Source: an optimization exercise on an open RTL-to-GDS flow (aim: small area and a short achievable clock period). Production flows keep margins and buffers that such runs may drop. Function was checked by simulation only, so behaviour that the tests miss may differ from the original. Some runs may be left out. An edit can pass the tests and still lose a function that they never use.

===== flow/run.sh =====
#!/bin/bash
# synth_recipe.tcl (not shown) runs the flow's synth.tcl, then flattens the netlist and writes it again
# the make line also repeats each setting of config.mk as NAME=value (left out here)
make -C /OpenROAD-flow-scripts/flow DESIGN_CONFIG=/design/flow/config.mk WORK_HOME=/design/flow/orfs CLKGATE_MAP_FILE= SYNTH_SCRIPT=/design/flow/synth_recipe.tcl finish

===== flow/config.mk =====
export PLATFORM = sky130hd
export DESIGN_NAME = piano_top
export DESIGN_NICKNAME = piano_top
export VERILOG_FILES = /design/flow/design.v
export SDC_FILE = /design/flow/constraint.sdc
export NUM_CORES = 4
export LEC_CHECK = 0
export CAP_MARGIN = 20
export CORE_MARGIN = 2
export CORE_UTILIZATION = 40
export SLEW_MARGIN = 20

===== flow/constraint.sdc =====
create_clock -name core_clock -period 100.0 [get_ports {CP}]
set_input_delay 20.0000 -clock core_clock [delete_from_list [all_inputs] [get_ports {CP}]]
set_output_delay 20.0000 -clock core_clock [all_outputs]
set_load 0.01 [all_outputs]

===== flow/design.v =====
module Clkdiv (
    input CP_100MHz,
    input clr,
    output CP_25MHz,       
    output reg CP_20ms,    
    output reg CP_rhythm,  
    output CP_381Hz        
);
    parameter N20=1999;       
    parameter NRHY=3333;      
    reg[1:0] count1;
    reg[31:0] count2;
    reg[31:0] count3;
    reg[23:0] count4;
    always @(posedge CP_100MHz, posedge clr) begin
        if(clr==1)
            count1<=0;
        else count1<=count1+1;
    end
    assign CP_25MHz=(count1==2'b01);
    always @(posedge CP_100MHz, posedge clr) begin
        if(clr==1) begin
            count2<=0;
            CP_20ms<=0;
        end
        else begin
            CP_20ms<=0;
            if(count2<N20)
                count2<=count2+1;
            else begin
                count2<=0;
                CP_20ms<=1;
            end
        end
    end
    always @(posedge CP_100MHz, posedge clr) begin
        if(clr==1) begin
            count3<=0;
            CP_rhythm<=0;
        end
        else begin
            CP_rhythm<=0;
            if(count3<NRHY)
                count3<=count3+1;
            else begin
                count3<=0;
                CP_rhythm<=1;
            end
        end
    end
    always@(posedge CP_100MHz, posedge clr) begin
        if(clr==1)
            count4<=0;
        else
            count4<=count4+1;
    end
    assign CP_381Hz=(count4[17:0]==18'h1ffff);
endmodule
module Key_dejitter (
    input CP,
    input clr,
    input[4:0] Button,
    input CP_20ms,
    output reg[4:0] X
);
    wire[2:0] invalid;
    assign invalid=Button[4]+Button[3]+Button[2]+Button[1]+Button[0];  
    always @(posedge CP, posedge clr) begin
        if(clr==1) X<=5'b00000;
        else if(CP_20ms) begin
            if(invalid>1) X<=5'b00000;  
            else X<=Button;
        end
    end
endmodule
module Free_play (
    input CP,
    input clr,
    input CP_20ms,
    input[2:0] sw,  
    input[4:0] Button,
    output reg[10:0] frequency
);
    parameter key_do=5'b10000, re=5'b01000, mi=5'b00100, so=5'b00010, la=5'b00001;  
    parameter low_origin=3'b100, low_up=3'b101,
                middle_origin=3'b000, middle_up=3'b001,
                high_origin=3'b010, high_up=3'b011;
    parameter low_do=262, middle_do=523, high_do=1046,
              low_re=294, middle_re=587, high_re=1175,
              low_mi=330, middle_mi=659, high_mi=1318,
              low_fa=349, middle_fa=699, high_fa=1398,
              low_so=392, middle_so=784, high_so=1569,
              low_la=440, middle_la=880, high_la=1762,
              low_xi=494, middle_xi=988, high_xi=1977,
              silence=1;
    wire[4:0] key;
    Key_dejitter U(.CP(CP),
                   .clr(clr),
                   .CP_20ms(CP_20ms),
                   .Button(Button),
                   .X(key));
    always @(*) begin
        case (key)
            key_do: case (sw)
                low_origin: frequency=low_do;
                low_up: frequency=low_do;
                middle_origin: frequency=middle_do;
                middle_up: frequency=middle_do;
                high_origin: frequency=high_do;
                high_up: frequency=high_do;
                default: frequency=middle_do;
            endcase
            re: case (sw)
                low_origin: frequency=low_re;
                low_up: frequency=low_re;
                middle_origin: frequency=middle_re;
                middle_up: frequency=middle_re;
                high_origin: frequency=high_re;
                high_up: frequency=high_re;
                default: frequency=middle_re;
            endcase
            mi: case (sw)
                low_origin: frequency=low_mi;
                low_up: frequency=low_fa;
                middle_origin: frequency=middle_mi;
                middle_up: frequency=middle_fa;
                high_origin: frequency=high_mi;
                high_up: frequency=high_fa;
                default: frequency=middle_mi;
            endcase
            so: case (sw)
                low_origin: frequency=low_so;
                low_up: frequency=low_so;
                middle_origin: frequency=middle_so;
                middle_up: frequency=middle_so;
                high_origin: frequency=high_so;
                high_up: frequency=high_so;
                default: frequency=middle_so;
            endcase
            la: case (sw)
                low_origin: frequency=low_la;
                low_up: frequency=low_xi;
                middle_origin: frequency=middle_la;
                middle_up: frequency=middle_xi;
                high_origin: frequency=high_la;
                high_up: frequency=high_xi;
                default: frequency=middle_la;
            endcase
            default: frequency=silence;
            endcase
    end
endmodule
module Auto_play (
    input CP,
    input clr,
    input CP_rhythm,
    input[1:0] sw,
    output reg[10:0] frequency
);
    reg[10:0] rhythm;
    parameter low_do=262, middle_do=523, high_do=1046,
              low_re=294, middle_re=587, high_re=1175,
              low_mi=330, middle_mi=659, high_mi=1318,
              low_fa=349, middle_fa=699, high_fa=1398,
              low_so=392, middle_so=784, high_so=1569,
              low_la=440, middle_la=880, high_la=1762,
              low_xi=494, middle_xi=988, high_xi=1977,
              silence=1;
    always @(posedge CP, posedge clr) begin
        if(clr==1) begin
            rhythm<=0;
            frequency<=silence;
        end
        else if(CP_rhythm) case (sw)
            2'b10: begin
               rhythm<=rhythm+1;
               case(rhythm)
               0: frequency<=silence;
               1: frequency<=middle_do;
               3: frequency<=middle_fa;
               6: frequency<=silence;
               7: frequency<=middle_so;
               8: frequency<=middle_la;
               9: frequency<=middle_xi;
               12: frequency<=silence;
               13: frequency<=middle_la;
               14: frequency<=middle_so;
               15: frequency<=middle_la;
               18: frequency<=silence;
               19: frequency<=middle_so;
               20: frequency<=middle_fa;
               21: frequency<=middle_so;
               23: frequency<=middle_re;
               26:frequency<=silence;
               27: frequency<=middle_fa;
               30: frequency<=silence;
               31: frequency<=middle_fa;
               32: frequency<=middle_so;
               33: frequency<=middle_mi;
               35: frequency<=middle_re;
               38: frequency<=middle_do;
               39: frequency<=middle_re;
               41: frequency<=middle_la;
               48: frequency<=silence;
               1+48: frequency<=middle_do;
               3+48: frequency<=middle_fa;
               6+48: frequency<=silence;
               7+48: frequency<=middle_so;
               8+48: frequency<=middle_la;
               9+48: frequency<=middle_xi;
               12+48: frequency<=silence;
               13+48: frequency<=middle_la;
               14+48: frequency<=middle_so;
               15+48: frequency<=middle_la;
               18+48: frequency<=silence;
               19+48: frequency<=middle_so;
               20+48: frequency<=middle_fa;
               21+48: frequency<=middle_so;
               23+48: frequency<=middle_re;
               26+48: frequency<=silence;
               27+48: frequency<=middle_fa;
               30+48: frequency<=silence;
               31+48: frequency<=middle_fa;
               32+48: frequency<=middle_so;
               33+48: frequency<=middle_mi;
               35+48: frequency<=middle_re;
               38+48: frequency<=middle_do;
               39+48: frequency<=middle_re;
               96: frequency<=silence;
               97: frequency<=middle_la;
               98: frequency<=middle_xi;
               99: frequency<=high_do;
               102: frequency<=silence;
               103: frequency<=high_do;
               104: frequency<=high_re;
               105: frequency<=middle_xi;
               107: frequency<=middle_la;
               109: frequency<=middle_so;
               111: frequency<=middle_la;
               114: frequency<=silence;
               115: frequency<=high_mi;
               117: frequency<=middle_xi;
               119: frequency<=middle_la;
               122: frequency<=middle_so;
               123: frequency<=middle_la;
               127: frequency<=middle_so;
               128: frequency<=middle_fa;
               129: frequency<=middle_mi;
               133: frequency<=middle_re;
               134: frequency<=middle_do;
               135: frequency<=middle_re;
               137: frequency<=middle_la;
               95+51: frequency<=silence;
               96+51: frequency<=silence;
               97+51: frequency<=middle_la;
               98+51: frequency<=middle_xi;
               99+51: frequency<=high_do;
               102+51: frequency<=silence;
               103+51: frequency<=high_do;
               104+51: frequency<=high_re;
               105+51: frequency<=middle_xi;
               107+51: frequency<=middle_la;
               109+51: frequency<=middle_so;
               111+51: frequency<=middle_la;
               114+51: frequency<=silence;
               115+51: frequency<=high_mi;
               117+51: frequency<=middle_xi;
               119+51: frequency<=middle_la;
               122+51: frequency<=middle_so;
               123+51: frequency<=middle_la;
               127+51: frequency<=middle_so;
               128+51: frequency<=middle_fa;
               129+51: frequency<=middle_mi;
               133+51: frequency<=middle_re;
               134+51: frequency<=middle_do;
               135+51: frequency<=middle_re;
               145+51: frequency<=silence;
               default :frequency<=frequency;
               endcase
            end
            2'b01: begin
                rhythm<=rhythm+1;
                case(rhythm)
                0: frequency<=silence;
                2: frequency<=middle_mi;
                4: frequency<=middle_re;
                5: frequency<=middle_do;
                7: frequency<=middle_re;
                8: frequency<=middle_mi;
                10: frequency<=middle_fa;
                11: frequency<=middle_so;
                13: frequency<=silence;
                14: frequency<=middle_mi;
                15: frequency<=middle_re;
                16: frequency<=middle_do;
                17: frequency<=low_xi;
                19: frequency<=low_la;
                20: frequency<=low_xi;
                22: frequency<=middle_do;
                23: frequency<=low_so;
                25: frequency<=silence;
                26: frequency<=low_la;
                27: frequency<=low_so;
                28: frequency<=low_fa;
                29: frequency<=low_mi;
                31: frequency<=low_so;
                32: frequency<=middle_do;
                34: frequency<=middle_mi;
                35: frequency<=middle_re;
                37: frequency<=middle_do;
                38: frequency<=middle_re;
                40: frequency<=low_la;
                41: frequency<=middle_do;
                43: frequency<=low_xi;
                44: frequency<=low_xi;
                46: frequency<=middle_do;
                47: frequency<=middle_re;
                49: frequency<=silence;
                default :frequency<=frequency;
            endcase
            end
            default: begin
                frequency<=1999;
                rhythm<=0;
            end
        endcase
    end
endmodule
module Select_frequency (
    input[1:0] sw,
    input[10:0] frequency1,frequency2,
    output reg[10:0] frequency
);
    always @(*) begin
        if((sw==0)||(sw==3))  
            frequency=frequency1;
        else  
            frequency=frequency2;
    end
endmodule
module Generate_melody (
    input CP,
    input clr,
    input[10:0] frequency,
    output reg melody
);
    reg[30:0] count;
    reg[30:0] flag;
    reg change;
    parameter N=9999_9999;
    always @(*) begin
        if(frequency==1)
            flag=1;  
        else flag=N/(2*frequency);
    end
    always @(posedge CP, posedge clr) begin
        if(clr==1) begin
            count<=0;
            change<=0;
        end
        else if(count<flag) begin
            count<=count+1;
            change<=0;
        end
        else begin
            change<=1;
            count<=0;
        end
    end
    always@(posedge CP, posedge clr) begin
        if(clr==1)
            melody<=0;
        else if(change)
            melody<=~melody;
    end
endmodule
module Display_melody (
    input[10:0] frequency,
    input[1:0] sw,
    input CP,
    input clr,
    input CP_381Hz,
    output reg[6:0] a_to_g,
    output reg[3:0] an
);
    reg s;
    reg[3:0] digit;
    reg[7:0] x;
    parameter low=2'b10, middle=2'b00, high=2'b01;
    parameter low_do=262, middle_do=523, high_do=1046,
              low_re=294, middle_re=587, high_re=1175,
              low_mi=330, middle_mi=659, high_mi=1318,
              low_fa=349, middle_fa=699, high_fa=1398,
              low_so=392, middle_so=784, high_so=1569,
              low_la=440, middle_la=880, high_la=1762,
              low_xi=494, middle_xi=988, high_xi=1977,
              silence=1;
    always @(*) begin
        case (frequency)
            low_do: x=8'b1010_0001;
            middle_do: x=8'b1011_0001;
            high_do: x=8'b1100_0001;
            low_re: x=8'b1010_0010;
            middle_re: x=8'b1011_0010;
            high_re: x=8'b1100_0010;
            low_mi: x=8'b1010_0011;
            middle_mi: x=8'b1011_0011;
            high_mi: x=8'b1100_0011;
            low_fa: x=8'b1010_0100;
            middle_fa: x=8'b1011_0100;
            high_fa: x=8'b1100_0100;
            low_so: x=8'b1010_0101;
            middle_so: x=8'b1011_0101;
            high_so: x=8'b1100_0101;
            low_la: x=8'b1010_0110;
            middle_la: x=8'b1011_0110;
            high_la: x=8'b1100_0110;
            low_xi: x=8'b1010_0111;
            middle_xi: x=8'b1011_0111;
            high_xi: x=8'b1100_0111;
            default: case (sw)
                low: x=8'b1010_0000;
                middle: x=8'b1011_0000;
                high: x=8'b1100_0000;
                default: x=8'b1011_0000;
            endcase
        endcase
    end
    always@(posedge CP, posedge clr) begin
        if(clr==1)
            s<=0;
        else if(CP_381Hz)
            s<=s+1;
    end
    always @(*)
        case(s)
        0: digit=x[3:0];
        1: digit=x[7:4];
        default digit=x[3:0];
        endcase
    always @(*) begin
        an=4'b1111;
        an[s]=0;
    end
    always @(*)
        case(digit)
            0:a_to_g=7'b000_0001;
            1:a_to_g=7'b100_1111;
            2:a_to_g=7'b001_0010;
            3:a_to_g=7'b000_0110;
            4:a_to_g=7'b100_1100;
            5:a_to_g=7'b010_0100;
            6:a_to_g=7'b010_0000;
            7:a_to_g=7'b000_1111;
            'hA:a_to_g=7'b111_0111;
            'hB:a_to_g=7'b111_1110;
            'hC:a_to_g=7'b011_1111;
            default:a_to_g=7'b000_0001;  
        endcase
endmodule
module VGA_640x480 (
    input CP,
    input clr,
    input CP_25MHz,
    output reg hsync,
    output reg vsync,
    output reg[9:0] hc,
    output reg[9:0] vc,
    output reg vidon
);
    parameter hpixels=10'b11001_00000,
              vlines=10'b10000_01001,
              hbp=10'b00100_10000,
              hfp=10'b1100010000,
              vbp=10'b00000_11111,
              vfp=10'b01111_11111;
    reg vsenable;
    always @(posedge CP, posedge clr) begin
        if(clr==1) begin
            hc<=0;
            vsenable<=0;
        end
        else if(CP_25MHz) begin
            if(hc==hpixels-1) begin
                hc<=0;
                vsenable<=1;
            end
            else begin
                hc<=hc+1;
                vsenable<=0;
            end
        end
    end
    always @(*) begin
        if(hc<96)
            hsync=0;
        else
            hsync=1;
    end
    always @(posedge CP, posedge clr) begin
        if(clr==1)
            vc<=0;
        else if(CP_25MHz)
            if(vsenable==1) begin
                if(vc==vlines-1)
                    vc<=0;
                else
                    vc<=vc+1;
            end
    end
    always @(*) begin
        if(vc<2)
            vsync=0;
        else
            vsync=1;
    end
    always @(*) begin
        if((hc<hfp)&&(hc>=hbp)&&(vc<vfp-40)&&(vc>=vbp))
            vidon=1;
        else
            vidon=0;
    end
endmodule
module Press_signal (
    input[10:0] frequency,
    output reg[9:0] press_left,
    output[9:0] press_right
);
    parameter low_do=262, middle_do=523, high_do=1046,
              low_re=294, middle_re=587, high_re=1175,
              low_mi=330, middle_mi=659, high_mi=1318,
              low_fa=349, middle_fa=699, high_fa=1398,
              low_so=392, middle_so=784, high_so=1569,
              low_la=440, middle_la=880, high_la=1762,
              low_xi=494, middle_xi=988, high_xi=1977,
              silence=1;
    parameter hbp=10'b00100_10000, hfp=10'b1100010000;
    parameter vbp=10'b00000_11111, vfp=10'b01111_11111;
    assign press_right=press_left+20;
    always @(*) begin
        case (frequency)
            low_do: press_left=149;
            middle_do: press_left=362;
            high_do: press_left=575;
            low_re: press_left=180;
            middle_re: press_left=395;
            high_re:  press_left=606;
            low_mi: press_left=210;
            middle_mi:  press_left=423;
            high_mi:  press_left=637;
            low_fa: press_left=241;
            middle_fa: press_left=454;
            high_fa: press_left=667;
            low_so: press_left=271;
            middle_so: press_left=484;
            high_so: press_left=697;
            low_la: press_left=301;
            middle_la:press_left=515;
            high_la: press_left=728;
            low_xi: press_left=332;
            middle_xi: press_left=545;
            high_xi: press_left=758;
            default: press_left=hfp;
        endcase
    end
endmodule
module Bar (
    input CP,
    input clr,
    input CP_rhythm,
    input[1:0] sw,
    input[9:0] hc,
    input[9:0] vc,
    output reg[3:0] red,green,blue
);
    reg[10:0] rhythm;
    reg[9:0] bar_bottom[28:0],bar_right[28:0];
    wire[9:0] bar_left[28:0],bar_top[28:0];
    parameter move_length=25;
    parameter vbp=10'b00000_11111, vfp=10'b01111_11111;
    integer i;
    reg[28:0] in_bar;
    parameter low_do=149, middle_do=362, high_do=575,
              low_re=180, middle_re=395, high_re=606,
              low_mi=210, middle_mi=423, high_mi=637,
              low_fa=241, middle_fa=454, high_fa=667,
              low_so=271, middle_so=484, high_so=697,
              low_la=301, middle_la=515, high_la=728,
              low_xi=332, middle_xi=545, high_xi=758;
    assign bar_left[0]=middle_so;
    assign bar_left[1]=high_mi;
    assign bar_left[2]=high_mi;
    assign bar_left[3]=high_fa;
    assign bar_left[4]=high_mi;
    assign bar_left[5]=high_re;
    assign bar_left[6]=high_do;
    assign bar_left[7]=high_do;
    assign bar_left[8]=high_do;
    assign bar_left[9]=high_fa;
    assign bar_left[10]=high_mi;
    assign bar_left[11]=high_re;
    assign bar_left[12]=high_do;
    assign bar_left[13]=high_re;
    assign bar_left[14]=middle_so;
    assign bar_left[15]=high_do;
    assign bar_left[16]=middle_so;
    assign bar_left[17]=high_do;
    assign bar_left[18]=middle_xi;
    assign bar_left[19]=middle_la;
    assign bar_left[20]=middle_xi;
    assign bar_left[21]=high_do;
    assign bar_left[22]=high_re;
    assign bar_left[23]=high_re;
    assign bar_left[24]=high_re;
    assign bar_left[25]=middle_xi;
    assign bar_left[26]=high_do;
    assign bar_left[27]=middle_la;
    assign bar_left[28]=middle_so;
    always @(*) begin
        for(i=0;i<=28;i=i+1)
            bar_right[i]=bar_left[i]+20;
    end
    assign bar_top[0]=bar_bottom[0]-move_length*2;
    assign bar_top[1]=bar_bottom[1]-move_length*3;
    assign bar_top[2]=bar_bottom[2]-move_length;
    assign bar_top[3]=bar_bottom[3]-move_length*2;
    assign bar_top[4]=bar_bottom[4]-move_length*2;
    assign bar_top[5]=bar_bottom[5]-move_length*4;
    assign bar_top[6]=bar_bottom[6]-move_length*2;
    assign bar_top[7]=bar_bottom[7]-move_length;
    assign bar_top[8]=bar_bottom[8]-move_length;
    assign bar_top[9]=bar_bottom[9]-move_length*2;
    assign bar_top[10]=bar_bottom[10]-move_length*2;
    assign bar_top[11]=bar_bottom[11]-move_length*2;
    assign bar_top[12]=bar_bottom[12]-move_length*2;
    assign bar_top[13]=bar_bottom[13]-move_length*6;
    assign bar_top[14]=bar_bottom[14]-move_length*2;
    assign bar_top[15]=bar_bottom[15]-move_length*2;
    assign bar_top[16]=bar_bottom[16]-move_length*2;
    assign bar_top[17]=bar_bottom[17]-move_length*2;
    assign bar_top[18]=bar_bottom[18]-move_length*2;
    assign bar_top[19]=bar_bottom[19]-move_length*3;
    assign bar_top[20]=bar_bottom[20]-move_length;
    assign bar_top[21]=bar_bottom[21]-move_length*2;
    assign bar_top[22]=bar_bottom[22]-move_length;
    assign bar_top[23]=bar_bottom[23]-move_length;
    assign bar_top[24]=bar_bottom[24]-move_length*3;
    assign bar_top[25]=bar_bottom[25]-move_length;
    assign bar_top[26]=bar_bottom[26]-move_length*2;
    assign bar_top[27]=bar_bottom[27]-move_length*2;
    assign bar_top[28]=bar_bottom[28]-move_length*6;
    always @(posedge CP, posedge clr) begin
        if(clr==1) begin
            rhythm<=0;
            for(i=0;i<=28;i=i+1)
                bar_bottom[i]<=0;
        end
        else if(CP_rhythm) case (sw)
            2'b11: begin
                rhythm<=rhythm+1;
                case (rhythm)
                    2: begin
                        bar_bottom[0]<=vbp;
                    end
                    4: begin
                        bar_bottom[0]<=bar_bottom[0]+move_length;
                        bar_bottom[1]<=vbp;
                    end
                    7: begin
                        for(i=0;i<=1;i=i+1)
                            if(bar_bottom[i])
                                bar_bottom[i]<=bar_bottom[i]+move_length;
                            else bar_bottom[i]<=0;
                        bar_bottom[2]<=vbp;
                    end
                    8: begin
                        for(i=0;i<=2;i=i+1)
                            if(bar_bottom[i])
                                bar_bottom[i]<=bar_bottom[i]+move_length;
                            else bar_bottom[i]<=0;
                        bar_bottom[3]<=vbp;
                    end
                    10: begin
                        for(i=0;i<=3;i=i+1)
                            if(bar_bottom[i])
                                bar_bottom[i]<=bar_bottom[i]+move_length;
                            else bar_bottom[i]<=0;
                        bar_bottom[4]<=vbp;
                    end
                    12: begin
                        for(i=0;i<=4;i=i+1)
                            if(bar_bottom[i])
                                bar_bottom[i]<=bar_bottom[i]+move_length;
                            else bar_bottom[i]<=0;
                        bar_bottom[5]<=vbp;
                    end
                    16: begin
                        for(i=0;i<=5;i=i+1)
                            if(bar_bottom[i])
                                bar_bottom[i]<=bar_bottom[i]+move_length;
                            else bar_bottom[i]<=0;
                        bar_bottom[6]<=vbp;
                    end
                    18: begin
                        for(i=0;i<=6;i=i+1)
                            if(bar_bottom[i])
                                bar_bottom[i]<=bar_bottom[i]+move_length;
                            else bar_bottom[i]<=0;
                        bar_bottom[7]<=vbp;
                    end
                    19: begin
                        for(i=0;i<=7;i=i+1)
                            if(bar_bottom[i])
                                bar_bottom[i]<=bar_bottom[i]+move_length;
                            else bar_bottom[i]<=0;
                        bar_bottom[8]<=vbp;
                    end
                    20: begin
                        for(i=0;i<=8;i=i+1)
                            if(bar_bottom[i])
                                bar_bottom[i]<=bar_bottom[i]+move_length;
                            else bar_bottom[i]<=0;
                        bar_bottom[9]<=vbp;
                    end
                    22: begin
                        for(i=0;i<=9;i=i+1)
                            if(bar_bottom[i])
                                bar_bottom[i]<=bar_bottom[i]+move_length;
                            else bar_bottom[i]<=0;
                        bar_bottom[10]<=vbp;
                    end
                    24: begin
                        for(i=0;i<=10;i=i+1)
                            if(bar_bottom[i])
                                bar_bottom[i]<=bar_bottom[i]+move_length;
                            else bar_bottom[i]<=0;
                        bar_bottom[11]<=vbp;
                    end
                    26: begin
                        for(i=0;i<=11;i=i+1)
                            if(bar_bottom[i])
                                bar_bottom[i]<=bar_bottom[i]+move_length;
                            else bar_bottom[i]<=0;
                        bar_bottom[12]<=vbp;
                    end
                    28: begin
                        for(i=0;i<=12;i=i+1)
                            if(bar_bottom[i])
                                bar_bottom[i]<=bar_bottom[i]+move_length;
                            else bar_bottom[i]<=0;
                        bar_bottom[13]<=vbp;
                    end
                    34: begin
                        for(i=0;i<=13;i=i+1)
                            if(bar_bottom[i])
                                bar_bottom[i]<=bar_bottom[i]+move_length;
                            else bar_bottom[i]<=0;
                        bar_bottom[14]<=vbp;
                    end
                    36: begin
                        for(i=0;i<=14;i=i+1)
                            if(bar_bottom[i])
                                bar_bottom[i]<=bar_bottom[i]+move_length;
                            else bar_bottom[i]<=0;
                        bar_bottom[15]<=vbp;
                    end
                    38: begin
                        for(i=0;i<=15;i=i+1)
                            if(bar_bottom[i])
                                bar_bottom[i]<=bar_bottom[i]+move_length;
                            else bar_bottom[i]<=0;
                        bar_bottom[16]<=vbp;
                    end
                    40: begin
                        for(i=0;i<=16;i=i+1)
                            if(bar_bottom[i])
                                bar_bottom[i]<=bar_bottom[i]+move_length;
                            else bar_bottom[i]<=0;
                        bar_bottom[17]<=vbp;
                    end
                    42: begin
                        for(i=0;i<=17;i=i+1)
                            if(bar_bottom[i])
                                bar_bottom[i]<=bar_bottom[i]+move_length;
                            else bar_bottom[i]<=0;
                        bar_bottom[18]<=vbp;
                    end
                    44: begin
                        for(i=0;i<=18;i=i+1)
                            if(bar_bottom[i])
                                bar_bottom[i]<=bar_bottom[i]+move_length;
                            else bar_bottom[i]<=0;
                        bar_bottom[19]<=vbp;
                    end
                    47: begin
                        for(i=0;i<=19;i=i+1)
                            if(bar_bottom[i])
                                bar_bottom[i]<=bar_bottom[i]+move_length;
                            else bar_bottom[i]<=0;
                        bar_bottom[20]<=vbp;
                    end
                    48: begin
                        for(i=0;i<=20;i=i+1)
                            if(bar_bottom[i])
                                bar_bottom[i]<=bar_bottom[i]+move_length;
                            else bar_bottom[i]<=0;
                        bar_bottom[21]<=vbp;
                    end
                    50: begin
                        for(i=0;i<=21;i=i+1)
                            if(bar_bottom[i])
                                bar_bottom[i]<=bar_bottom[i]+move_length;
                            else bar_bottom[i]<=0;
                        bar_bottom[22]<=vbp;
                    end
                    51: begin
                        for(i=0;i<=22;i=i+1)
                            if(bar_bottom[i])
                                bar_bottom[i]<=bar_bottom[i]+move_length;
                            else bar_bottom[i]<=0;
                        bar_bottom[23]<=vbp;
                    end
                    52: begin
                        for(i=0;i<=23;i=i+1)
                            if(bar_bottom[i])
                                bar_bottom[i]<=bar_bottom[i]+move_length;
                            else bar_bottom[i]<=0;
                        bar_bottom[24]<=vbp;
                    end
                    55: begin
                        for(i=0;i<=24;i=i+1)
                            if(bar_bottom[i])
                                bar_bottom[i]<=bar_bottom[i]+move_length;
                            else bar_bottom[i]<=0;
                        bar_bottom[25]<=vbp;
                    end
                    56: begin
                        for(i=0;i<=25;i=i+1)
                            if(bar_bottom[i])
                                bar_bottom[i]<=bar_bottom[i]+move_length;
                            else bar_bottom[i]<=0;
                        bar_bottom[26]<=vbp;
                    end
                    58: begin
                        for(i=0;i<=26;i=i+1)
                            if(bar_bottom[i])
                                bar_bottom[i]<=bar_bottom[i]+move_length;
                            else bar_bottom[i]<=0;
                        bar_bottom[27]<=vbp;
                    end
                    60: begin
                        for(i=0;i<=27;i=i+1)
                            if(bar_bottom[i])
                                bar_bottom[i]<=bar_bottom[i]+move_length;
                            else bar_bottom[i]<=0;
                        bar_bottom[28]<=vbp;
                    end
                    default: begin
                        for(i=0;i<=28;i=i+1)
                            if((bar_bottom[i]>0)&&(bar_bottom[i]<=vfp))
                                bar_bottom[i]<=bar_bottom[i]+move_length;
                            else bar_bottom[i]<=0;
                    end
                endcase
            end
            default: begin
                rhythm<=0;
                for(i=0;i<=28;i=i+1)
                    bar_bottom[i]<=0;
            end
        endcase
    end
    always @(*) begin
        for(i=0;i<=28;i=i+1)
            in_bar[i]=(hc<bar_right[i])&(hc>bar_left[i])&(vc>bar_top[i])&(vc<bar_bottom[i]);
    end
    always @(*) begin
        red=0; green=0; blue=0;
        if(in_bar) begin
            red=4'b1001;
            green=4'b1111;
            blue=4'b1111;
        end
    end
endmodule
module VGA_picture (
    input CP,
    input clr,
    input vidon,
    input CP_rhythm,
    input CP_25MHz,
    input[11:0] rom_data,
    output[16:0] rom_addr,
    input[1:0] sw,
    input[9:0] hc,
    input[9:0] vc,
    input[10:0] frequency,
    output reg[3:0] red,green,blue
);
    parameter hbp=10'b00100_10000, hfp=10'b1100010000;
    parameter vbp=10'b00000_11111, vfp=10'b01111_11111;
    parameter W=640, H=189;
    wire[10:0] xpix,ypix;
    wire[18:0] rom_addr1, rom_addr2;
    wire[16:0] rom_addr17;
    reg sprite_on,R,G,B;
    wire[11:0] M;
    wire[9:0] press_left;
    wire[9:0] press_right;
    parameter press_top=vfp-80, press_bottom=vfp-60;
    wire[3:0] red_bar,green_bar,blue_bar;
    reg[11:0] M_q;
    assign ypix=vc-(vfp-H-40);
    assign xpix=hc-hbp;
    assign rom_addr17=ypix*640+xpix;
    assign rom_addr=rom_addr17;
    always @(posedge CP, posedge clr) begin
        if(clr==1)
            M_q<=0;
        else if(CP_25MHz)
            M_q<=rom_data;
    end
    assign M=M_q;
    always @(*) begin
        if((hc>=hbp)&&(hc<hbp+W)&&
           (vc>=vfp-H-40)&&(vc<vfp-40))
           sprite_on=1;
        else
           sprite_on=0;
    end
    Press_signal U2(.frequency(frequency),
                    .press_left(press_left),
                    .press_right(press_right));
    Bar U3(.CP(CP),
          .clr(clr),
          .CP_rhythm(CP_rhythm),
          .sw(sw),
          .hc(hc),
          .vc(vc),
          .red(red_bar),
          .green(green_bar),
          .blue(blue_bar));
    always @(*) begin
        red=0; green=0; blue=0;
        if(sprite_on==1) begin
            if((hc>=press_left)&&(hc<press_right)&&
                (vc>=press_top)&&(vc<press_bottom)) begin
                    red=4'b1111;
                    green=0;
                    blue=0;
                end
            else begin
            red=M[11:8];
            green=M[7:4];
            blue=M[3:0];
            end
        end
        else if(vidon==1) begin
            red=red_bar;
            green=green_bar;
            blue=blue_bar;
        end
        else begin
            red=0;
            green=0;
            blue=0;
        end
    end
endmodule
module piano_top (
    input CP,
    input clr,
    input[4:0] sw,
    input[4:0] Button,
    input[11:0] rom_data,
    output[16:0] rom_addr,
    output melody,
    output[4:0] led,
    output[6:0] a_to_g,
    output[3:0] an,
    output hsync,vsync,
    output[3:0] red,green,blue
);
    wire[10:0] frequency1, frequency2, frequency;
    wire CP_25MHz, CP_20ms,CP_rhythm,CP_381Hz;
    wire vidon;
    wire[9:0] hc,vc;
    assign led=sw;
    Clkdiv U1(.CP_100MHz(CP),
              .clr(clr),
              .CP_25MHz(CP_25MHz),
              .CP_rhythm(CP_rhythm),
              .CP_20ms(CP_20ms),
              .CP_381Hz(CP_381Hz));
    Free_play U2(.CP(CP),
                 .clr(clr),
                 .CP_20ms(CP_20ms),
                 .sw(sw[4:2]),
                 .Button(Button),
                 .frequency(frequency1));
    Auto_play U3(.CP(CP),
                 .clr(clr),
                 .CP_rhythm(CP_rhythm),
                 .sw(sw[1:0]),
                 .frequency(frequency2));
    Select_frequency U4(.sw(sw[1:0]),
              .frequency1(frequency1),
              .frequency2(frequency2),
              .frequency(frequency));
    Generate_melody U5(.CP(CP),
                       .clr(clr),
                       .frequency(frequency),
                       .melody(melody));
    Display_melody U6(.CP(CP),
                      .clr(clr),
                      .CP_381Hz(CP_381Hz),
                      .frequency(frequency),
                      .sw(sw[4:3]),
                      .a_to_g(a_to_g),
                      .an(an));
    VGA_640x480 U7(.CP(CP),
                   .clr(clr),
                   .CP_25MHz(CP_25MHz),
                   .hsync(hsync),
                   .vsync(vsync),
                   .hc(hc),
                   .vc(vc),
                   .vidon(vidon));
    VGA_picture U8(.CP(CP),
                   .clr(clr),
                   .vidon(vidon),
                   .CP_25MHz(CP_25MHz),
                   .CP_rhythm(CP_rhythm),
                   .rom_data(rom_data),
                   .rom_addr(rom_addr),
                   .sw(sw[1:0]),
                   .hc(hc),
                   .vc(vc),
                   .frequency(frequency),
                   .red(red),
                   .green(green),
                   .blue(blue));
endmodule

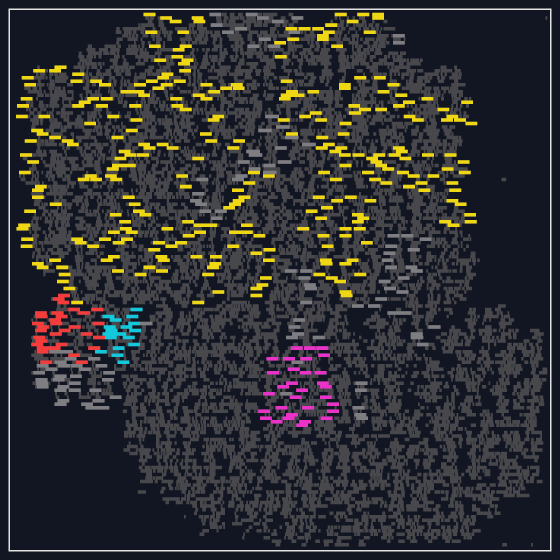
**Above:** run 1 (sequential cells colored by netlist name).
Magenta marks U5.count, placed flops 31. Yellow marks U8.U3.bar_bottom, placed flops 290. Cyan marks U1.count4, placed flops 18, where left middle. Red marks U1.count3, placed flops 32, where left middle.
Another 110 sequential cells are not colored.
Final Util: 0.439

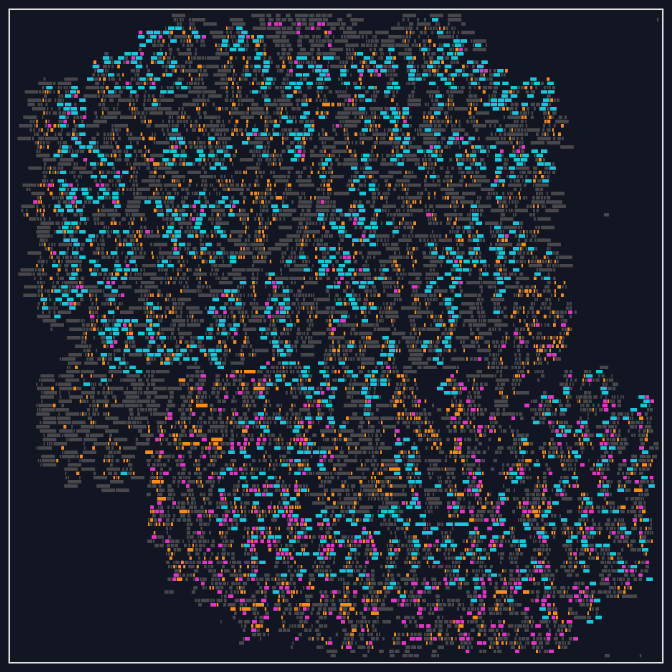
**Above:** run 1 (logic cells by family).
Magenta marks non-inverting ao/oa cells, cells 491, most used a21o_1, where widely spread. Cyan marks fa/ha/maj cells, cells 1020, most used ha_1, where widely spread. Orange marks nor cells, cells 1480, most used nor2_1, where widely spread.
multi-input combinational area share: 0.720
commonest non-fill, non-tap cell in the layout: ha_1

==> run summary, run 1 <==
Critical Path End Type=flip-flop; FF-to-FF Start=U2.U.X[3]$_DFFE_PP0P_; row count=152; top-area cell type share of the netlist area=0.185; Core ar.=171000 µm²; reg-to-reg critical path endpoint=U5.count[25]$_DFF_PP0_; Placer Congestion=0.963; clk buf depth=3; Mapped Cells=9095; Slew Limit Fails=0; final instance area=75100 µm²; outcome=complete, no violations; cell with the most instances after synthesis=ha_1; Setup crit start kind=input port; die area=175000 µm²; WP depth=405; Clk pin slew, worst setup/hold paths=0.06 ns; Seq. cell area=12100 µm²; highest clock rate=0.0106 GHz; HP Class=flip-flop to flip-flop; first-pass GRT wire length=356000 µm; Critical path buffers and inverters=24; FF+latch count, synth=481; Die Height=418 µm; share of layout cells above drive strength 1=0.0684; Max Cap Viol=0; dominant cell type by area after synthesis=ha_1; GRT overflow=0
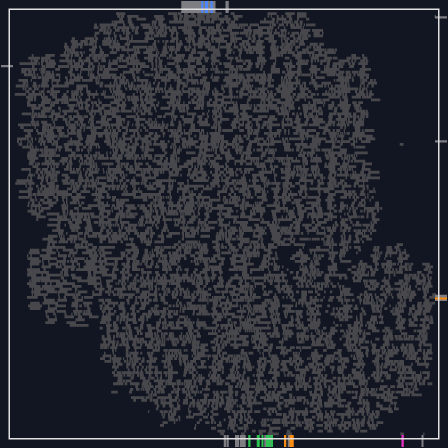
**Above:** run 1 (I/O pins on the die edge).
Pins as bars across the die edge, other pins in gray.
Orange marks led, pins 5, direction output, edge 4 bottom, 1 right. Green marks a_to_g, pins 7, direction output, edge bottom. Magenta marks clr, pins 1, direction input, edge bottom. Blue marks red, pins 4, direction output, edge top.
All pins by edge: 37 top, 28 bottom, 6 right, 1 left.

==> run 1: flip-flops by register name (all words and copies together), names as in the netlist, 5 cells and up <==
| register | cells |
|---|---|
| U5.count | 31 |
| U2.U.X | 5 |
| U3.rhythm | 11 |
| U1.count2 | 32 |
| U1.count3 | 32 |
| U8.U3.bar_bottom | 290 |
| U3.frequency | 11 |
| U7.hc | 10 |
| U8.U3.rhythm | 11 |
| U8.M_q | 12 |
| U7.vc | 10 |
| U1.count4 | 18 |
==> run 1: worst reg2reg max path: cells and delay by family (launching register included) <==
family	cells	cell delay [ns]
flops	1	0.56
buf+inv	20	3.54
xor+xnor	1	0.22
mux	8	2.39
fa+ha+maj	29	9.14
compound gates	210	37.61
simple gates	132	21.74
==> run 1: stage by stage <==
step                TNS (ns)   util  setup WS, ns
finish                     0  0.439          5.60
global route           -7.68  0.439        -0.269
CTS                        0  0.434         0.210
detailed placement    -17.69  0.421        -0.581
global placement           0  0.421          1.41
floorplan                  0      -          3.59
==> run 1: repair_timing <==
action                     CTS  global route
resized for setup            3           123
buffers inserted             0            49
cloned                       0             3
setup endpoints to repair   32            32
hold buffers                 0             0
pin swaps                    0            25
==> run 1: layout make-up <==
type | instances | area share
clock buffers | 82 | 0.0234
multi-input cells | 7886 | 0.720
diodes | 2 | 0.0000666
flip-flops and latches | 481 | 0.161
inverters | 476 | 0.0239
clock inverters | 30 | 0.00573
repair buffers | 258 | 0.0289
well taps | 2233 | 0.0372
==> run 1: per-layer routing <==
metal / GRT usage / routed length [µm]
met1: 0.341 / 102000
met2: 0.396 / 99900
met3: 0.0276 / 14500
met5: 0 / 14
met4: 0.0806 / 7330
==> run 1: how the worst min path moves through the flow <==
stage / endpoint / slack (ns) / cells past startpoint
floorplan: U1.count1[0]$_DFF_PP0_ / 0.40 / 1
global placement: U1.count1[0]$_DFF_PP0_ / 0.41 / 1
detailed placement: U1.count1[0]$_DFF_PP0_ / 0.43 / 1
CTS: U1.count1[0]$_DFF_PP0_ / 0.44 / 1
global route: U1.count1[0]$_DFF_PP0_ / 0.48 / 1
finish: U1.count1[0]$_DFF_PP0_ / 0.43 / 1
==> run 1: cells by family after synthesis <==
family                     Yosys count  synth area share
muxes                              104            0.0167
buffers and inverters              771            0.0465
DFF                                481             0.175
AOI/OAI and AO/OA                 2726             0.251
and+or+nand+nor                   3394             0.247
xor gates and xnor gates           597            0.0766
other                                2          0.000109
adders and majority gates         1020             0.186
==> run 1: layout by cell type (no fill, tap or decap), types with 167 or more instances in the layout <==
cell type	netlist	final
a21o_1	178	178
a21oi_1	690	673
buf_4	48	177
dfrtp_1	480	470
ha_1	1016	1012
inv_1	467	465
nand2_1	811	805
nand2b_1	228	228
nand3_1	291	286
nand4_1	166	167
nor2_1	837	827
nor2b_1	172	171
nor3_1	267	261
o21ai_0	761	740
xnor2_1	460	460
==> run 2: a larger rewrite; changed files in full <==
==> flow/design.v <==
module Clkdiv (
    input CP,
    input clr,
    output pix_en,    
    output s,         
    output key_en,    
    output beat       
);
    reg[18:0] c4;
    always @(posedge CP, posedge clr)
        if (clr) c4 <= 19'h20000;
        else c4 <= c4 + 1'b1;
    assign pix_en = (c4[1:0] == 2'b01);
    assign s = c4[18];
    reg[6:0] kd;
    wire kd_top = kd[6] & kd[5] & kd[4] & kd[3] & kd[2] & kd[0];  
    always @(posedge CP, posedge clr)
        if (clr) kd <= 0;
        else if (c4[3:0] == 4'hf) kd <= kd_top ? 7'd1 : kd + 1'b1;
    assign key_en = kd_top & (c4[3:0] == 4'h0);
    reg[10:0] bd;
    wire bd_top = bd[10] & bd[9] & bd[7] & bd[1] & bd[0];  
    always @(posedge CP, posedge clr)
        if (clr) bd <= 0;
        else if (c4[0]) bd <= bd_top ? 11'd1 : bd + 1'b1;
    assign beat = bd_top & ~c4[0];
endmodule
module Key_dejitter (
    input CP,
    input clr,
    input key_en,
    input[4:0] Button,
    output reg[2:0] k
);
    wire[2:0] nkeys = Button[4] + Button[3] + Button[2] + Button[1] + Button[0];
    always @(posedge CP, posedge clr)
        if (clr) k <= 0;
        else if (key_en) begin
            if (nkeys > 1) k <= 0;
            else k <= {Button[1] | Button[0], Button[3] | Button[2] | Button[0],
                       Button[4] | Button[2] | Button[1]};
        end
endmodule
module Free_play (
    input[2:0] sw,
    input[2:0] k,
    output[1:0] o,
    output[2:0] t
);
    wire up = sw[0] & ~(sw[2] & sw[1]);
    assign o = {sw[2] & ~sw[1], sw[1] & ~sw[2]};
    assign t = (up && (k == 3'd3)) ? 3'd4 : (up && (k == 3'd6)) ? 3'd7 : k;
endmodule
module Auto_play (
    input CP,
    input clr,
    input beat,
    input[1:0] sw,
    output reg[4:0] auto_note,
    output[10:0] rb         
);
    reg[10:0] rc;
    reg rm;
    wire[10:0] ar = rm ? rc : 11'd0;    
    assign rb = rm ? 11'd0 : rc;
    wire auto_sw = sw[1] ^ sw[0];
    always @(posedge CP, posedge clr)
        if (clr) begin
            rc <= 0;
            rm <= 0;
        end else if (beat) begin
            if (auto_sw) begin
                rc <= ar + 1'b1;
                rm <= 1'b1;
            end else if (sw[1]) begin
                rc <= rb + 1'b1;
                rm <= 1'b0;
            end else
                rc <= 0;
        end
    reg song1_set, song2_set;
    reg[4:0] song1_note, song2_note;
    always @(*) begin
        song1_set=1'b1; song1_note=5'd0;
        case (ar)
            11'd0: song1_note=5'd0;
            11'd1: song1_note=5'd1;
            11'd3: song1_note=5'd4;
            11'd6: song1_note=5'd0;
            11'd7: song1_note=5'd5;
            11'd8: song1_note=5'd6;
            11'd9: song1_note=5'd7;
            11'd12: song1_note=5'd0;
            11'd13: song1_note=5'd6;
            11'd14: song1_note=5'd5;
            11'd15: song1_note=5'd6;
            11'd18: song1_note=5'd0;
            11'd19: song1_note=5'd5;
            11'd20: song1_note=5'd4;
            11'd21: song1_note=5'd5;
            11'd23: song1_note=5'd2;
            11'd26: song1_note=5'd0;
            11'd27: song1_note=5'd4;
            11'd30: song1_note=5'd0;
            11'd31: song1_note=5'd4;
            11'd32: song1_note=5'd5;
            11'd33: song1_note=5'd3;
            11'd35: song1_note=5'd2;
            11'd38: song1_note=5'd1;
            11'd39: song1_note=5'd2;
            11'd41: song1_note=5'd6;
            11'd48: song1_note=5'd0;
            11'd49: song1_note=5'd1;
            11'd51: song1_note=5'd4;
            11'd54: song1_note=5'd0;
            11'd55: song1_note=5'd5;
            11'd56: song1_note=5'd6;
            11'd57: song1_note=5'd7;
            11'd60: song1_note=5'd0;
            11'd61: song1_note=5'd6;
            11'd62: song1_note=5'd5;
            11'd63: song1_note=5'd6;
            11'd66: song1_note=5'd0;
            11'd67: song1_note=5'd5;
            11'd68: song1_note=5'd4;
            11'd69: song1_note=5'd5;
            11'd71: song1_note=5'd2;
            11'd74: song1_note=5'd0;
            11'd75: song1_note=5'd4;
            11'd78: song1_note=5'd0;
            11'd79: song1_note=5'd4;
            11'd80: song1_note=5'd5;
            11'd81: song1_note=5'd3;
            11'd83: song1_note=5'd2;
            11'd86: song1_note=5'd1;
            11'd87: song1_note=5'd2;
            11'd96: song1_note=5'd0;
            11'd97: song1_note=5'd6;
            11'd98: song1_note=5'd7;
            11'd99: song1_note=5'd9;
            11'd102: song1_note=5'd0;
            11'd103: song1_note=5'd9;
            11'd104: song1_note=5'd10;
            11'd105: song1_note=5'd7;
            11'd107: song1_note=5'd6;
            11'd109: song1_note=5'd5;
            11'd111: song1_note=5'd6;
            11'd114: song1_note=5'd0;
            11'd115: song1_note=5'd11;
            11'd117: song1_note=5'd7;
            11'd119: song1_note=5'd6;
            11'd122: song1_note=5'd5;
            11'd123: song1_note=5'd6;
            11'd127: song1_note=5'd5;
            11'd128: song1_note=5'd4;
            11'd129: song1_note=5'd3;
            11'd133: song1_note=5'd2;
            11'd134: song1_note=5'd1;
            11'd135: song1_note=5'd2;
            11'd137: song1_note=5'd6;
            11'd146: song1_note=5'd0;
            11'd147: song1_note=5'd0;
            11'd148: song1_note=5'd6;
            11'd149: song1_note=5'd7;
            11'd150: song1_note=5'd9;
            11'd153: song1_note=5'd0;
            11'd154: song1_note=5'd9;
            11'd155: song1_note=5'd10;
            11'd156: song1_note=5'd7;
            11'd158: song1_note=5'd6;
            11'd160: song1_note=5'd5;
            11'd162: song1_note=5'd6;
            11'd165: song1_note=5'd0;
            11'd166: song1_note=5'd11;
            11'd168: song1_note=5'd7;
            11'd170: song1_note=5'd6;
            11'd173: song1_note=5'd5;
            11'd174: song1_note=5'd6;
            11'd178: song1_note=5'd5;
            11'd179: song1_note=5'd4;
            11'd180: song1_note=5'd3;
            11'd184: song1_note=5'd2;
            11'd185: song1_note=5'd1;
            11'd186: song1_note=5'd2;
            11'd196: song1_note=5'd0;
            default: song1_set=1'b0;
        endcase
    end
    always @(*) begin
        song2_set=1'b1; song2_note=5'd0;
        case (ar)
            11'd0: song2_note=5'd0;
            11'd2: song2_note=5'd3;
            11'd4: song2_note=5'd2;
            11'd5: song2_note=5'd1;
            11'd7: song2_note=5'd2;
            11'd8: song2_note=5'd3;
            11'd10: song2_note=5'd4;
            11'd11: song2_note=5'd5;
            11'd13: song2_note=5'd0;
            11'd14: song2_note=5'd3;
            11'd15: song2_note=5'd2;
            11'd16: song2_note=5'd1;
            11'd17: song2_note=5'd23;
            11'd19: song2_note=5'd22;
            11'd20: song2_note=5'd23;
            11'd22: song2_note=5'd1;
            11'd23: song2_note=5'd21;
            11'd25: song2_note=5'd0;
            11'd26: song2_note=5'd22;
            11'd27: song2_note=5'd21;
            11'd28: song2_note=5'd20;
            11'd29: song2_note=5'd19;
            11'd31: song2_note=5'd21;
            11'd32: song2_note=5'd1;
            11'd34: song2_note=5'd3;
            11'd35: song2_note=5'd2;
            11'd37: song2_note=5'd1;
            11'd38: song2_note=5'd2;
            11'd40: song2_note=5'd22;
            11'd41: song2_note=5'd1;
            11'd43: song2_note=5'd23;
            11'd44: song2_note=5'd23;
            11'd46: song2_note=5'd1;
            11'd47: song2_note=5'd2;
            11'd49: song2_note=5'd0;
            default: song2_set=1'b0;
        endcase
    end
    always @(posedge CP, posedge clr)
        if (clr) auto_note <= 0;
        else if (beat) begin
            if (sw == 2'b10) begin
                if (song1_set) auto_note <= song1_note;
            end else if (sw == 2'b01) begin
                if (song2_set) auto_note <= song2_note;
            end else
                auto_note <= 5'b11000;
        end
endmodule
module Select_frequency (
    input[1:0] sw,
    input[1:0] free_o,
    input[2:0] free_t,
    input[4:0] auto_note,
    output[1:0] o,
    output[2:0] t,
    output idle       
);
    wire auto_sw = sw[1] ^ sw[0];
    assign o = auto_sw ? auto_note[4:3] : free_o;
    assign t = auto_sw ? auto_note[2:0] : free_t;
    assign idle = auto_sw & (auto_note == 5'b11000);
endmodule
module Generate_melody (
    input CP,
    input clr,
    input[1:0] o,
    input[2:0] t,
    input idle,
    output reg melody
);
    reg[17:0] half;
    always @(*)
        case ({o, t})
            5'b10001: half = 190839;
            5'b10010: half = 170068;
            5'b10011: half = 151515;
            5'b10100: half = 143266;
            5'b10101: half = 127551;
            5'b10110: half = 113636;
            5'b10111: half = 101214;
            5'b00001: half = 95602;
            5'b00010: half = 85178;
            5'b00011: half = 75872;
            5'b00100: half = 71530;
            5'b00101: half = 63775;
            5'b00110: half = 56818;
            5'b00111: half = 50607;
            5'b01001: half = 47801;
            5'b01010: half = 42553;
            5'b01011: half = 37936;
            5'b01100: half = 35765;
            5'b01101: half = 31867;
            5'b01110: half = 28376;
            5'b01111: half = 25290;
            default: half = idle ? 18'd25012 : 18'd1;
        endcase
    reg[17:0] count;
    reg change;
    always @(posedge CP, posedge clr)
        if (clr) begin
            count <= 0;
            change <= 0;
        end else if (count < half) begin
            count <= count + 1'b1;
            change <= 0;
        end else begin
            count <= 0;
            change <= 1;
        end
    always @(posedge CP, posedge clr)
        if (clr) melody <= 0;
        else if (change) melody <= ~melody;
endmodule
module Display_melody (
    input s,
    input[1:0] sw,       
    input auto_sw,
    input[1:0] auto_o,
    input[2:0] t,
    output reg[6:0] a_to_g,
    output[3:0] an
);
    wire[1:0] dig_o = (auto_sw && t != 0) ? auto_o : sw;
    wire[3:0] digit = !s ? {1'b0, t} : (dig_o == 2'b01) ? 4'hC : (dig_o == 2'b10) ? 4'hA : 4'hB;
    assign an = s ? 4'b1101 : 4'b1110;
    always @(*)
        case (digit)
            4'h1: a_to_g = 7'b100_1111;
            4'h2: a_to_g = 7'b001_0010;
            4'h3: a_to_g = 7'b000_0110;
            4'h4: a_to_g = 7'b100_1100;
            4'h5: a_to_g = 7'b010_0100;
            4'h6: a_to_g = 7'b010_0000;
            4'h7: a_to_g = 7'b000_1111;
            4'hA: a_to_g = 7'b111_0111;
            4'hB: a_to_g = 7'b111_1110;
            4'hC: a_to_g = 7'b011_1111;
            default: a_to_g = 7'b000_0001;
        endcase
endmodule
module VGA_640x480 (
    input CP,
    input clr,
    input pix_en,
    output hsync,
    output vsync,
    output reg[9:0] hc,
    output reg[9:0] vc
);
    reg vsenable;
    always @(posedge CP, posedge clr)
        if (clr) begin
            hc <= 0;
            vsenable <= 0;
        end else if (pix_en) begin
            if (hc == 10'd799) begin
                hc <= 0;
                vsenable <= 1;
            end else begin
                hc <= hc + 1'b1;
                vsenable <= 0;
            end
        end
    always @(posedge CP, posedge clr)
        if (clr) vc <= 0;
        else if (pix_en && vsenable) vc <= (vc == 10'd520) ? 10'd0 : vc + 1'b1;
    assign hsync = (hc >= 10'd96);
    assign vsync = (vc >= 10'd2);
endmodule
module Press_signal (
    input[9:0] hc,
    output reg[4:0] pcol
);
    always @(*) begin
        if (hc >= 10'd149 && hc < 10'd169) pcol = 5'd17;
        else if (hc >= 10'd180 && hc < 10'd200) pcol = 5'd18;
        else if (hc >= 10'd210 && hc < 10'd230) pcol = 5'd19;
        else if (hc >= 10'd241 && hc < 10'd261) pcol = 5'd20;
        else if (hc >= 10'd271 && hc < 10'd291) pcol = 5'd21;
        else if (hc >= 10'd301 && hc < 10'd321) pcol = 5'd22;
        else if (hc >= 10'd332 && hc < 10'd352) pcol = 5'd23;
        else if (hc >= 10'd362 && hc < 10'd382) pcol = 5'd1;
        else if (hc >= 10'd395 && hc < 10'd415) pcol = 5'd2;
        else if (hc >= 10'd423 && hc < 10'd443) pcol = 5'd3;
        else if (hc >= 10'd454 && hc < 10'd474) pcol = 5'd4;
        else if (hc >= 10'd484 && hc < 10'd504) pcol = 5'd5;
        else if (hc >= 10'd515 && hc < 10'd535) pcol = 5'd6;
        else if (hc >= 10'd545 && hc < 10'd565) pcol = 5'd7;
        else if (hc >= 10'd575 && hc < 10'd595) pcol = 5'd9;
        else if (hc >= 10'd606 && hc < 10'd626) pcol = 5'd10;
        else if (hc >= 10'd637 && hc < 10'd657) pcol = 5'd11;
        else if (hc >= 10'd667 && hc < 10'd687) pcol = 5'd12;
        else if (hc >= 10'd697 && hc < 10'd717) pcol = 5'd13;
        else if (hc >= 10'd728 && hc < 10'd748) pcol = 5'd14;
        else if (hc >= 10'd758 && hc < 10'd778) pcol = 5'd15;
        else pcol = 5'b11111;
    end
endmodule
module Bar (
    input[10:0] rb,
    input[9:0] hc,
    input[9:0] vc,
    output in_bar
);
    reg[3:0] a;
    reg bf;
    always @(*) begin
        if (vc >= 10'd281) a = 11;
        else if (vc >= 10'd256) a = 10;
        else if (vc >= 10'd231) a = 9;
        else if (vc >= 10'd206) a = 8;
        else if (vc >= 10'd181) a = 7;
        else if (vc >= 10'd156) a = 6;
        else if (vc >= 10'd131) a = 5;
        else if (vc >= 10'd106) a = 4;
        else if (vc >= 10'd81) a = 3;
        else if (vc >= 10'd56) a = 2;
        else a = 1;
        bf = !(vc == 10'd31 || vc == 10'd56 || vc == 10'd81 || vc == 10'd106 ||
               vc == 10'd131 || vc == 10'd156 || vc == 10'd181 || vc == 10'd206 ||
               vc == 10'd231 || vc == 10'd256 || vc == 10'd281);
    end
    wire[10:0] tau = rb - a;
    wire[6:0] cov, bcol;
    assign cov[0] = ((tau >= 11'd3) && (tau <= (bf ? 11'd4 : 11'd3))) ||
                      ((tau >= 11'd35) && (tau <= (bf ? 11'd36 : 11'd35))) ||
                      ((tau >= 11'd39) && (tau <= (bf ? 11'd40 : 11'd39))) ||
                      ((tau >= 11'd61) && (tau <= (bf ? 11'd66 : 11'd65)) && (rb >= 11'd66));
    assign cov[1] = ((tau >= 11'd45) && (tau <= (bf ? 11'd47 : 11'd46)) && (rb >= 11'd47)) ||
                      ((tau >= 11'd59) && (tau <= (bf ? 11'd60 : 11'd59)));
    assign cov[2] = ((tau >= 11'd43) && (tau <= (bf ? 11'd44 : 11'd43))) ||
                      ((tau >= 11'd48) && (tau <= (bf ? 11'd48 : 11'd47))) ||
                      ((tau >= 11'd56) && (tau <= (bf ? 11'd56 : 11'd55)));
    assign cov[3] = ((tau >= 11'd17) && (tau <= (bf ? 11'd18 : 11'd17))) ||
                      ((tau >= 11'd19) && (tau <= (bf ? 11'd19 : 11'd18))) ||
                      ((tau >= 11'd20) && (tau <= (bf ? 11'd20 : 11'd19))) ||
                      ((tau >= 11'd27) && (tau <= (bf ? 11'd28 : 11'd27))) ||
                      ((tau >= 11'd37) && (tau <= (bf ? 11'd38 : 11'd37))) ||
                      ((tau >= 11'd41) && (tau <= (bf ? 11'd42 : 11'd41))) ||
                      ((tau >= 11'd49) && (tau <= (bf ? 11'd50 : 11'd49))) ||
                      ((tau >= 11'd57) && (tau <= (bf ? 11'd58 : 11'd57)));
    assign cov[4] = ((tau >= 11'd13) && (tau <= (bf ? 11'd16 : 11'd15)) && (rb >= 11'd16)) ||
                      ((tau >= 11'd25) && (tau <= (bf ? 11'd26 : 11'd25))) ||
                      ((tau >= 11'd29) && (tau <= (bf ? 11'd34 : 11'd33)) && (rb >= 11'd34)) ||
                      ((tau >= 11'd51) && (tau <= (bf ? 11'd51 : 11'd50))) ||
                      ((tau >= 11'd52) && (tau <= (bf ? 11'd52 : 11'd51))) ||
                      ((tau >= 11'd53) && (tau <= (bf ? 11'd55 : 11'd54)) && (rb >= 11'd55));
    assign cov[5] = ((tau >= 11'd5) && (tau <= (bf ? 11'd7 : 11'd6)) && (rb >= 11'd7)) ||
                      ((tau >= 11'd8) && (tau <= (bf ? 11'd8 : 11'd7))) ||
                      ((tau >= 11'd11) && (tau <= (bf ? 11'd12 : 11'd11))) ||
                      ((tau >= 11'd23) && (tau <= (bf ? 11'd24 : 11'd23)));
    assign cov[6] = ((tau >= 11'd9) && (tau <= (bf ? 11'd10 : 11'd9))) ||
                      ((tau >= 11'd21) && (tau <= (bf ? 11'd22 : 11'd21)));
    assign bcol[0] = (hc > 10'd484) && (hc < 10'd504);
    assign bcol[1] = (hc > 10'd515) && (hc < 10'd535);
    assign bcol[2] = (hc > 10'd545) && (hc < 10'd565);
    assign bcol[3] = (hc > 10'd575) && (hc < 10'd595);
    assign bcol[4] = (hc > 10'd606) && (hc < 10'd626);
    assign bcol[5] = (hc > 10'd637) && (hc < 10'd657);
    assign bcol[6] = (hc > 10'd667) && (hc < 10'd687);
    assign in_bar = |(cov & bcol);
endmodule
module VGA_picture (
    input CP,
    input pix_en,
    input[9:0] hc,
    input[9:0] vc,
    input[11:0] rom_data,
    output[16:0] rom_addr,
    input[4:0] note,
    input[4:0] pcol,
    input in_bar,
    output reg[3:0] red,green,blue
);
    wire[10:0] xpix = {1'b0, hc} - 11'd144;
    assign rom_addr = {vc, 7'd0} + {vc, 9'd0} + {6'd0, xpix} + 17'd81664;
    reg[11:0] M;
    always @(posedge CP)
        if (pix_en) M <= rom_data;
    wire hvis = (hc >= 10'd144) && (hc < 10'd784);
    wire sprite_on = hvis && (vc >= 10'd282) && (vc < 10'd471);
    wire vidon = hvis && (vc >= 10'd31) && (vc < 10'd471);
    wire press = (note == pcol) && (vc >= 10'd431) && (vc < 10'd451);
    always @(*) begin
        if (sprite_on) begin
            if (press) begin
                red = 4'hf; green = 0; blue = 0;
            end else begin
                red = M[11:8]; green = M[7:4]; blue = M[3:0];
            end
        end else if (vidon && in_bar) begin
            red = 4'b1001; green = 4'hf; blue = 4'hf;
        end else begin
            red = 0; green = 0; blue = 0;
        end
    end
endmodule
module piano_top (
    input CP,
    input clr,
    input[4:0] sw,
    input[4:0] Button,
    input[11:0] rom_data,
    output[16:0] rom_addr,
    output melody,
    output[4:0] led,
    output[6:0] a_to_g,
    output[3:0] an,
    output hsync,vsync,
    output[3:0] red,green,blue
);
    wire pix_en, s, key_en, beat;
    wire[2:0] k;
    wire[1:0] free_o, o;
    wire[2:0] free_t, t;
    wire[4:0] auto_note, pcol;
    wire[10:0] rb;
    wire idle, in_bar;
    wire[9:0] hc, vc;
    assign led = sw;
    Clkdiv U1(.CP(CP), .clr(clr), .pix_en(pix_en), .s(s), .key_en(key_en), .beat(beat));
    Key_dejitter U2(.CP(CP), .clr(clr), .key_en(key_en), .Button(Button), .k(k));
    Free_play U3(.sw(sw[4:2]), .k(k), .o(free_o), .t(free_t));
    Auto_play U4(.CP(CP), .clr(clr), .beat(beat), .sw(sw[1:0]), .auto_note(auto_note), .rb(rb));
    Select_frequency U5(.sw(sw[1:0]), .free_o(free_o), .free_t(free_t), .auto_note(auto_note),
                        .o(o), .t(t), .idle(idle));
    Generate_melody U6(.CP(CP), .clr(clr), .o(o), .t(t), .idle(idle), .melody(melody));
    Display_melody U7(.s(s), .sw(sw[4:3]), .auto_sw(sw[1] ^ sw[0]), .auto_o(auto_note[4:3]),
                      .t(t), .a_to_g(a_to_g), .an(an));
    VGA_640x480 U8(.CP(CP), .clr(clr), .pix_en(pix_en), .hsync(hsync), .vsync(vsync),
                   .hc(hc), .vc(vc));
    Press_signal U9(.hc(hc), .pcol(pcol));
    Bar U10(.rb(rb), .hc(hc), .vc(vc), .in_bar(in_bar));
    VGA_picture U11(.CP(CP), .pix_en(pix_en), .hc(hc), .vc(vc), .rom_data(rom_data),
                    .rom_addr(rom_addr), .note({o, t}), .pcol(pcol), .in_bar(in_bar),
                    .red(red), .green(green), .blue(blue));
endmodule
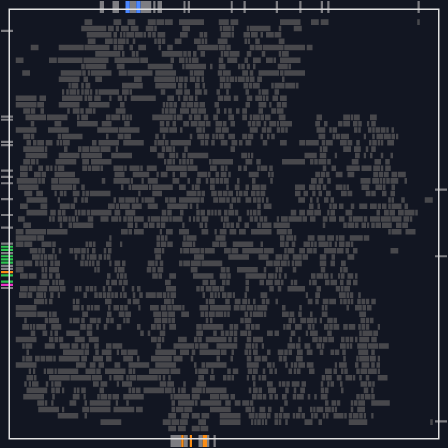
**Above:** run 2 (I/O pins on the die edge).
Pins as bars across the die edge, other pins in gray.
Green marks a_to_g, pins 7, direction output, edge left. Magenta marks clr, pins 1, direction input, edge left. Orange marks led, pins 5, direction output, edge 4 bottom, 1 left. Blue marks red, pins 4, direction output, edge top.
All pins by edge: 29 top, 25 left, 15 bottom, 3 right.

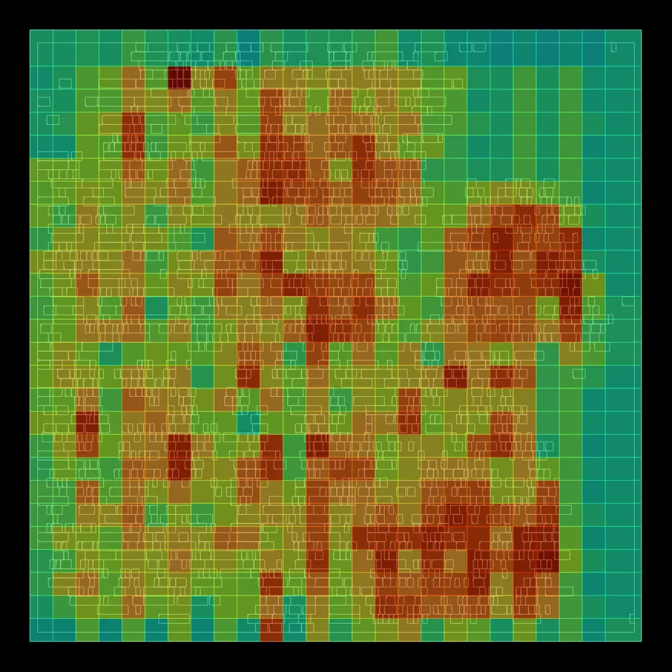
**Above:** run 2 (track usage over the die).
Final Util: 0.441
met1 Resource Use GR: 0.346
met3 Use GR: 0.0405
gr busiest metal: met2
met2 usage: 0.387

==> run 2 against run 1 <==
Against the previous run:
- largest cell class unchanged
- critical endpoint is now red[3]
- synthesized cell count decreased by 81%
- critical path type is now input port to output port
- non-clock buffer count decreased by 168
- synthesized area is 81% lower
- utilization up 0.19 points
==> run summary, run 2 <==
outcome=complete, no violations; Most flops, register=U1.c4; total CTS buffers=9; Synth Area in Compound Gates=0.268 (+0.0169); Slew Limit Fails=0 (unchanged); share of layout cells above drive strength 1=0.0599 (-0.00852); Post-Route Setup TNS=0 ns (unchanged); Placer Congestion=0.957 (-0.66%); Clk pin slew, worst setup/hold paths=0.08 ns (+0.02 ns); clk buf depth=2 (-1); FF-to-FF Start=U2.k[1]$_DFFE_PP0P_; first-pass GRT wire length=67500 µm (-81%); Seq. cell area=2810 µm² (-77%); reg-to-reg critical path endpoint=U6.count[13]$_DFF_PP0_; Setup crit start kind=input port; leading cell types in the layout, fill and taps excluded=202 x nand2_1, 155 x nor2_1, 128 x o21ai_0; Post-CTS Resized=0 (-3); Setup Buffers After CTS=0 (unchanged); Netlist cell types=100; Worst R2R Setup Slack=95.26 ns; FF+latch count, synth=110 (-77%); Regs by FF count=U1.c4 (19), U6.count (18), U11.M (12); synth top area cells=dfrtp_1 19%, ha_1 9.1%, nand2_1 5.9%; Die Height=183 µm (-56%); async set-or-reset flop fraction in the synthesized netlist=0.891; Core ar.=31600 µm² (-82%); row count=65 (-57%); synthesized-area fraction occupied by and/or/nand/nor cells=0.263 (+0.0163); unrepaired setup endpoints after global routing=false; number of flip-flops in the largest register=19 (-93%); top-area cell type share of the netlist area=0.189 (+0.00354); final instance area=13900 µm² (-81%); die area=33600 µm² (-81%); GRT overflow=0 (unchanged); Ant. Diodes=0 (-2); mux cell area share after synthesis=0.0194 (+0.00264); Max Cap Viol=0 (unchanged); Critical Path End Type=output port; dominant cell type by area after synthesis=dfrtp_1; commonest non-fill, non-tap cell in the layout=nand2_1; Hold Crit Endpoint=U6.melody$_DFFE_PP0P_; highest clock rate=0.0225 GHz (+110%); Hold Buf Count CTS=0 (unchanged); Hold Path Depth=1 (unchanged); cell with the most instances after synthesis=nand2_1
[run 2: changes by cell type after synthesis, moves of 221 or more]
cell,change
nor3_1,-221
inv_1,-401
nor2_1,-682
a21oi_1,-595
ha_1,-922
dfrtp_1,-383
o21ai_0,-633
xnor2_1,-403
nand2_1,-609
[run 2: metal layers]
metal | track usage | routed length [µm] | part of all wire
met1 | 0.346 | 18400 | 0.44
met2 | 0.387 | 19200 | 0.46
met5 | 0 | 0 | 0
met4 | 0.0733 | 847 | 0.020
met3 | 0.0405 | 3460 | 0.083
[run 2: logic make-up after synthesis]
| group | after synthesis |
|---|---|
| other | 1 |
| flip-flops | 110 |
| multiplexers | 21 |
| AND/OR/NAND/NOR | 694 |
| adder cells (fa/ha/maj) | 100 |
| buffers and inverters | 201 |
| AO/OA/AOI/OAI | 508 |
| XOR/XNOR | 88 |
[run 2: critical path: stages]
cell and delay (ns):
clkdlybuf4s50_1 0.53, inv_1 0.10, ha_1 0.74, clkinv_1 0.47, mux2_2 0.55, and3_1 0.21
mux2_2 0.26, nor4_1 0.79, o21ai_0 0.19, nand2_1 0.12, clkdlybuf4s50_1 0.53
[run 2: through the flow]
step           setup WS (ns)  std cells
6_report               55.50       2106
3_3_place_gp           55.52       2090
2_1_floorplan          57.34       1724
3_5_place_dp           55.42       2090
4_1_cts                55.43       2106
5_1_grt                55.12       2106
[run 2: how the worst max path moves through the flow]
stage	end	from	slack [ns]
2_1_floorplan	a_to_g[3]	sw[1]	57.34
3_3_place_gp	red[0]	sw[1]	55.52
3_5_place_dp	red[3]	sw[1]	55.42
4_1_cts	red[3]	sw[1]	55.43
5_1_grt	red[3]	sw[1]	55.12
6_report	red[3]	sw[1]	55.50
[run 2: cell type report]
type | count | area share
multi-input cells | 1413 | 0.659
flip-flops and latches | 110 | 0.202
repair buffers | 90 | 0.0608
well taps | 402 | 0.0361
inverters | 75 | 0.0204
clock buffers | 11 | 0.0182
clock inverters | 5 | 0.00422
==> run 3: a larger rewrite; changed files in full <==
removed: flow/run.sh
==> flow/design.v <==
module Clkdiv (
    input CP,
    input clr,
    output pix_en,    
    output reg s,     
    output key_en,    
    output beat       
);
    reg[1:0] p;
    always @(posedge CP, posedge clr)
        if (clr) p <= 0;
        else p <= p + 1'b1;
    assign pix_en = (p == 2'b01);
    reg[10:0] kq;
    assign key_en = (kq == 11'h4ff);
    always @(posedge CP, posedge clr)
        if (clr) kq <= 11'h0ff;
        else kq <= {kq[9:0], kq[10] ^ kq[8] ^ key_en};
    reg[11:0] bq;
    assign beat = (bq == 12'hf55);
    always @(posedge CP, posedge clr)
        if (clr) bq <= 12'h755;
        else bq <= {bq[10:0], bq[11] ^ bq[10] ^ bq[9] ^ bq[3] ^ beat};
    reg[18:0] sq;
    wire s_flip = (sq == 19'h555fe);
    always @(posedge CP, posedge clr)
        if (clr) sq <= 19'h003e6;
        else sq <= {sq[17:0], sq[18] ^ sq[17] ^ sq[16] ^ sq[13] ^ s_flip};
    always @(posedge CP, posedge clr)
        if (clr) s <= 0;
        else if (s_flip) s <= ~s;
endmodule
module Key_dejitter (
    input CP,
    input clr,
    input key_en,
    input[4:0] Button,
    output reg[2:0] k
);
    wire[2:0] nkeys = Button[4] + Button[3] + Button[2] + Button[1] + Button[0];
    always @(posedge CP, posedge clr)
        if (clr) k <= 0;
        else if (key_en) begin
            if (nkeys > 1) k <= 0;
            else k <= {Button[1] | Button[0], Button[3] | Button[2] | Button[0],
                       Button[4] | Button[2] | Button[1]};
        end
endmodule
module Free_play (
    input[2:0] sw,
    input[2:0] k,
    output[1:0] o,
    output[2:0] t
);
    wire up = sw[0] & ~(sw[2] & sw[1]);
    assign o = {sw[2] & ~sw[1], sw[1] & ~sw[2]};
    assign t = (up && (k == 3'd3)) ? 3'd4 : (up && (k == 3'd6)) ? 3'd7 : k;
endmodule
module Auto_play (
    input CP,
    input clr,
    input beat,
    input[1:0] sw,
    output reg[4:0] auto_note,
    output[10:0] rb         
);
    reg[10:0] rc;
    reg rm;
    wire[10:0] ar = rm ? rc : 11'd0;    
    assign rb = rm ? 11'd0 : rc;
    wire auto_sw = sw[1] ^ sw[0];
    always @(posedge CP, posedge clr)
        if (clr) begin
            rc <= 0;
            rm <= 0;
        end else if (beat) begin
            if (auto_sw) begin
                rc <= ar + 1'b1;
                rm <= 1'b1;
            end else if (sw[1]) begin
                rc <= rb + 1'b1;
                rm <= 1'b0;
            end else
                rc <= 0;
        end
    reg song1_set, song2_set;
    reg[4:0] song1_note, song2_note;
    always @(*) begin
        song1_set=1'b1; song1_note=5'd0;
        case (ar)
            11'd0: song1_note=5'd0;
            11'd1: song1_note=5'd1;
            11'd3: song1_note=5'd4;
            11'd6: song1_note=5'd0;
            11'd7: song1_note=5'd5;
            11'd8: song1_note=5'd6;
            11'd9: song1_note=5'd7;
            11'd12: song1_note=5'd0;
            11'd13: song1_note=5'd6;
            11'd14: song1_note=5'd5;
            11'd15: song1_note=5'd6;
            11'd18: song1_note=5'd0;
            11'd19: song1_note=5'd5;
            11'd20: song1_note=5'd4;
            11'd21: song1_note=5'd5;
            11'd23: song1_note=5'd2;
            11'd26: song1_note=5'd0;
            11'd27: song1_note=5'd4;
            11'd30: song1_note=5'd0;
            11'd31: song1_note=5'd4;
            11'd32: song1_note=5'd5;
            11'd33: song1_note=5'd3;
            11'd35: song1_note=5'd2;
            11'd38: song1_note=5'd1;
            11'd39: song1_note=5'd2;
            11'd41: song1_note=5'd6;
            11'd48: song1_note=5'd0;
            11'd49: song1_note=5'd1;
            11'd51: song1_note=5'd4;
            11'd54: song1_note=5'd0;
            11'd55: song1_note=5'd5;
            11'd56: song1_note=5'd6;
            11'd57: song1_note=5'd7;
            11'd60: song1_note=5'd0;
            11'd61: song1_note=5'd6;
            11'd62: song1_note=5'd5;
            11'd63: song1_note=5'd6;
            11'd66: song1_note=5'd0;
            11'd67: song1_note=5'd5;
            11'd68: song1_note=5'd4;
            11'd69: song1_note=5'd5;
            11'd71: song1_note=5'd2;
            11'd74: song1_note=5'd0;
            11'd75: song1_note=5'd4;
            11'd78: song1_note=5'd0;
            11'd79: song1_note=5'd4;
            11'd80: song1_note=5'd5;
            11'd81: song1_note=5'd3;
            11'd83: song1_note=5'd2;
            11'd86: song1_note=5'd1;
            11'd87: song1_note=5'd2;
            11'd96: song1_note=5'd0;
            11'd97: song1_note=5'd6;
            11'd98: song1_note=5'd7;
            11'd99: song1_note=5'd9;
            11'd102: song1_note=5'd0;
            11'd103: song1_note=5'd9;
            11'd104: song1_note=5'd10;
            11'd105: song1_note=5'd7;
            11'd107: song1_note=5'd6;
            11'd109: song1_note=5'd5;
            11'd111: song1_note=5'd6;
            11'd114: song1_note=5'd0;
            11'd115: song1_note=5'd11;
            11'd117: song1_note=5'd7;
            11'd119: song1_note=5'd6;
            11'd122: song1_note=5'd5;
            11'd123: song1_note=5'd6;
            11'd127: song1_note=5'd5;
            11'd128: song1_note=5'd4;
            11'd129: song1_note=5'd3;
            11'd133: song1_note=5'd2;
            11'd134: song1_note=5'd1;
            11'd135: song1_note=5'd2;
            11'd137: song1_note=5'd6;
            11'd146: song1_note=5'd0;
            11'd147: song1_note=5'd0;
            11'd148: song1_note=5'd6;
            11'd149: song1_note=5'd7;
            11'd150: song1_note=5'd9;
            11'd153: song1_note=5'd0;
            11'd154: song1_note=5'd9;
            11'd155: song1_note=5'd10;
            11'd156: song1_note=5'd7;
            11'd158: song1_note=5'd6;
            11'd160: song1_note=5'd5;
            11'd162: song1_note=5'd6;
            11'd165: song1_note=5'd0;
            11'd166: song1_note=5'd11;
            11'd168: song1_note=5'd7;
            11'd170: song1_note=5'd6;
            11'd173: song1_note=5'd5;
            11'd174: song1_note=5'd6;
            11'd178: song1_note=5'd5;
            11'd179: song1_note=5'd4;
            11'd180: song1_note=5'd3;
            11'd184: song1_note=5'd2;
            11'd185: song1_note=5'd1;
            11'd186: song1_note=5'd2;
            11'd196: song1_note=5'd0;
            default: song1_set=1'b0;
        endcase
    end
    always @(*) begin
        song2_set=1'b1; song2_note=5'd0;
        case (ar)
            11'd0: song2_note=5'd0;
            11'd2: song2_note=5'd3;
            11'd4: song2_note=5'd2;
            11'd5: song2_note=5'd1;
            11'd7: song2_note=5'd2;
            11'd8: song2_note=5'd3;
            11'd10: song2_note=5'd4;
            11'd11: song2_note=5'd5;
            11'd13: song2_note=5'd0;
            11'd14: song2_note=5'd3;
            11'd15: song2_note=5'd2;
            11'd16: song2_note=5'd1;
            11'd17: song2_note=5'd23;
            11'd19: song2_note=5'd22;
            11'd20: song2_note=5'd23;
            11'd22: song2_note=5'd1;
            11'd23: song2_note=5'd21;
            11'd25: song2_note=5'd0;
            11'd26: song2_note=5'd22;
            11'd27: song2_note=5'd21;
            11'd28: song2_note=5'd20;
            11'd29: song2_note=5'd19;
            11'd31: song2_note=5'd21;
            11'd32: song2_note=5'd1;
            11'd34: song2_note=5'd3;
            11'd35: song2_note=5'd2;
            11'd37: song2_note=5'd1;
            11'd38: song2_note=5'd2;
            11'd40: song2_note=5'd22;
            11'd41: song2_note=5'd1;
            11'd43: song2_note=5'd23;
            11'd44: song2_note=5'd23;
            11'd46: song2_note=5'd1;
            11'd47: song2_note=5'd2;
            11'd49: song2_note=5'd0;
            default: song2_set=1'b0;
        endcase
    end
    always @(posedge CP, posedge clr)
        if (clr) auto_note <= 0;
        else if (beat) begin
            if (sw == 2'b10) begin
                if (song1_set) auto_note <= song1_note;
            end else if (sw == 2'b01) begin
                if (song2_set) auto_note <= song2_note;
            end else
                auto_note <= 5'b11000;
        end
endmodule
module Select_frequency (
    input[1:0] sw,
    input[1:0] free_o,
    input[2:0] free_t,
    input[4:0] auto_note,
    output[1:0] o,
    output[2:0] t,
    output idle       
);
    wire auto_sw = sw[1] ^ sw[0];
    assign o = auto_sw ? auto_note[4:3] : free_o;
    assign t = auto_sw ? auto_note[2:0] : free_t;
    assign idle = auto_sw & (auto_note == 5'b11000);
endmodule
module Generate_melody (
    input CP,
    input clr,
    input[1:0] o,
    input[2:0] t,
    input idle,
    output reg melody
);
    reg[17:0] half;
    always @(*)
        case ({o, t})
            5'b10001: half = 190839;
            5'b10010: half = 170068;
            5'b10011: half = 151515;
            5'b10100: half = 143266;
            5'b10101: half = 127551;
            5'b10110: half = 113636;
            5'b10111: half = 101214;
            5'b00001: half = 95602;
            5'b00010: half = 85178;
            5'b00011: half = 75872;
            5'b00100: half = 71530;
            5'b00101: half = 63775;
            5'b00110: half = 56818;
            5'b00111: half = 50607;
            5'b01001: half = 47801;
            5'b01010: half = 42553;
            5'b01011: half = 37936;
            5'b01100: half = 35765;
            5'b01101: half = 31867;
            5'b01110: half = 28376;
            5'b01111: half = 25290;
            default: half = idle ? 18'd25012 : 18'd1;
        endcase
    reg[17:0] count;
    reg change;
    always @(posedge CP, posedge clr)
        if (clr) begin
            count <= 0;
            change <= 0;
        end else if (count < half) begin
            count <= count + 1'b1;
            change <= 0;
        end else begin
            count <= 0;
            change <= 1;
        end
    always @(posedge CP, posedge clr)
        if (clr) melody <= 0;
        else if (change) melody <= ~melody;
endmodule
module Display_melody (
    input s,
    input[4:0] sw,
    input[2:0] k,            
    input[4:0] auto_note,
    output[6:0] a_to_g,
    output[3:0] an
);
    function [6:0] seg;
        input[3:0] d;
        case (d)
            4'h1: seg = 7'b100_1111;
            4'h2: seg = 7'b001_0010;
            4'h3: seg = 7'b000_0110;
            4'h4: seg = 7'b100_1100;
            4'h5: seg = 7'b010_0100;
            4'h6: seg = 7'b010_0000;
            4'h7: seg = 7'b000_1111;
            4'hA: seg = 7'b111_0111;
            4'hB: seg = 7'b111_1110;
            4'hC: seg = 7'b011_1111;
            default: seg = 7'b000_0001;
        endcase
    endfunction
    function [6:0] mark;
        input[1:0] o;
        mark = (o == 2'b01) ? seg(4'hC) : (o == 2'b10) ? seg(4'hA) : seg(4'hB);
    endfunction
    wire auto_sw = sw[1] ^ sw[0];
    wire up = sw[2] & ~(sw[4] & sw[3]);
    wire[2:0] kup = (k == 3'd3) ? 3'd4 : (k == 3'd6) ? 3'd7 : k;
    wire[6:0] seg_k = seg({1'b0, k});
    wire[6:0] seg_kup = seg({1'b0, kup});
    wire[6:0] seg_auto = seg({1'b0, auto_note[2:0]});
    wire[6:0] mark_auto = mark(auto_note[4:3]);
    wire auto_tone = auto_note[2:0] != 3'd0;
    wire[6:0] mark_sw = mark(sw[4:3]);
    assign a_to_g = s ? ((auto_sw & auto_tone) ? mark_auto : mark_sw)
                      : (auto_sw ? seg_auto : (up ? seg_kup : seg_k));
    assign an = s ? 4'b1101 : 4'b1110;
endmodule
module VGA_640x480 (
    input CP,
    input clr,
    input pix_en,
    output hsync,
    output vsync,
    output reg[9:0] hc,
    output reg[9:0] vc
);
    reg vsenable;
    always @(posedge CP, posedge clr)
        if (clr) begin
            hc <= 0;
            vsenable <= 0;
        end else if (pix_en) begin
            if (hc == 10'd799) begin
                hc <= 0;
                vsenable <= 1;
            end else begin
                hc <= hc + 1'b1;
                vsenable <= 0;
            end
        end
    always @(posedge CP, posedge clr)
        if (clr) vc <= 0;
        else if (pix_en && vsenable) vc <= (vc == 10'd520) ? 10'd0 : vc + 1'b1;
    assign hsync = (hc >= 10'd96);
    assign vsync = (vc >= 10'd2);
endmodule
module Press_signal (
    input[9:0] hc,
    output reg[4:0] pcol
);
    always @(*) begin
        if (hc >= 10'd149 && hc < 10'd169) pcol = 5'd17;
        else if (hc >= 10'd180 && hc < 10'd200) pcol = 5'd18;
        else if (hc >= 10'd210 && hc < 10'd230) pcol = 5'd19;
        else if (hc >= 10'd241 && hc < 10'd261) pcol = 5'd20;
        else if (hc >= 10'd271 && hc < 10'd291) pcol = 5'd21;
        else if (hc >= 10'd301 && hc < 10'd321) pcol = 5'd22;
        else if (hc >= 10'd332 && hc < 10'd352) pcol = 5'd23;
        else if (hc >= 10'd362 && hc < 10'd382) pcol = 5'd1;
        else if (hc >= 10'd395 && hc < 10'd415) pcol = 5'd2;
        else if (hc >= 10'd423 && hc < 10'd443) pcol = 5'd3;
        else if (hc >= 10'd454 && hc < 10'd474) pcol = 5'd4;
        else if (hc >= 10'd484 && hc < 10'd504) pcol = 5'd5;
        else if (hc >= 10'd515 && hc < 10'd535) pcol = 5'd6;
        else if (hc >= 10'd545 && hc < 10'd565) pcol = 5'd7;
        else if (hc >= 10'd575 && hc < 10'd595) pcol = 5'd9;
        else if (hc >= 10'd606 && hc < 10'd626) pcol = 5'd10;
        else if (hc >= 10'd637 && hc < 10'd657) pcol = 5'd11;
        else if (hc >= 10'd667 && hc < 10'd687) pcol = 5'd12;
        else if (hc >= 10'd697 && hc < 10'd717) pcol = 5'd13;
        else if (hc >= 10'd728 && hc < 10'd748) pcol = 5'd14;
        else if (hc >= 10'd758 && hc < 10'd778) pcol = 5'd15;
        else pcol = 5'b11111;
    end
endmodule
module Bar (
    input[10:0] rb,
    input[9:0] hc,
    input[9:0] vc,
    output in_bar
);
    reg[3:0] a;
    reg bf;
    always @(*) begin
        if (vc >= 10'd281) a = 11;
        else if (vc >= 10'd256) a = 10;
        else if (vc >= 10'd231) a = 9;
        else if (vc >= 10'd206) a = 8;
        else if (vc >= 10'd181) a = 7;
        else if (vc >= 10'd156) a = 6;
        else if (vc >= 10'd131) a = 5;
        else if (vc >= 10'd106) a = 4;
        else if (vc >= 10'd81) a = 3;
        else if (vc >= 10'd56) a = 2;
        else a = 1;
        bf = !(vc == 10'd31 || vc == 10'd56 || vc == 10'd81 || vc == 10'd106 ||
               vc == 10'd131 || vc == 10'd156 || vc == 10'd181 || vc == 10'd206 ||
               vc == 10'd231 || vc == 10'd256 || vc == 10'd281);
    end
    wire[10:0] tau = rb - a;
    wire[6:0] bcol;
    reg[6:0] cov;
    always @(*)
        case (tau[6:0])
            7'd3: cov[0] = 1'b1;
            7'd4: cov[0] = (bf ? 1'b1 : 1'b0);
            7'd35: cov[0] = 1'b1;
            7'd36: cov[0] = (bf ? 1'b1 : 1'b0);
            7'd39: cov[0] = 1'b1;
            7'd40: cov[0] = (bf ? 1'b1 : 1'b0);
            7'd61: cov[0] = (a >= 4'd5);
            7'd62: cov[0] = (a >= 4'd4);
            7'd63: cov[0] = (a >= 4'd3);
            7'd64: cov[0] = (a >= 4'd2);
            7'd65: cov[0] = 1'b1;
            7'd66: cov[0] = (bf ? 1'b1 : 1'b0);
            default: cov[0] = 1'b0;
        endcase
    always @(*)
        case (tau[6:0])
            7'd45: cov[1] = (a >= 4'd2);
            7'd46: cov[1] = 1'b1;
            7'd47: cov[1] = (bf ? 1'b1 : 1'b0);
            7'd59: cov[1] = 1'b1;
            7'd60: cov[1] = (bf ? 1'b1 : 1'b0);
            default: cov[1] = 1'b0;
        endcase
    always @(*)
        case (tau[6:0])
            7'd43: cov[2] = 1'b1;
            7'd44: cov[2] = (bf ? 1'b1 : 1'b0);
            7'd48: cov[2] = (bf ? 1'b1 : 1'b0);
            7'd56: cov[2] = (bf ? 1'b1 : 1'b0);
            default: cov[2] = 1'b0;
        endcase
    always @(*)
        case (tau[6:0])
            7'd17: cov[3] = 1'b1;
            7'd18: cov[3] = (bf ? 1'b1 : 1'b0);
            7'd19: cov[3] = (bf ? 1'b1 : 1'b0);
            7'd20: cov[3] = (bf ? 1'b1 : 1'b0);
            7'd27: cov[3] = 1'b1;
            7'd28: cov[3] = (bf ? 1'b1 : 1'b0);
            7'd37: cov[3] = 1'b1;
            7'd38: cov[3] = (bf ? 1'b1 : 1'b0);
            7'd41: cov[3] = 1'b1;
            7'd42: cov[3] = (bf ? 1'b1 : 1'b0);
            7'd49: cov[3] = 1'b1;
            7'd50: cov[3] = (bf ? 1'b1 : 1'b0);
            7'd57: cov[3] = 1'b1;
            7'd58: cov[3] = (bf ? 1'b1 : 1'b0);
            default: cov[3] = 1'b0;
        endcase
    always @(*)
        case (tau[6:0])
            7'd13: cov[4] = (a >= 4'd3);
            7'd14: cov[4] = (a >= 4'd2);
            7'd15: cov[4] = 1'b1;
            7'd16: cov[4] = (bf ? 1'b1 : 1'b0);
            7'd25: cov[4] = 1'b1;
            7'd26: cov[4] = (bf ? 1'b1 : 1'b0);
            7'd29: cov[4] = (a >= 4'd5);
            7'd30: cov[4] = (a >= 4'd4);
            7'd31: cov[4] = (a >= 4'd3);
            7'd32: cov[4] = (a >= 4'd2);
            7'd33: cov[4] = 1'b1;
            7'd34: cov[4] = (bf ? 1'b1 : 1'b0);
            7'd51: cov[4] = (bf ? 1'b1 : 1'b0);
            7'd52: cov[4] = (bf ? 1'b1 : 1'b0);
            7'd53: cov[4] = (a >= 4'd2);
            7'd54: cov[4] = 1'b1;
            7'd55: cov[4] = (bf ? 1'b1 : 1'b0);
            default: cov[4] = 1'b0;
        endcase
    always @(*)
        case (tau[6:0])
            7'd5: cov[5] = (a >= 4'd2);
            7'd6: cov[5] = 1'b1;
            7'd7: cov[5] = (bf ? 1'b1 : 1'b0);
            7'd8: cov[5] = (bf ? 1'b1 : 1'b0);
            7'd11: cov[5] = 1'b1;
            7'd12: cov[5] = (bf ? 1'b1 : 1'b0);
            7'd23: cov[5] = 1'b1;
            7'd24: cov[5] = (bf ? 1'b1 : 1'b0);
            default: cov[5] = 1'b0;
        endcase
    always @(*)
        case (tau[6:0])
            7'd9: cov[6] = 1'b1;
            7'd10: cov[6] = (bf ? 1'b1 : 1'b0);
            7'd21: cov[6] = 1'b1;
            7'd22: cov[6] = (bf ? 1'b1 : 1'b0);
            default: cov[6] = 1'b0;
        endcase
    assign bcol[0] = (hc > 10'd484) && (hc < 10'd504);
    assign bcol[1] = (hc > 10'd515) && (hc < 10'd535);
    assign bcol[2] = (hc > 10'd545) && (hc < 10'd565);
    assign bcol[3] = (hc > 10'd575) && (hc < 10'd595);
    assign bcol[4] = (hc > 10'd606) && (hc < 10'd626);
    assign bcol[5] = (hc > 10'd637) && (hc < 10'd657);
    assign bcol[6] = (hc > 10'd667) && (hc < 10'd687);
    assign in_bar = (tau[10:7] == 0) && |(cov & bcol);
endmodule
module VGA_picture (
    input CP,
    input pix_en,
    input[9:0] hc,
    input[9:0] vc,
    input[11:0] rom_data,
    output[16:0] rom_addr,
    input[4:0] sw,
    input[2:0] k,
    input[4:0] auto_note,
    input[4:0] pcol,         
    input in_bar,
    output[3:0] red,green,blue
);
    wire[10:0] xpix = {1'b0, hc} - 11'd144;
    assign rom_addr = {vc, 7'd0} + {vc, 9'd0} + {6'd0, xpix} + 17'd81664;
    reg[11:0] M;
    always @(posedge CP)
        if (pix_en) M <= rom_data;
    wire hvis = (hc >= 10'd144) && (hc < 10'd784);
    wire sprite_on = hvis && (vc >= 10'd282) && (vc < 10'd471);
    wire vidon = hvis && (vc >= 10'd31) && (vc < 10'd471);
    wire mark_row = sprite_on && (vc >= 10'd431) && (vc < 10'd451);
    wire[11:0] base = sprite_on ? M : (vidon && in_bar) ? 12'h9ff : 12'h000;
    wire auto_sw = sw[1] ^ sw[0];
    wire up = sw[2] & ~(sw[4] & sw[3]);
    wire[2:0] kup = (k == 3'd3) ? 3'd4 : (k == 3'd6) ? 3'd7 : k;
    wire hit_auto = (auto_note == pcol);
    wire hit_k = (k == pcol[2:0]);
    wire hit_kup = (kup == pcol[2:0]);
    wire oct_ok = (sw[4:3] == 2'b10) ? (pcol[4:3] == 2'b10) :
                  (sw[4:3] == 2'b01) ? (pcol[4:3] == 2'b01) : (pcol[4:3] == 2'b00);
    wire hit = auto_sw ? hit_auto : (oct_ok & (up ? hit_kup : hit_k));
    wire mark = mark_row & hit;
    assign red = base[11:8] | {4{mark}};
    assign green = base[7:4] & ~{4{mark}};
    assign blue = base[3:0] & ~{4{mark}};
endmodule
module piano_top (
    input CP,
    input clr,
    input[4:0] sw,
    input[4:0] Button,
    input[11:0] rom_data,
    output[16:0] rom_addr,
    output melody,
    output[4:0] led,
    output[6:0] a_to_g,
    output[3:0] an,
    output hsync,vsync,
    output[3:0] red,green,blue
);
    wire pix_en, s, key_en, beat;
    wire[2:0] k;
    wire[1:0] free_o, o;
    wire[2:0] free_t, t;
    wire[4:0] auto_note, pcol;
    wire[10:0] rb;
    wire idle, in_bar;
    wire[9:0] hc, vc;
    assign led = sw;
    Clkdiv U1(.CP(CP), .clr(clr), .pix_en(pix_en), .s(s), .key_en(key_en), .beat(beat));
    Key_dejitter U2(.CP(CP), .clr(clr), .key_en(key_en), .Button(Button), .k(k));
    Free_play U3(.sw(sw[4:2]), .k(k), .o(free_o), .t(free_t));
    Auto_play U4(.CP(CP), .clr(clr), .beat(beat), .sw(sw[1:0]), .auto_note(auto_note), .rb(rb));
    Select_frequency U5(.sw(sw[1:0]), .free_o(free_o), .free_t(free_t), .auto_note(auto_note),
                        .o(o), .t(t), .idle(idle));
    Generate_melody U6(.CP(CP), .clr(clr), .o(o), .t(t), .idle(idle), .melody(melody));
    Display_melody U7(.s(s), .sw(sw), .k(k), .auto_note(auto_note), .a_to_g(a_to_g), .an(an));
    VGA_640x480 U8(.CP(CP), .clr(clr), .pix_en(pix_en), .hsync(hsync), .vsync(vsync),
                   .hc(hc), .vc(vc));
    Press_signal U9(.hc(hc), .pcol(pcol));
    Bar U10(.rb(rb), .hc(hc), .vc(vc), .in_bar(in_bar));
    VGA_picture U11(.CP(CP), .pix_en(pix_en), .hc(hc), .vc(vc), .rom_data(rom_data),
                    .rom_addr(rom_addr), .sw(sw), .k(k), .auto_note(auto_note), .pcol(pcol),
                    .in_bar(in_bar), .red(red), .green(green), .blue(blue));
endmodule
==> flow/flow/run.sh <==
#!/bin/bash
# The standard layout, with two changes: synthesis maps arithmetic to plain
# gates (no Kogge-Stone carry map, no full-adder cells) with an area-oriented ABC
# script (flow/my_synth.tcl), and the
# port buffers are the smallest buffer cell. Output goes to standard.log.
set -euo pipefail
here=$(pwd)
bash standard.sh SYNTH_SCRIPT=$here/flow/my_synth.tcl \
  "BUFFER_PORTS_ARGS=-buffer_cell sky130_fd_sc_hd__buf_1" ADDER_MAP_FILE= \
  finish > standard.log 2>&1
==> flow/flow/area.abc <==
strash; ifraig; dc2; dc2; dc2; &get -n; &st; &dch -f; &nf -a -R 1000; &put; topo
==> flow/flow/my_synth.tcl <==
# The standard flow's synthesis (ORFS synth.tcl, without Yosys's fsm and share passes), with
# ripple arithmetic instead of the Kogge-Stone carry map and an area-oriented
# ABC script.
set my_dir [file dirname [file normalize [info script]]]
proc synth {args} {
  set out {}
  set skip 0
  foreach a $args {
    if {$skip} { set skip 0; continue }
    if {$a eq "-extra-map"} { set skip 1; continue }
    lappend out $a
  }
  yosys synth -nofsm -noshare {*}$out
}
proc abc {args} {
  global my_dir
  set out {}
  set skip 0
  foreach a $args {
    if {$skip} { set skip 0; continue }
    if {$a eq "-script"} { set skip 1; continue }
    lappend out $a
  }
  yosys abc -script $my_dir/area.abc {*}$out
}
source $::env(SCRIPTS_DIR)/synth.tcl
# left out here: clear keep_hierarchy, flatten, clean up, hide names made inside functions, write 1_2_yosys.v
==> flow/standard.sh <==
#!/bin/bash
# synth_recipe.tcl (not shown) runs the flow's synth.tcl, then flattens the netlist and writes it again
# the make line also repeats each setting of config.mk as NAME=value (left out here)
make -C /OpenROAD-flow-scripts/flow DESIGN_CONFIG=/design/flow/config.mk WORK_HOME=/design/flow/orfs CLKGATE_MAP_FILE= SYNTH_SCRIPT=/design/flow/synth_recipe.tcl "${@:-finish}"
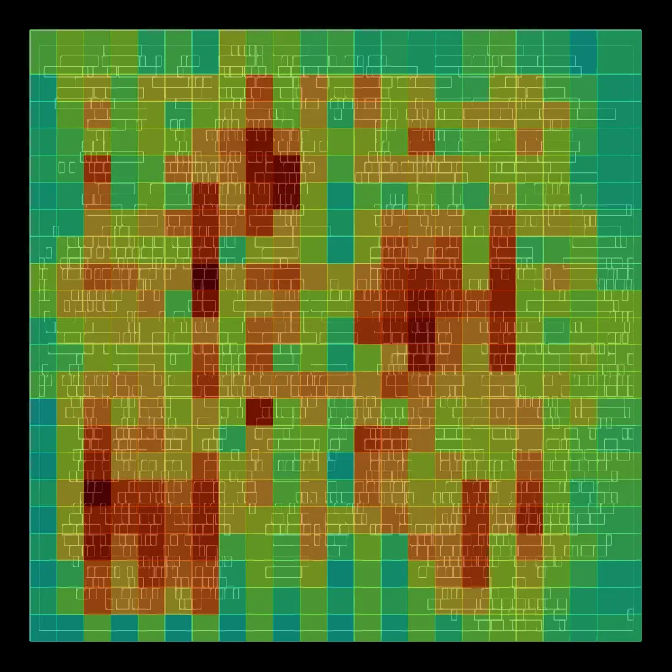
**Above:** run 3 (track usage over the die).
drt wl/cell: 18.4 µm
met2 usage: 0.359
Final Util: 0.460
total track usage: 0.241
met1 Resource Use GR: 0.353

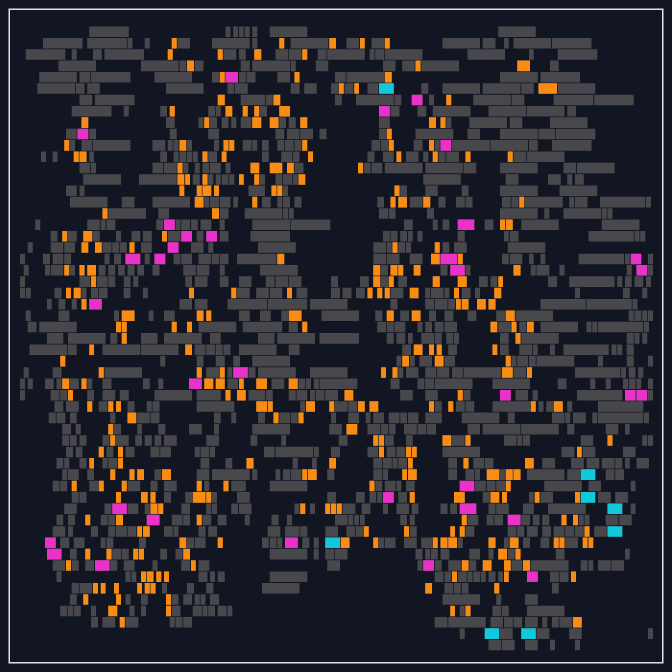
**Above:** run 3 (logic cells by family).
Magenta marks non-inverting ao/oa cells, cells 34, most used a21o_1, where widely spread. Cyan marks fa/ha/maj cells, cells 8, most used maj3_1. Orange marks nor cells, cells 300, most used nor2_1, where widely spread.
multi-input combinational area share: 0.581
final std cells w/o fill: 1608
commonest non-fill, non-tap cell in the layout: nor2_1

==> run 3 against run 2 <==
Against the previous run:
- via count down 25%
- final cell count down 24%
- non-clock buffer count down 11
- sequential share of layout area up 8.9 points
- cell area down 25%
- flip-flop and latch count up 8
- register-to-register slack worse by 0.82 ns
- clock skew up 0.0025 ns
- routed wire length down 29%
==> run summary, run 3 <==
row count=55 (-15%); Sink Count=118; number of flip-flops in the largest register=19 (unchanged); Commonest cells post-synth=192 x nor2_1, 155 x nand2_1, 97 x a21oi_1, 84 x dfrtp_1, 74 x o21ai_0; async set-or-reset flop fraction in the synthesized netlist=0.898 (+0.00740); Placer Congestion=0.967 (+1.0%); synth top area cells=dfrtp_1 23%, nor2_1 7.8%, nand2_1 6.3%; dominant cell type by area after synthesis=dfrtp_1; Clk pin slew, worst setup/hold paths=0.06 ns (-0.02 ns); Placed Cells=1576 (-25%); Critical Path End Type=output port; worst-margin pin slew=0.951 ns; leading cell types in the layout, fill and taps excluded=192 x nor2_1, 155 x nand2_1, 97 x a21oi_1; Initial Util=0.408; Core ar.=22700 µm² (-28%); highest clock rate=0.0233 GHz (+3.9%); largest net degree at the start of global routing=59; Post-Route Setup TNS=0 ns (unchanged); drt drc=0; final worst path period share=0.428; Most flops, register=U1.sq; port bufs=69; outcome=complete, no violations; unrepaired setup endpoints after global routing=false; FF+latch count, synth=118 (+7.3%); top-area cell type share of the netlist area=0.227 (+0.0383); Max Cap Viol=0 (unchanged); GRT overflow=0 (unchanged); mapped cell area=9260 µm²; initial antenna violation count=0; die area=24400 µm² (-27%); first-pass GRT wire length=47600 µm (-29%); CTS tree=built; Ant. Diodes=0 (unchanged); H-tree depth=4; Regs by FF count=U1.sq (19), U6.count (18); Setup crit start kind=input port; data arrival time of the critical path=22.85 ns; Post-CTS Resized=0 (unchanged); Setup Buffers After CTS=0 (unchanged); Netlist cell types=63 (-37%); CTS root buf=clkbuf_16; Hold Buf Count CTS=0 (unchanged); total CTS buffers=17 (+8); Final min period=42.85 ns; Slew Limit Fails=0 (unchanged); Die Height=156 µm (-15%); clk buf depth=2 (unchanged); cell with the most instances after synthesis=nor2_1; share of layout cells above drive strength 1=0.0499 (-0.00997); Seq/Total Area, Yosys=0.328; Ys Warns=9
## run 3: changes by cell type in the layout (fill, tap and decap cells not counted), sizes merged, moves of 13 or more
cell	previous run	this run
ha	94	0
o21ai	137	74
clkdlybuf4s50	69	0
xnor2	59	42
dfstp	1	22
nand2	202	155
dfrtp	97	84
buf	21	79
nor4	29	15
nor2	160	192
nand3	78	56
clkinv	7	20
inv	73	11
## run 3: critical path, stage by stage
cell	delay (ns)
buf_1	0.18
nand2b_1	0.22
and2_0	0.56
o211ai_1	0.17
o41ai_1	0.80
and3_1	0.49
nand2b_1	0.18
a21o_1	0.10
buf_1	0.14
## run 3: final timing paths
check / slack (ns) / cells after the start / to / start
worst max-delay path: 57.15 / 9 / red[3] / sw[0]
worst min-delay path: 0.36 / 0 / U1.kq[1]$_DFF_PP1_ / U1.kq[0]$_DFF_PP1_
worst max register to register: 94.44 / 24 / U6.count[13]$_DFF_PP0_ / U2.k[2]$_DFFE_PP0N_
worst min register to register: 0.36 / 0 / U1.kq[1]$_DFF_PP1_ / U1.kq[0]$_DFF_PP1_
max in group asynchronous: 79.17 / 3 / U1.p[1]$_DFF_PP0_ / clr
min in group asynchronous: 19.63 / 2 / U1.s$_DFFE_PP0N_ / clr
## run 3: cells by family (layout without fill, tap and decap cells)
family                     Yosys count  in the layout  synth area share
AOI/OAI and AO/OA                  347            347             0.239
other                                1              2          0.000405
adders and majority gates            8              8           0.00864
muxes                                3              3           0.00338
DFF                                118            118             0.328
xor gates and xnor gates            78             78            0.0737
buffers and inverters               29            128            0.0166
and+or+nand+nor                    639            639             0.330
## run 3: per-layer routing
metal  GRT usage  vias to the layer above  share of wire
li1            -                     4753              -
met1       0.353                     4703           0.46
met2       0.359                      529           0.43
met3      0.0358                       92          0.082
met4      0.0874                        0          0.032
met5           0                        -              0
## run 3: layout make-up
class                      instances  area, µm²  area share
clock buffer                      17        425      0.0407
clock inverter                    15        155      0.0148
inverter                          17       66.3     0.00634
multi-input combinational       1077       6080       0.581
sequential                       118       3040       0.291
tap                              285        357      0.0341
timing repair buffer              79        334      0.0319
## run 3: through the flow
stage	cell area (µm²)	setup slack (ns)	hold WS (ns)
2_1_floorplan	9270	58.42	0.345
3_3_place_gp	9870	57.35	0.356
3_5_place_dp	9870	57.30	0.357
4_1_cts	10500	57.29	0.368
5_1_grt	10500	57.09	0.371
6_report	10500	57.15	0.364
## Run 4: large edit since run 3, in outline
flow/design.v: 614 -> 942 lines; modules unchanged: 9
  Auto_play: edited, 187 -> 511 lines
  Bar: edited, 128 -> 131 lines
  piano_top: edited, 39 -> 40 lines
==> module piano_top as of run 4 <==
module piano_top (
    input CP,
    input clr,
    input[4:0] sw,
    input[4:0] Button,
    input[11:0] rom_data,
    output[16:0] rom_addr,
    output melody,
    output[4:0] led,
    output[6:0] a_to_g,
    output[3:0] an,
    output hsync,vsync,
    output[3:0] red,green,blue
);
    wire pix_en, s, key_en, beat;
    wire[2:0] k;
    wire[1:0] free_o, o;
    wire[2:0] free_t, t;
    wire[4:0] auto_note, pcol;
    wire[10:0] rc;
    wire rm;
    wire idle, in_bar;
    wire[9:0] hc, vc;
    assign led = sw;
    Clkdiv U1(.CP(CP), .clr(clr), .pix_en(pix_en), .s(s), .key_en(key_en), .beat(beat));
    Key_dejitter U2(.CP(CP), .clr(clr), .key_en(key_en), .Button(Button), .k(k));
    Free_play U3(.sw(sw[4:2]), .k(k), .o(free_o), .t(free_t));
    Auto_play U4(.CP(CP), .clr(clr), .beat(beat), .sw(sw[1:0]), .auto_note(auto_note), .rc(rc), .rm(rm));
    Select_frequency U5(.sw(sw[1:0]), .free_o(free_o), .free_t(free_t), .auto_note(auto_note),
                        .o(o), .t(t), .idle(idle));
    Generate_melody U6(.CP(CP), .clr(clr), .o(o), .t(t), .idle(idle), .melody(melody));
    Display_melody U7(.s(s), .sw(sw), .k(k), .auto_note(auto_note), .a_to_g(a_to_g), .an(an));
    VGA_640x480 U8(.CP(CP), .clr(clr), .pix_en(pix_en), .hsync(hsync), .vsync(vsync),
                   .hc(hc), .vc(vc));
    Press_signal U9(.hc(hc), .pcol(pcol));
    Bar U10(.rc(rc), .rm(rm), .hc(hc), .pcol(pcol), .vc(vc), .in_bar(in_bar));
    VGA_picture U11(.CP(CP), .pix_en(pix_en), .hc(hc), .vc(vc), .rom_data(rom_data),
                    .rom_addr(rom_addr), .sw(sw), .k(k), .auto_note(auto_note), .pcol(pcol),
                    .in_bar(in_bar), .red(red), .green(green), .blue(blue));
endmodule
==> flow/flow/run.sh (replaced) <==
#!/bin/bash
# The standard layout (standard.sh), with these changes:
# - synthesis (flow/my_synth.tcl): arithmetic maps to plain gates (no
#   Kogge-Stone carry map, no full-adder cells) and ABC runs an area-oriented
#   script (flow/area.abc); registers and their names are as standard;
# - port buffers are the smallest buffer cell;
# - the clock tree uses clkbuf_4 cells and no dummy loads.
# make's output goes to standard.log; each step's log is under orfs/logs.
set -euo pipefail
here=$(pwd)
bash standard.sh SYNTH_SCRIPT=$here/flow/my_synth.tcl ADDER_MAP_FILE= \
  "BUFFER_PORTS_ARGS=-buffer_cell sky130_fd_sc_hd__buf_1" \
  "CTS_ARGS=-sink_clustering_enable -repair_clock_nets -buf_list sky130_fd_sc_hd__clkbuf_4 -sink_clustering_size 20 -sink_clustering_max_diameter 300 -sink_buffer_max_cap_derate 1.0 -dont_use_dummy_load" \
  finish > standard.log 2>&1
--- a/flow/config.mk
+++ b/flow/config.mk
@@ -8,4 +8,5 @@
 export CAP_MARGIN = 20
 export CORE_MARGIN = 2
-export CORE_UTILIZATION = 40
+export CORE_UTILIZATION = 65
+export PLACE_DENSITY = 0.75
 export SLEW_MARGIN = 20
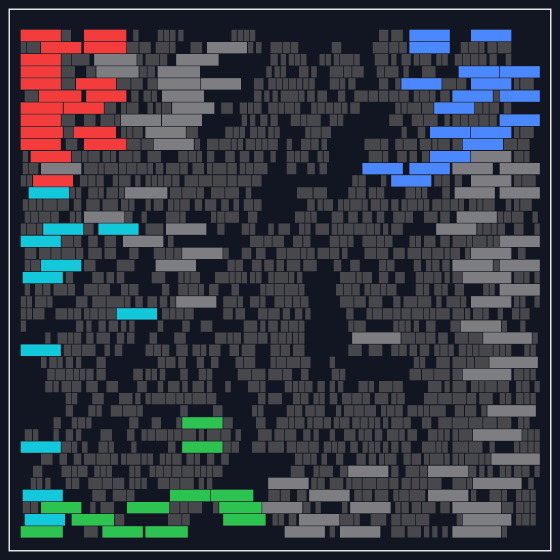
**Above:** run 4 (sequential cells colored by netlist name).
Red marks U1.sq, placed flops 19, where top left. Green marks U1.bq, placed flops 12. Cyan marks U4.rc, placed flops 11. Blue marks U6.count, placed flops 18, where top right.
Another 58 sequential cells are not colored.
Seq. cell area: 3040 µm²
Final Util: 0.714

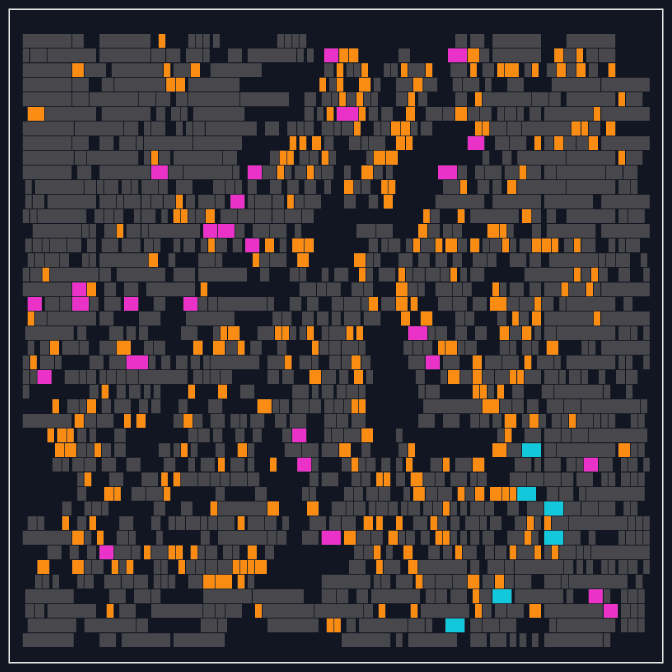
**Above:** run 4 (logic cells by family).
Cyan marks fa/ha/maj cells, cells 6, most used maj3_1, where bottom right. Magenta marks non-inverting ao/oa cells, cells 27, most used a21o_1, where widely spread. Orange marks nor cells, cells 262, most used nor2_1, where widely spread.

==> run 4 against run 3 <==
Against the previous run:
- final cell count is 11% lower
- synthesized cell count is 4.6% lower
- largest cell class unchanged
- utilization is 25 points higher
- via count is 0.34% lower
- non-clock buffer count is 2 lower
- sequential share of layout area is 2.8 points higher
- highest routed layer unchanged
- still clean on timing, DRC and antenna
==> run summary, run 4 <==
outcome=complete, no violations; Max stage delay cell, worst path=o41ai_1; initial antenna violation count=0 (unchanged); iteration count of the initial detailed-routing pass=7; Ys Warns=9 (unchanged); cell with the most instances after synthesis=nand2_1; clk buf depth=2 (unchanged); Clk pin slew, worst setup/hold paths=0.12 ns (+0.06 ns); total CTS buffers=17 (unchanged); Most flops, register=U1.sq; die area=14700 µm² (-40%); row count=42 (-24%); dominant cell type by area after synthesis=dfrtp_1; drt wl/cell=19.7 µm (+7.2%); max incr delay on CP=0.64 ns (-0.16 ns); highest clock rate=0.0233 GHz (-0.37%); Hold Buf Count CTS=0 (unchanged); Placer Congestion=1.00 (+3.5%); Slew Limit Fails=0 (unchanged); GRT overflow=0 (unchanged); H-tree depth=4 (unchanged); total track usage=0.380 (+0.139); Post-Route Setup TNS=0 ns (unchanged); mapped cell area=8950 µm² (-3.4%); Setup crit start kind=input port; leading cell types in the layout, fill and taps excluded=164 x nand2_1, 155 x nor2_1, 92 x a21oi_1; Ant. Diodes=0 (unchanged); highest routed layer=met4; Critical Path End Type=output port; Commonest cells post-synth=164 x nand2_1, 156 x nor2_1, 92 x a21oi_1, 84 x dfrtp_1, 76 x o21ai_0; Critical path buffers and inverters=2 (unchanged); synth top area cells=dfrtp_1 23%, nand2_1 6.9%, nor2_1 6.5%; Netlist cell types=63 (unchanged); FF+latch count, synth=118 (unchanged); met3 wire len=3320 µm (+37%); Final min period=43.01 ns (+0.160 ns); Post-CTS Resized=0 (unchanged); r2r worst-path depth=21 (-13%); unrepaired setup endpoints after global routing=false; worst-margin pin slew=1.11 ns (+0.157 ns); data arrival time of the critical path=23.01 ns (+0.16 ns); top-area cell type share of the netlist area=0.235 (+0.00799); async set-or-reset flop fraction in the synthesized netlist=0.898 (unchanged); Die Height=121 µm (-22%); largest net degree at the start of global routing=76 (+29%); drt drc=0 (unchanged); first-pass GRT wire length=44900 µm (-5.6%); CTS tree=built; Regs by FF count=U1.sq (19), U6.count (18); WP depth=11 (+2); Seq/Total Area, Yosys=0.340 (+0.0116); Cell Chain, Critical Path=buf_1 > a21boi_0 > and3_1 > o22a_1 > xor2_1 > o2111ai_1 > o41ai_1 > and3_1 > nor2b_1 > nand2_1 > buf_1; port bufs=69 (unchanged); Initial Util=0.670 (+0.262); commonest non-fill, non-tap cell in the layout=nand2_1; Sink Count=118 (unchanged)
-- run 4: cell types whose count changed after synthesis, moves of 6 or more --
cell | before | now
nor2_1 | 192 | 156
nand2_1 | 155 | 164
and3_1 | 15 | 31
and2_0 | 21 | 15
nand4b_1 | 5 | 11
or3_1 | 11 | 17
nand3_1 | 56 | 39
xor2_1 | 36 | 30
nand4_1 | 27 | 12
-- run 4: area by class of cell --
type                    instances  area [µm²]
inverters                      21        81.3
well taps                     176         220
repair buffers                 77         319
flip-flops and latches        118        3040
fillers                      1035        3810
multi-input cells            1017        5750
clock buffers                  17         128
-- run 4: final timing paths --
| check | from | endpoint | slack, ns |
|---|---|---|---|
| max in group asynchronous | clr | U8.hc[0]$_DFFE_PP0N_ | 79.28 |
| hold reg to reg | U1.kq[0]$_DFF_PP1_ | U1.kq[1]$_DFF_PP1_ | 0.33 |
| setup reg to reg | U2.k[2]$_DFFE_PP0N_ | U6.count[13]$_DFF_PP0_ | 93.80 |
| hold / removal | U1.kq[0]$_DFF_PP1_ | U1.kq[1]$_DFF_PP1_ | 0.33 |
| setup / recovery | sw[3] | red[0] | 56.99 |
| min in group asynchronous | clr | U4.rc[9]$_DFFE_PP0N_ | 19.42 |
-- run 4: layer usage --
metal	track usage	up-vias
li1	-	4521
met1	0.510	4590
met2	0.593	789
met3	0.0874	143
met4	0.158	0
met5	0	-
-- run 4: cells by family (layout without fill, tap and decap cells) --
family,Yosys count,after routing,synth area share
xor+xnor,71,71,0.0695
compound gates,334,334,0.236
simple gates,601,601,0.325
mux,3,3,0.00364
fa+ha+maj,6,6,0.00671
other cells,1,2,0.000419
flops,118,118,0.340
buf+inv,33,115,0.0189
-- run 4: stage by stage --
step                      std cells  instance area (µm²)  utilization  hold WS [ns]  setup WS, ns
after floorplan                1168                 8950            -         0.345         58.14
after global placement         1408                 9400        0.704         0.351         57.18
after detailed placement       1409                 9400        0.705         0.355         57.03
after CTS                      1426                 9530        0.714         0.330         57.03
after global routing           1426                 9530        0.714         0.331         56.85
final                          1426                 9530        0.714         0.332         56.99
==> inputs of run 5 (changes only) <==
==> flow/flow/run.sh (replaced) <==
#!/bin/bash
# The standard layout (standard.sh), with these changes:
# - synthesis (flow/my_synth.tcl): arithmetic maps to plain gates (no
#   Kogge-Stone carry map, no full-adder cells) and ABC runs an area-oriented
#   script with deep logic resynthesis (flow/area.abc); registers and their
#   names are as in the standard synthesis;
# - port buffers are the smallest buffer cell;
# - the clock tree uses clkbuf_4 cells and no dummy loads;
# - repair_timing works on paths with less than 57.7 ns of slack: the paths
#   from the switch inputs to the outputs, which set the period reached.
# make's output goes to standard.log; each step's log is under orfs/logs.
set -euo pipefail
here=$(pwd)
bash standard.sh SYNTH_SCRIPT=$here/flow/my_synth.tcl ADDER_MAP_FILE= \
  "BUFFER_PORTS_ARGS=-buffer_cell sky130_fd_sc_hd__buf_1" \
  "CTS_ARGS=-sink_clustering_enable -repair_clock_nets -buf_list sky130_fd_sc_hd__clkbuf_4 -sink_clustering_size 20 -sink_clustering_max_diameter 300 -sink_buffer_max_cap_derate 1.0 -dont_use_dummy_load" \
  SETUP_SLACK_MARGIN=57.7 \
  finish > standard.log 2>&1
==> flow/flow/area.abc (replaced) <==
strash; ifraig; dc2; dc2; dc2; &get -n; &deepsyn -T 300; &put; strash; &get -n; &st; &dch -f; &nf -R 1000; &put; topo
--- a/flow/flow/my_synth.tcl
+++ b/flow/flow/my_synth.tcl
@@ -1,6 +1,6 @@
 # The standard flow's synthesis (ORFS synth.tcl, without Yosys's fsm and share passes), with
 # ripple arithmetic instead of the Kogge-Stone carry map and an area-oriented
-# ABC script.
+# ABC script (flow/area.abc).
 set my_dir [file dirname [file normalize [info script]]]
 proc synth {args} {
   set out {}
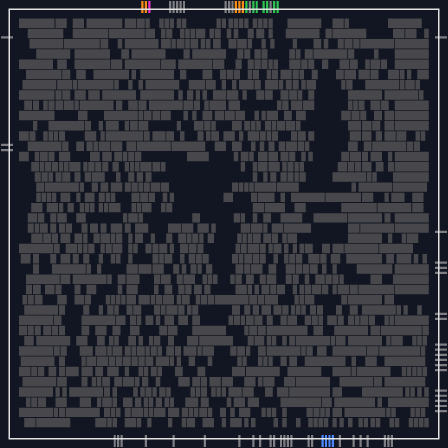
**Above:** run 5 (I/O pins on the die edge).
Pins as bars across the die edge, other pins in gray.
Green marks a_to_g, pins 7, direction output, edge top. Blue marks red, pins 4, direction output, edge bottom. Orange marks led, pins 5, direction output, edge top. Magenta marks clr, pins 1, direction input, edge top.
All pins by edge: 28 bottom, 23 top, 18 right, 3 left.

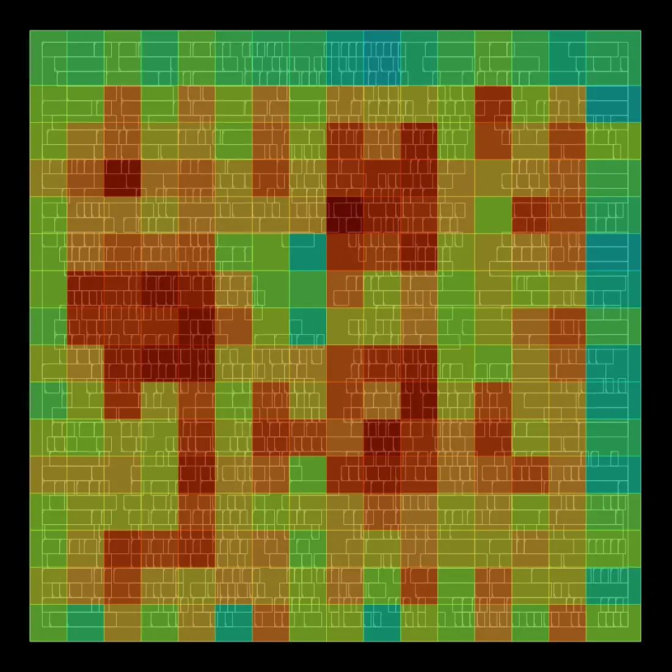
**Above:** run 5 (track usage over the die).
Final Util: 0.722
met1 Resource Use GR: 0.459
met3 Use GR: 0.0760

==> run 5 against run 4 <==
Against the previous run:
- flip-flop and latch count unchanged
- clock skew decreased by 0.0064 ns
- synthesized cell count decreased by 16%
- critical path type unchanged
- global-route usage decreased by 5.3 points
- highest routed layer unchanged
- die area decreased by 12%
- final cell count decreased by 15%
- synthesized area decreased by 13%
==> run summary, run 5 <==
largest net degree at the start of global routing=66 (-13%); drt wl/cell=17.1 µm (-13%); synth top area cells=dfrtp_1 27%, dfstp_2 7.4%, nand2_1 7.1%; Placer Congestion=0.999 (-0.21%); CTS tree=built; Worst Setup EP=green[2]; total CTS buffers=17 (unchanged); total track usage=0.327 (-0.0530); commonest non-fill, non-tap cell in the layout=nand2_1; Critical Path End Type=output port; Regs by FF count=U1.sq (19), U6.count (18); Sink Count=118 (unchanged); final worst slack=57.80 ns (+0.806 ns); Worst R2R Setup Slack=94.99 ns (+1.19 ns); port bufs=69 (unchanged); Setup WS pre-CTS=56.59 ns (-0.442 ns); cell with the most instances after synthesis=nand2_1; Setup crit start kind=input port; Clk pin slew, worst setup/hold paths=0.10 ns (-0.02 ns); Placed Cells=1191 (-15%); Most flops, register=U1.sq; iteration count of the initial detailed-routing pass=9 (+2); Initial Util=0.659 (-0.0109); Final min period=42.20 ns (-0.806 ns); GRT overflow=0 (unchanged); FF-to-FF Start=U2.k[1]$_DFFE_PP0N_; final std cells w/o fill=1219 (-15%); H-tree depth=4 (unchanged); die area=12900 µm² (-12%); data arrival time of the critical path=22.20 ns (-0.81 ns); row count=40 (-4.8%); Seq/Total Area, Yosys=0.389 (+0.0489); first-pass GRT wire length=34600 µm (-23%); Ys Warns=9 (unchanged); async set-or-reset flop fraction in the synthesized netlist=0.898 (unchanged); Netlist cell types=64 (+1.6%); Commonest cells post-synth=148 x nand2_1, 115 x nor2_1, 86 x a21oi_1, 84 x dfrtp_1, 81 x o21ai_0; mapped cell area=7820 µm² (-13%); crit path max fanout=9; dominant cell type by area after synthesis=dfrtp_1; clk buf depth=2 (unchanged); FF+latch count, synth=118 (unchanged); outcome=complete, no violations; Post-Route Setup TNS=0 ns (unchanged); unrepaired setup endpoints after global routing=true; r2r worst-path depth=24 (+14%)
run 5: area by class of cell:
type	instances	area, µm²	area share
sequential	118	3040	0.355
tap	147	184	0.0215
multi-input combinational	819	4700	0.549
timing repair buffer	86	395	0.0461
inverter	31	119	0.0139
antenna	1	2.50	0.000292
clock buffer	17	128	0.0149
run 5: repair_timing:
item                                    4_1_cts  5_1_grt
endpoints found under the setup margin       19       12
hold buffers                                  0        0
resized for setup                            13       13
pin swaps                                     1        2
cloned                                        0        1
setup buffers                                 4        5
run 5: per-layer routing:
metal | GRT usage | wire (µm)
met1 | 0.459 | 8880
met2 | 0.502 | 9280
met3 | 0.0760 | 1970
met4 | 0.115 | 691
met5 | 0 | 0
run 5: worst min path at each step:
stage / depth (start not counted) / from / slack [ns] / to
floorplan: 0 / U1.bq[7]$_DFF_PP0_ / 0.35 / U1.bq[8]$_DFF_PP1_
finish: 0 / U1.kq[1]$_DFF_PP1_ / 0.36 / U1.kq[2]$_DFF_PP1_
global placement: 0 / U1.sq[4]$_DFF_PP0_ / 0.35 / U1.sq[5]$_DFF_PP1_
CTS: 0 / U1.kq[1]$_DFF_PP1_ / 0.35 / U1.kq[2]$_DFF_PP1_
detailed placement: 0 / U1.kq[4]$_DFF_PP1_ / 0.36 / U1.kq[5]$_DFF_PP1_
global route: 0 / U1.kq[1]$_DFF_PP1_ / 0.36 / U1.kq[2]$_DFF_PP1_
run 5: stage by stage:
stage                     instance area [µm²]   util
final                                    8570  0.722
after global routing                     8570  0.722
after CTS                                8450  0.713
after detailed placement                 8250  0.696
after global placement                   8250  0.696
after floorplan                          7840      -
run 5: worst max-delay path, cell delays in order:
cell	delay, ns
clkbuf_4	0.19
xor2_2	0.23
nor3_2	0.33
nand2_2	0.14
nand2_1	0.08
o21ai_0	0.09
buf_4	0.20
xnor2_2	0.21
a211oi_4	0.07
buf_4	0.15
nor2b_4	0.19
nand2_1	0.07
nand2_1	0.07
buf_1	0.16
run 5: cell families after synthesis:
| family | share of synthesized area |
|---|---|
| and+or+nand+nor | 0.264 |
| DFF | 0.389 |
| other | 0.000479 |
| xor gates and xnor gates | 0.0627 |
| AOI/OAI and AO/OA | 0.246 |
| muxes | 0.00656 |
| buffers and inverters | 0.0264 |
| adders and majority gates | 0.00512 |

==> screenshots <==
Port wiring.
shot_01.png
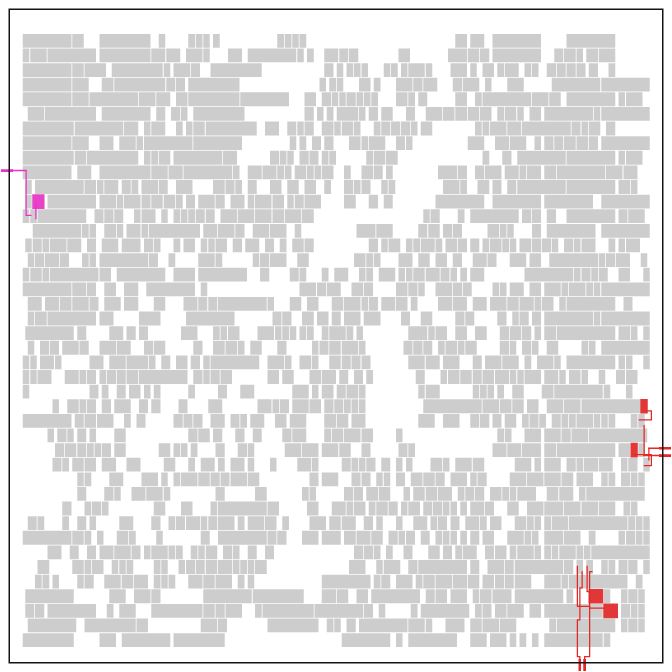
shot_02.png
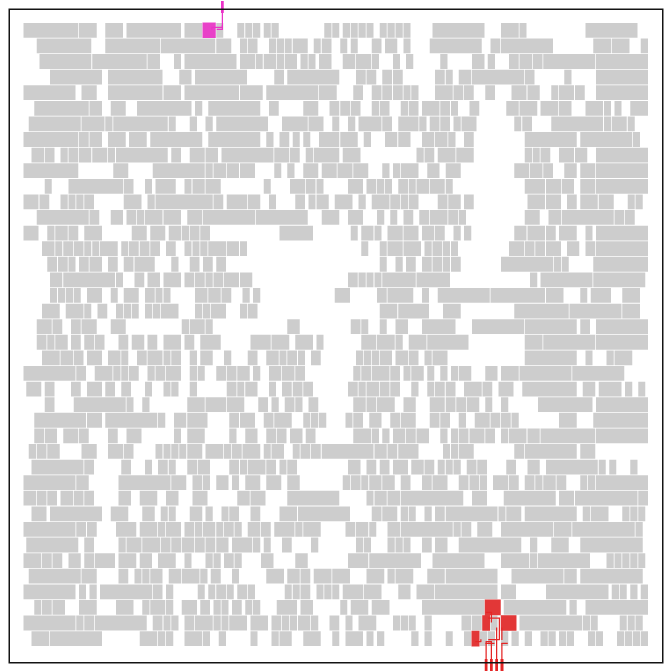
shot_03.png
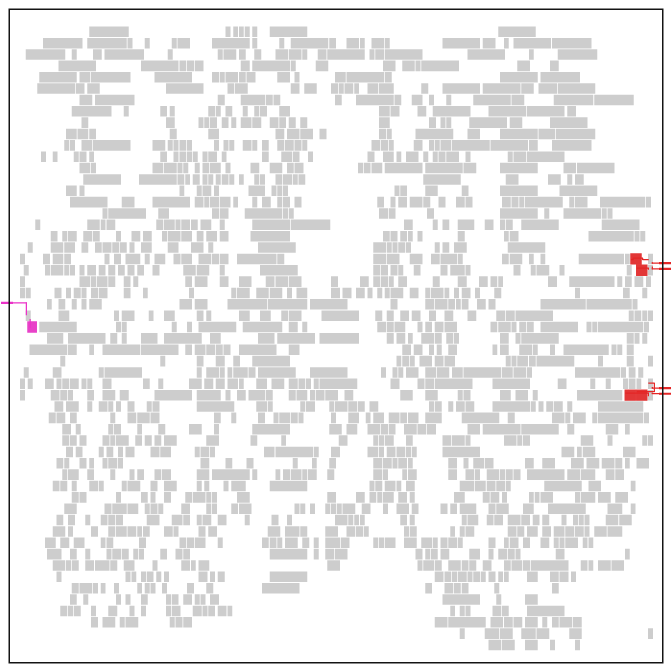
shot_04.png
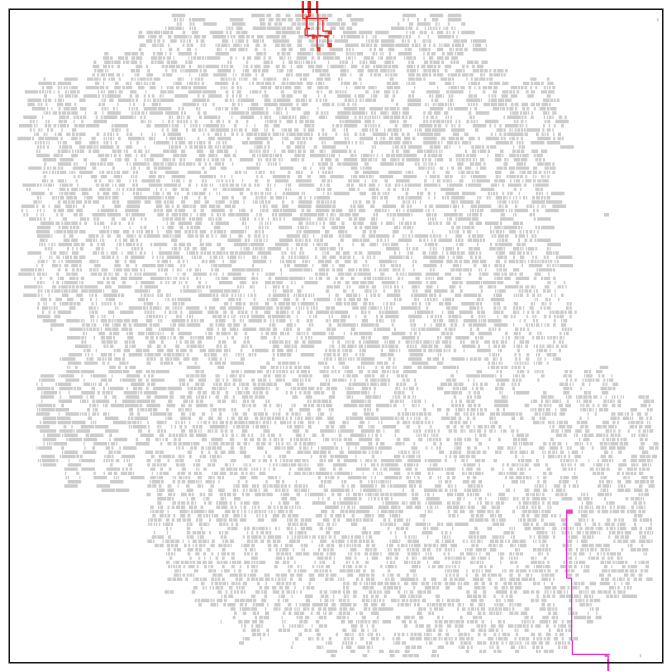
shot_05.png
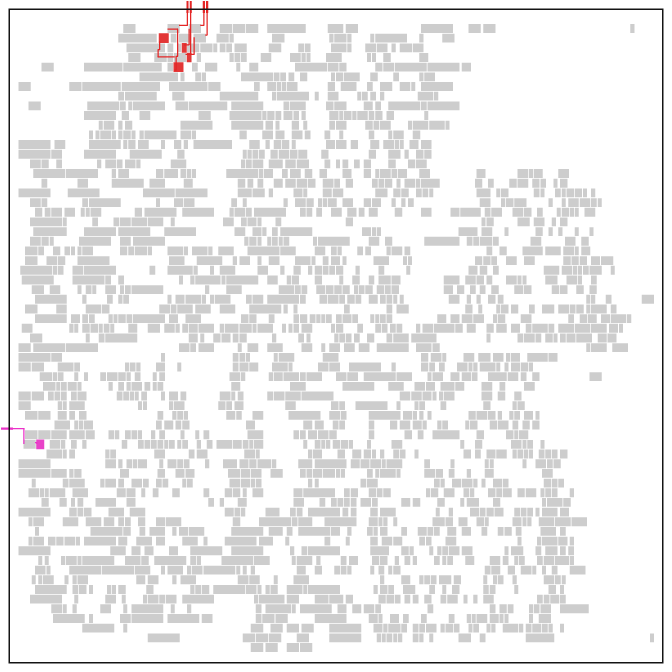
- most cells: shot_04.png
- fewest cells: shot_02.png
| from | picture |
|---|---|
| run 4 | shot_01.png |
| run 1 | shot_04.png |
| run 2 | shot_05.png |
| run 5 | shot_02.png |
| run 3 | shot_03.png |


==> notes/layouts.md <==
Pictures saved along the way, in no particular order.

Sequential cells colored by netlist name.
panel A
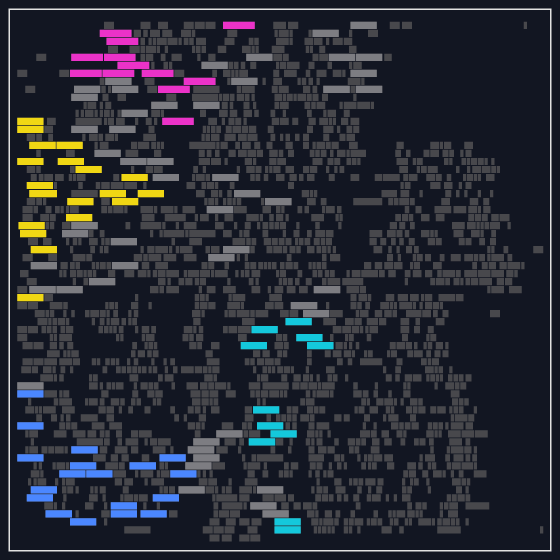
panel B
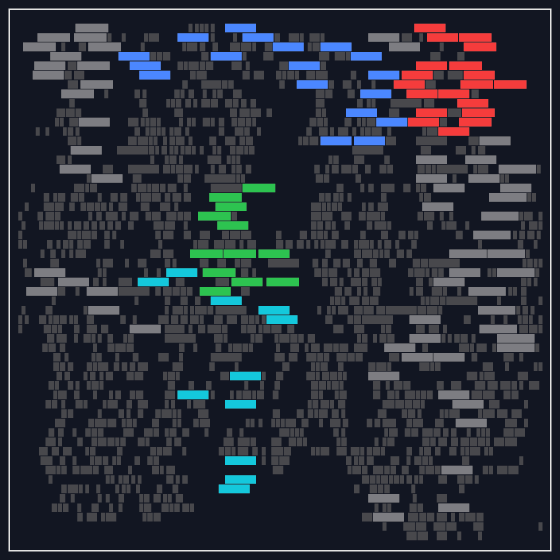
panel C
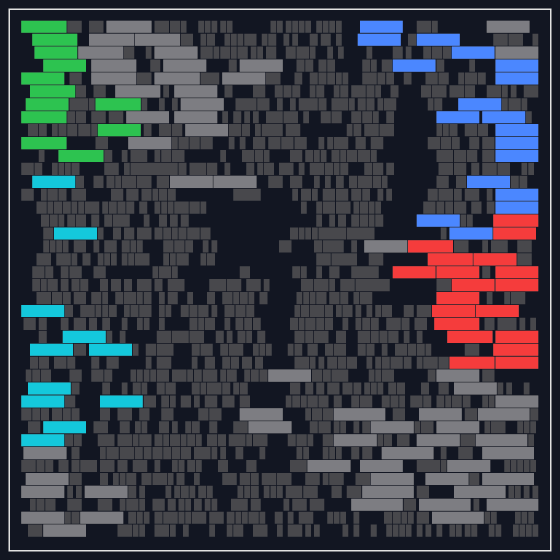
Of these, fewest cells: panel C
| from | picture |
|---|---|
| run 3 | panel B |
| run 2 | panel A |
| run 5 | panel C |

static timing again, ports no longer ideal:
No port has a modelled driver above. Below, the same layouts with a new extraction and two added sets of constraints.
Step 1 (the two cells are an assumption about what drives the block):
set clk [get_ports {CP}]
set_driving_cell -lib_cell sky130_fd_sc_hd__clkbuf_16 $clk
set_driving_cell -lib_cell sky130_fd_sc_hd__buf_2 [delete_from_list [all_inputs] $clk]
Step 2 adds t to the input delays and takes it off the output delays; t is the mean of the earliest and latest rising clock arrival at the registers after step 1. Input paths then give back, and output paths get back, about the clock's delay inside the block.
Slacks: ideal ports / drivers / drivers and shift; pairs: ideal ports / drivers.
run	t (ns)	setup slack, ns	latest minus earliest clock arrival (ns)
run 1	0.744	5.596 / 5.642 / 4.898	0.041 / 0.041
run 2	0.415	55.501 / 55.472 / 55.472	0.011 / 0.011
run 3	0.470	57.154 / 57.132 / 57.132	0.016 / 0.016
run 4	0.582	56.994 / 56.972 / 56.972	0.039 / 0.039
run 5	0.534	57.799 / 57.777 / 57.777	0.025 / 0.025
After both steps every run listed still meets setup and hold. For run 1, which loses most, drivers alone change the setup slack by +0.046 ns; drivers and shift together by -0.698 ns.
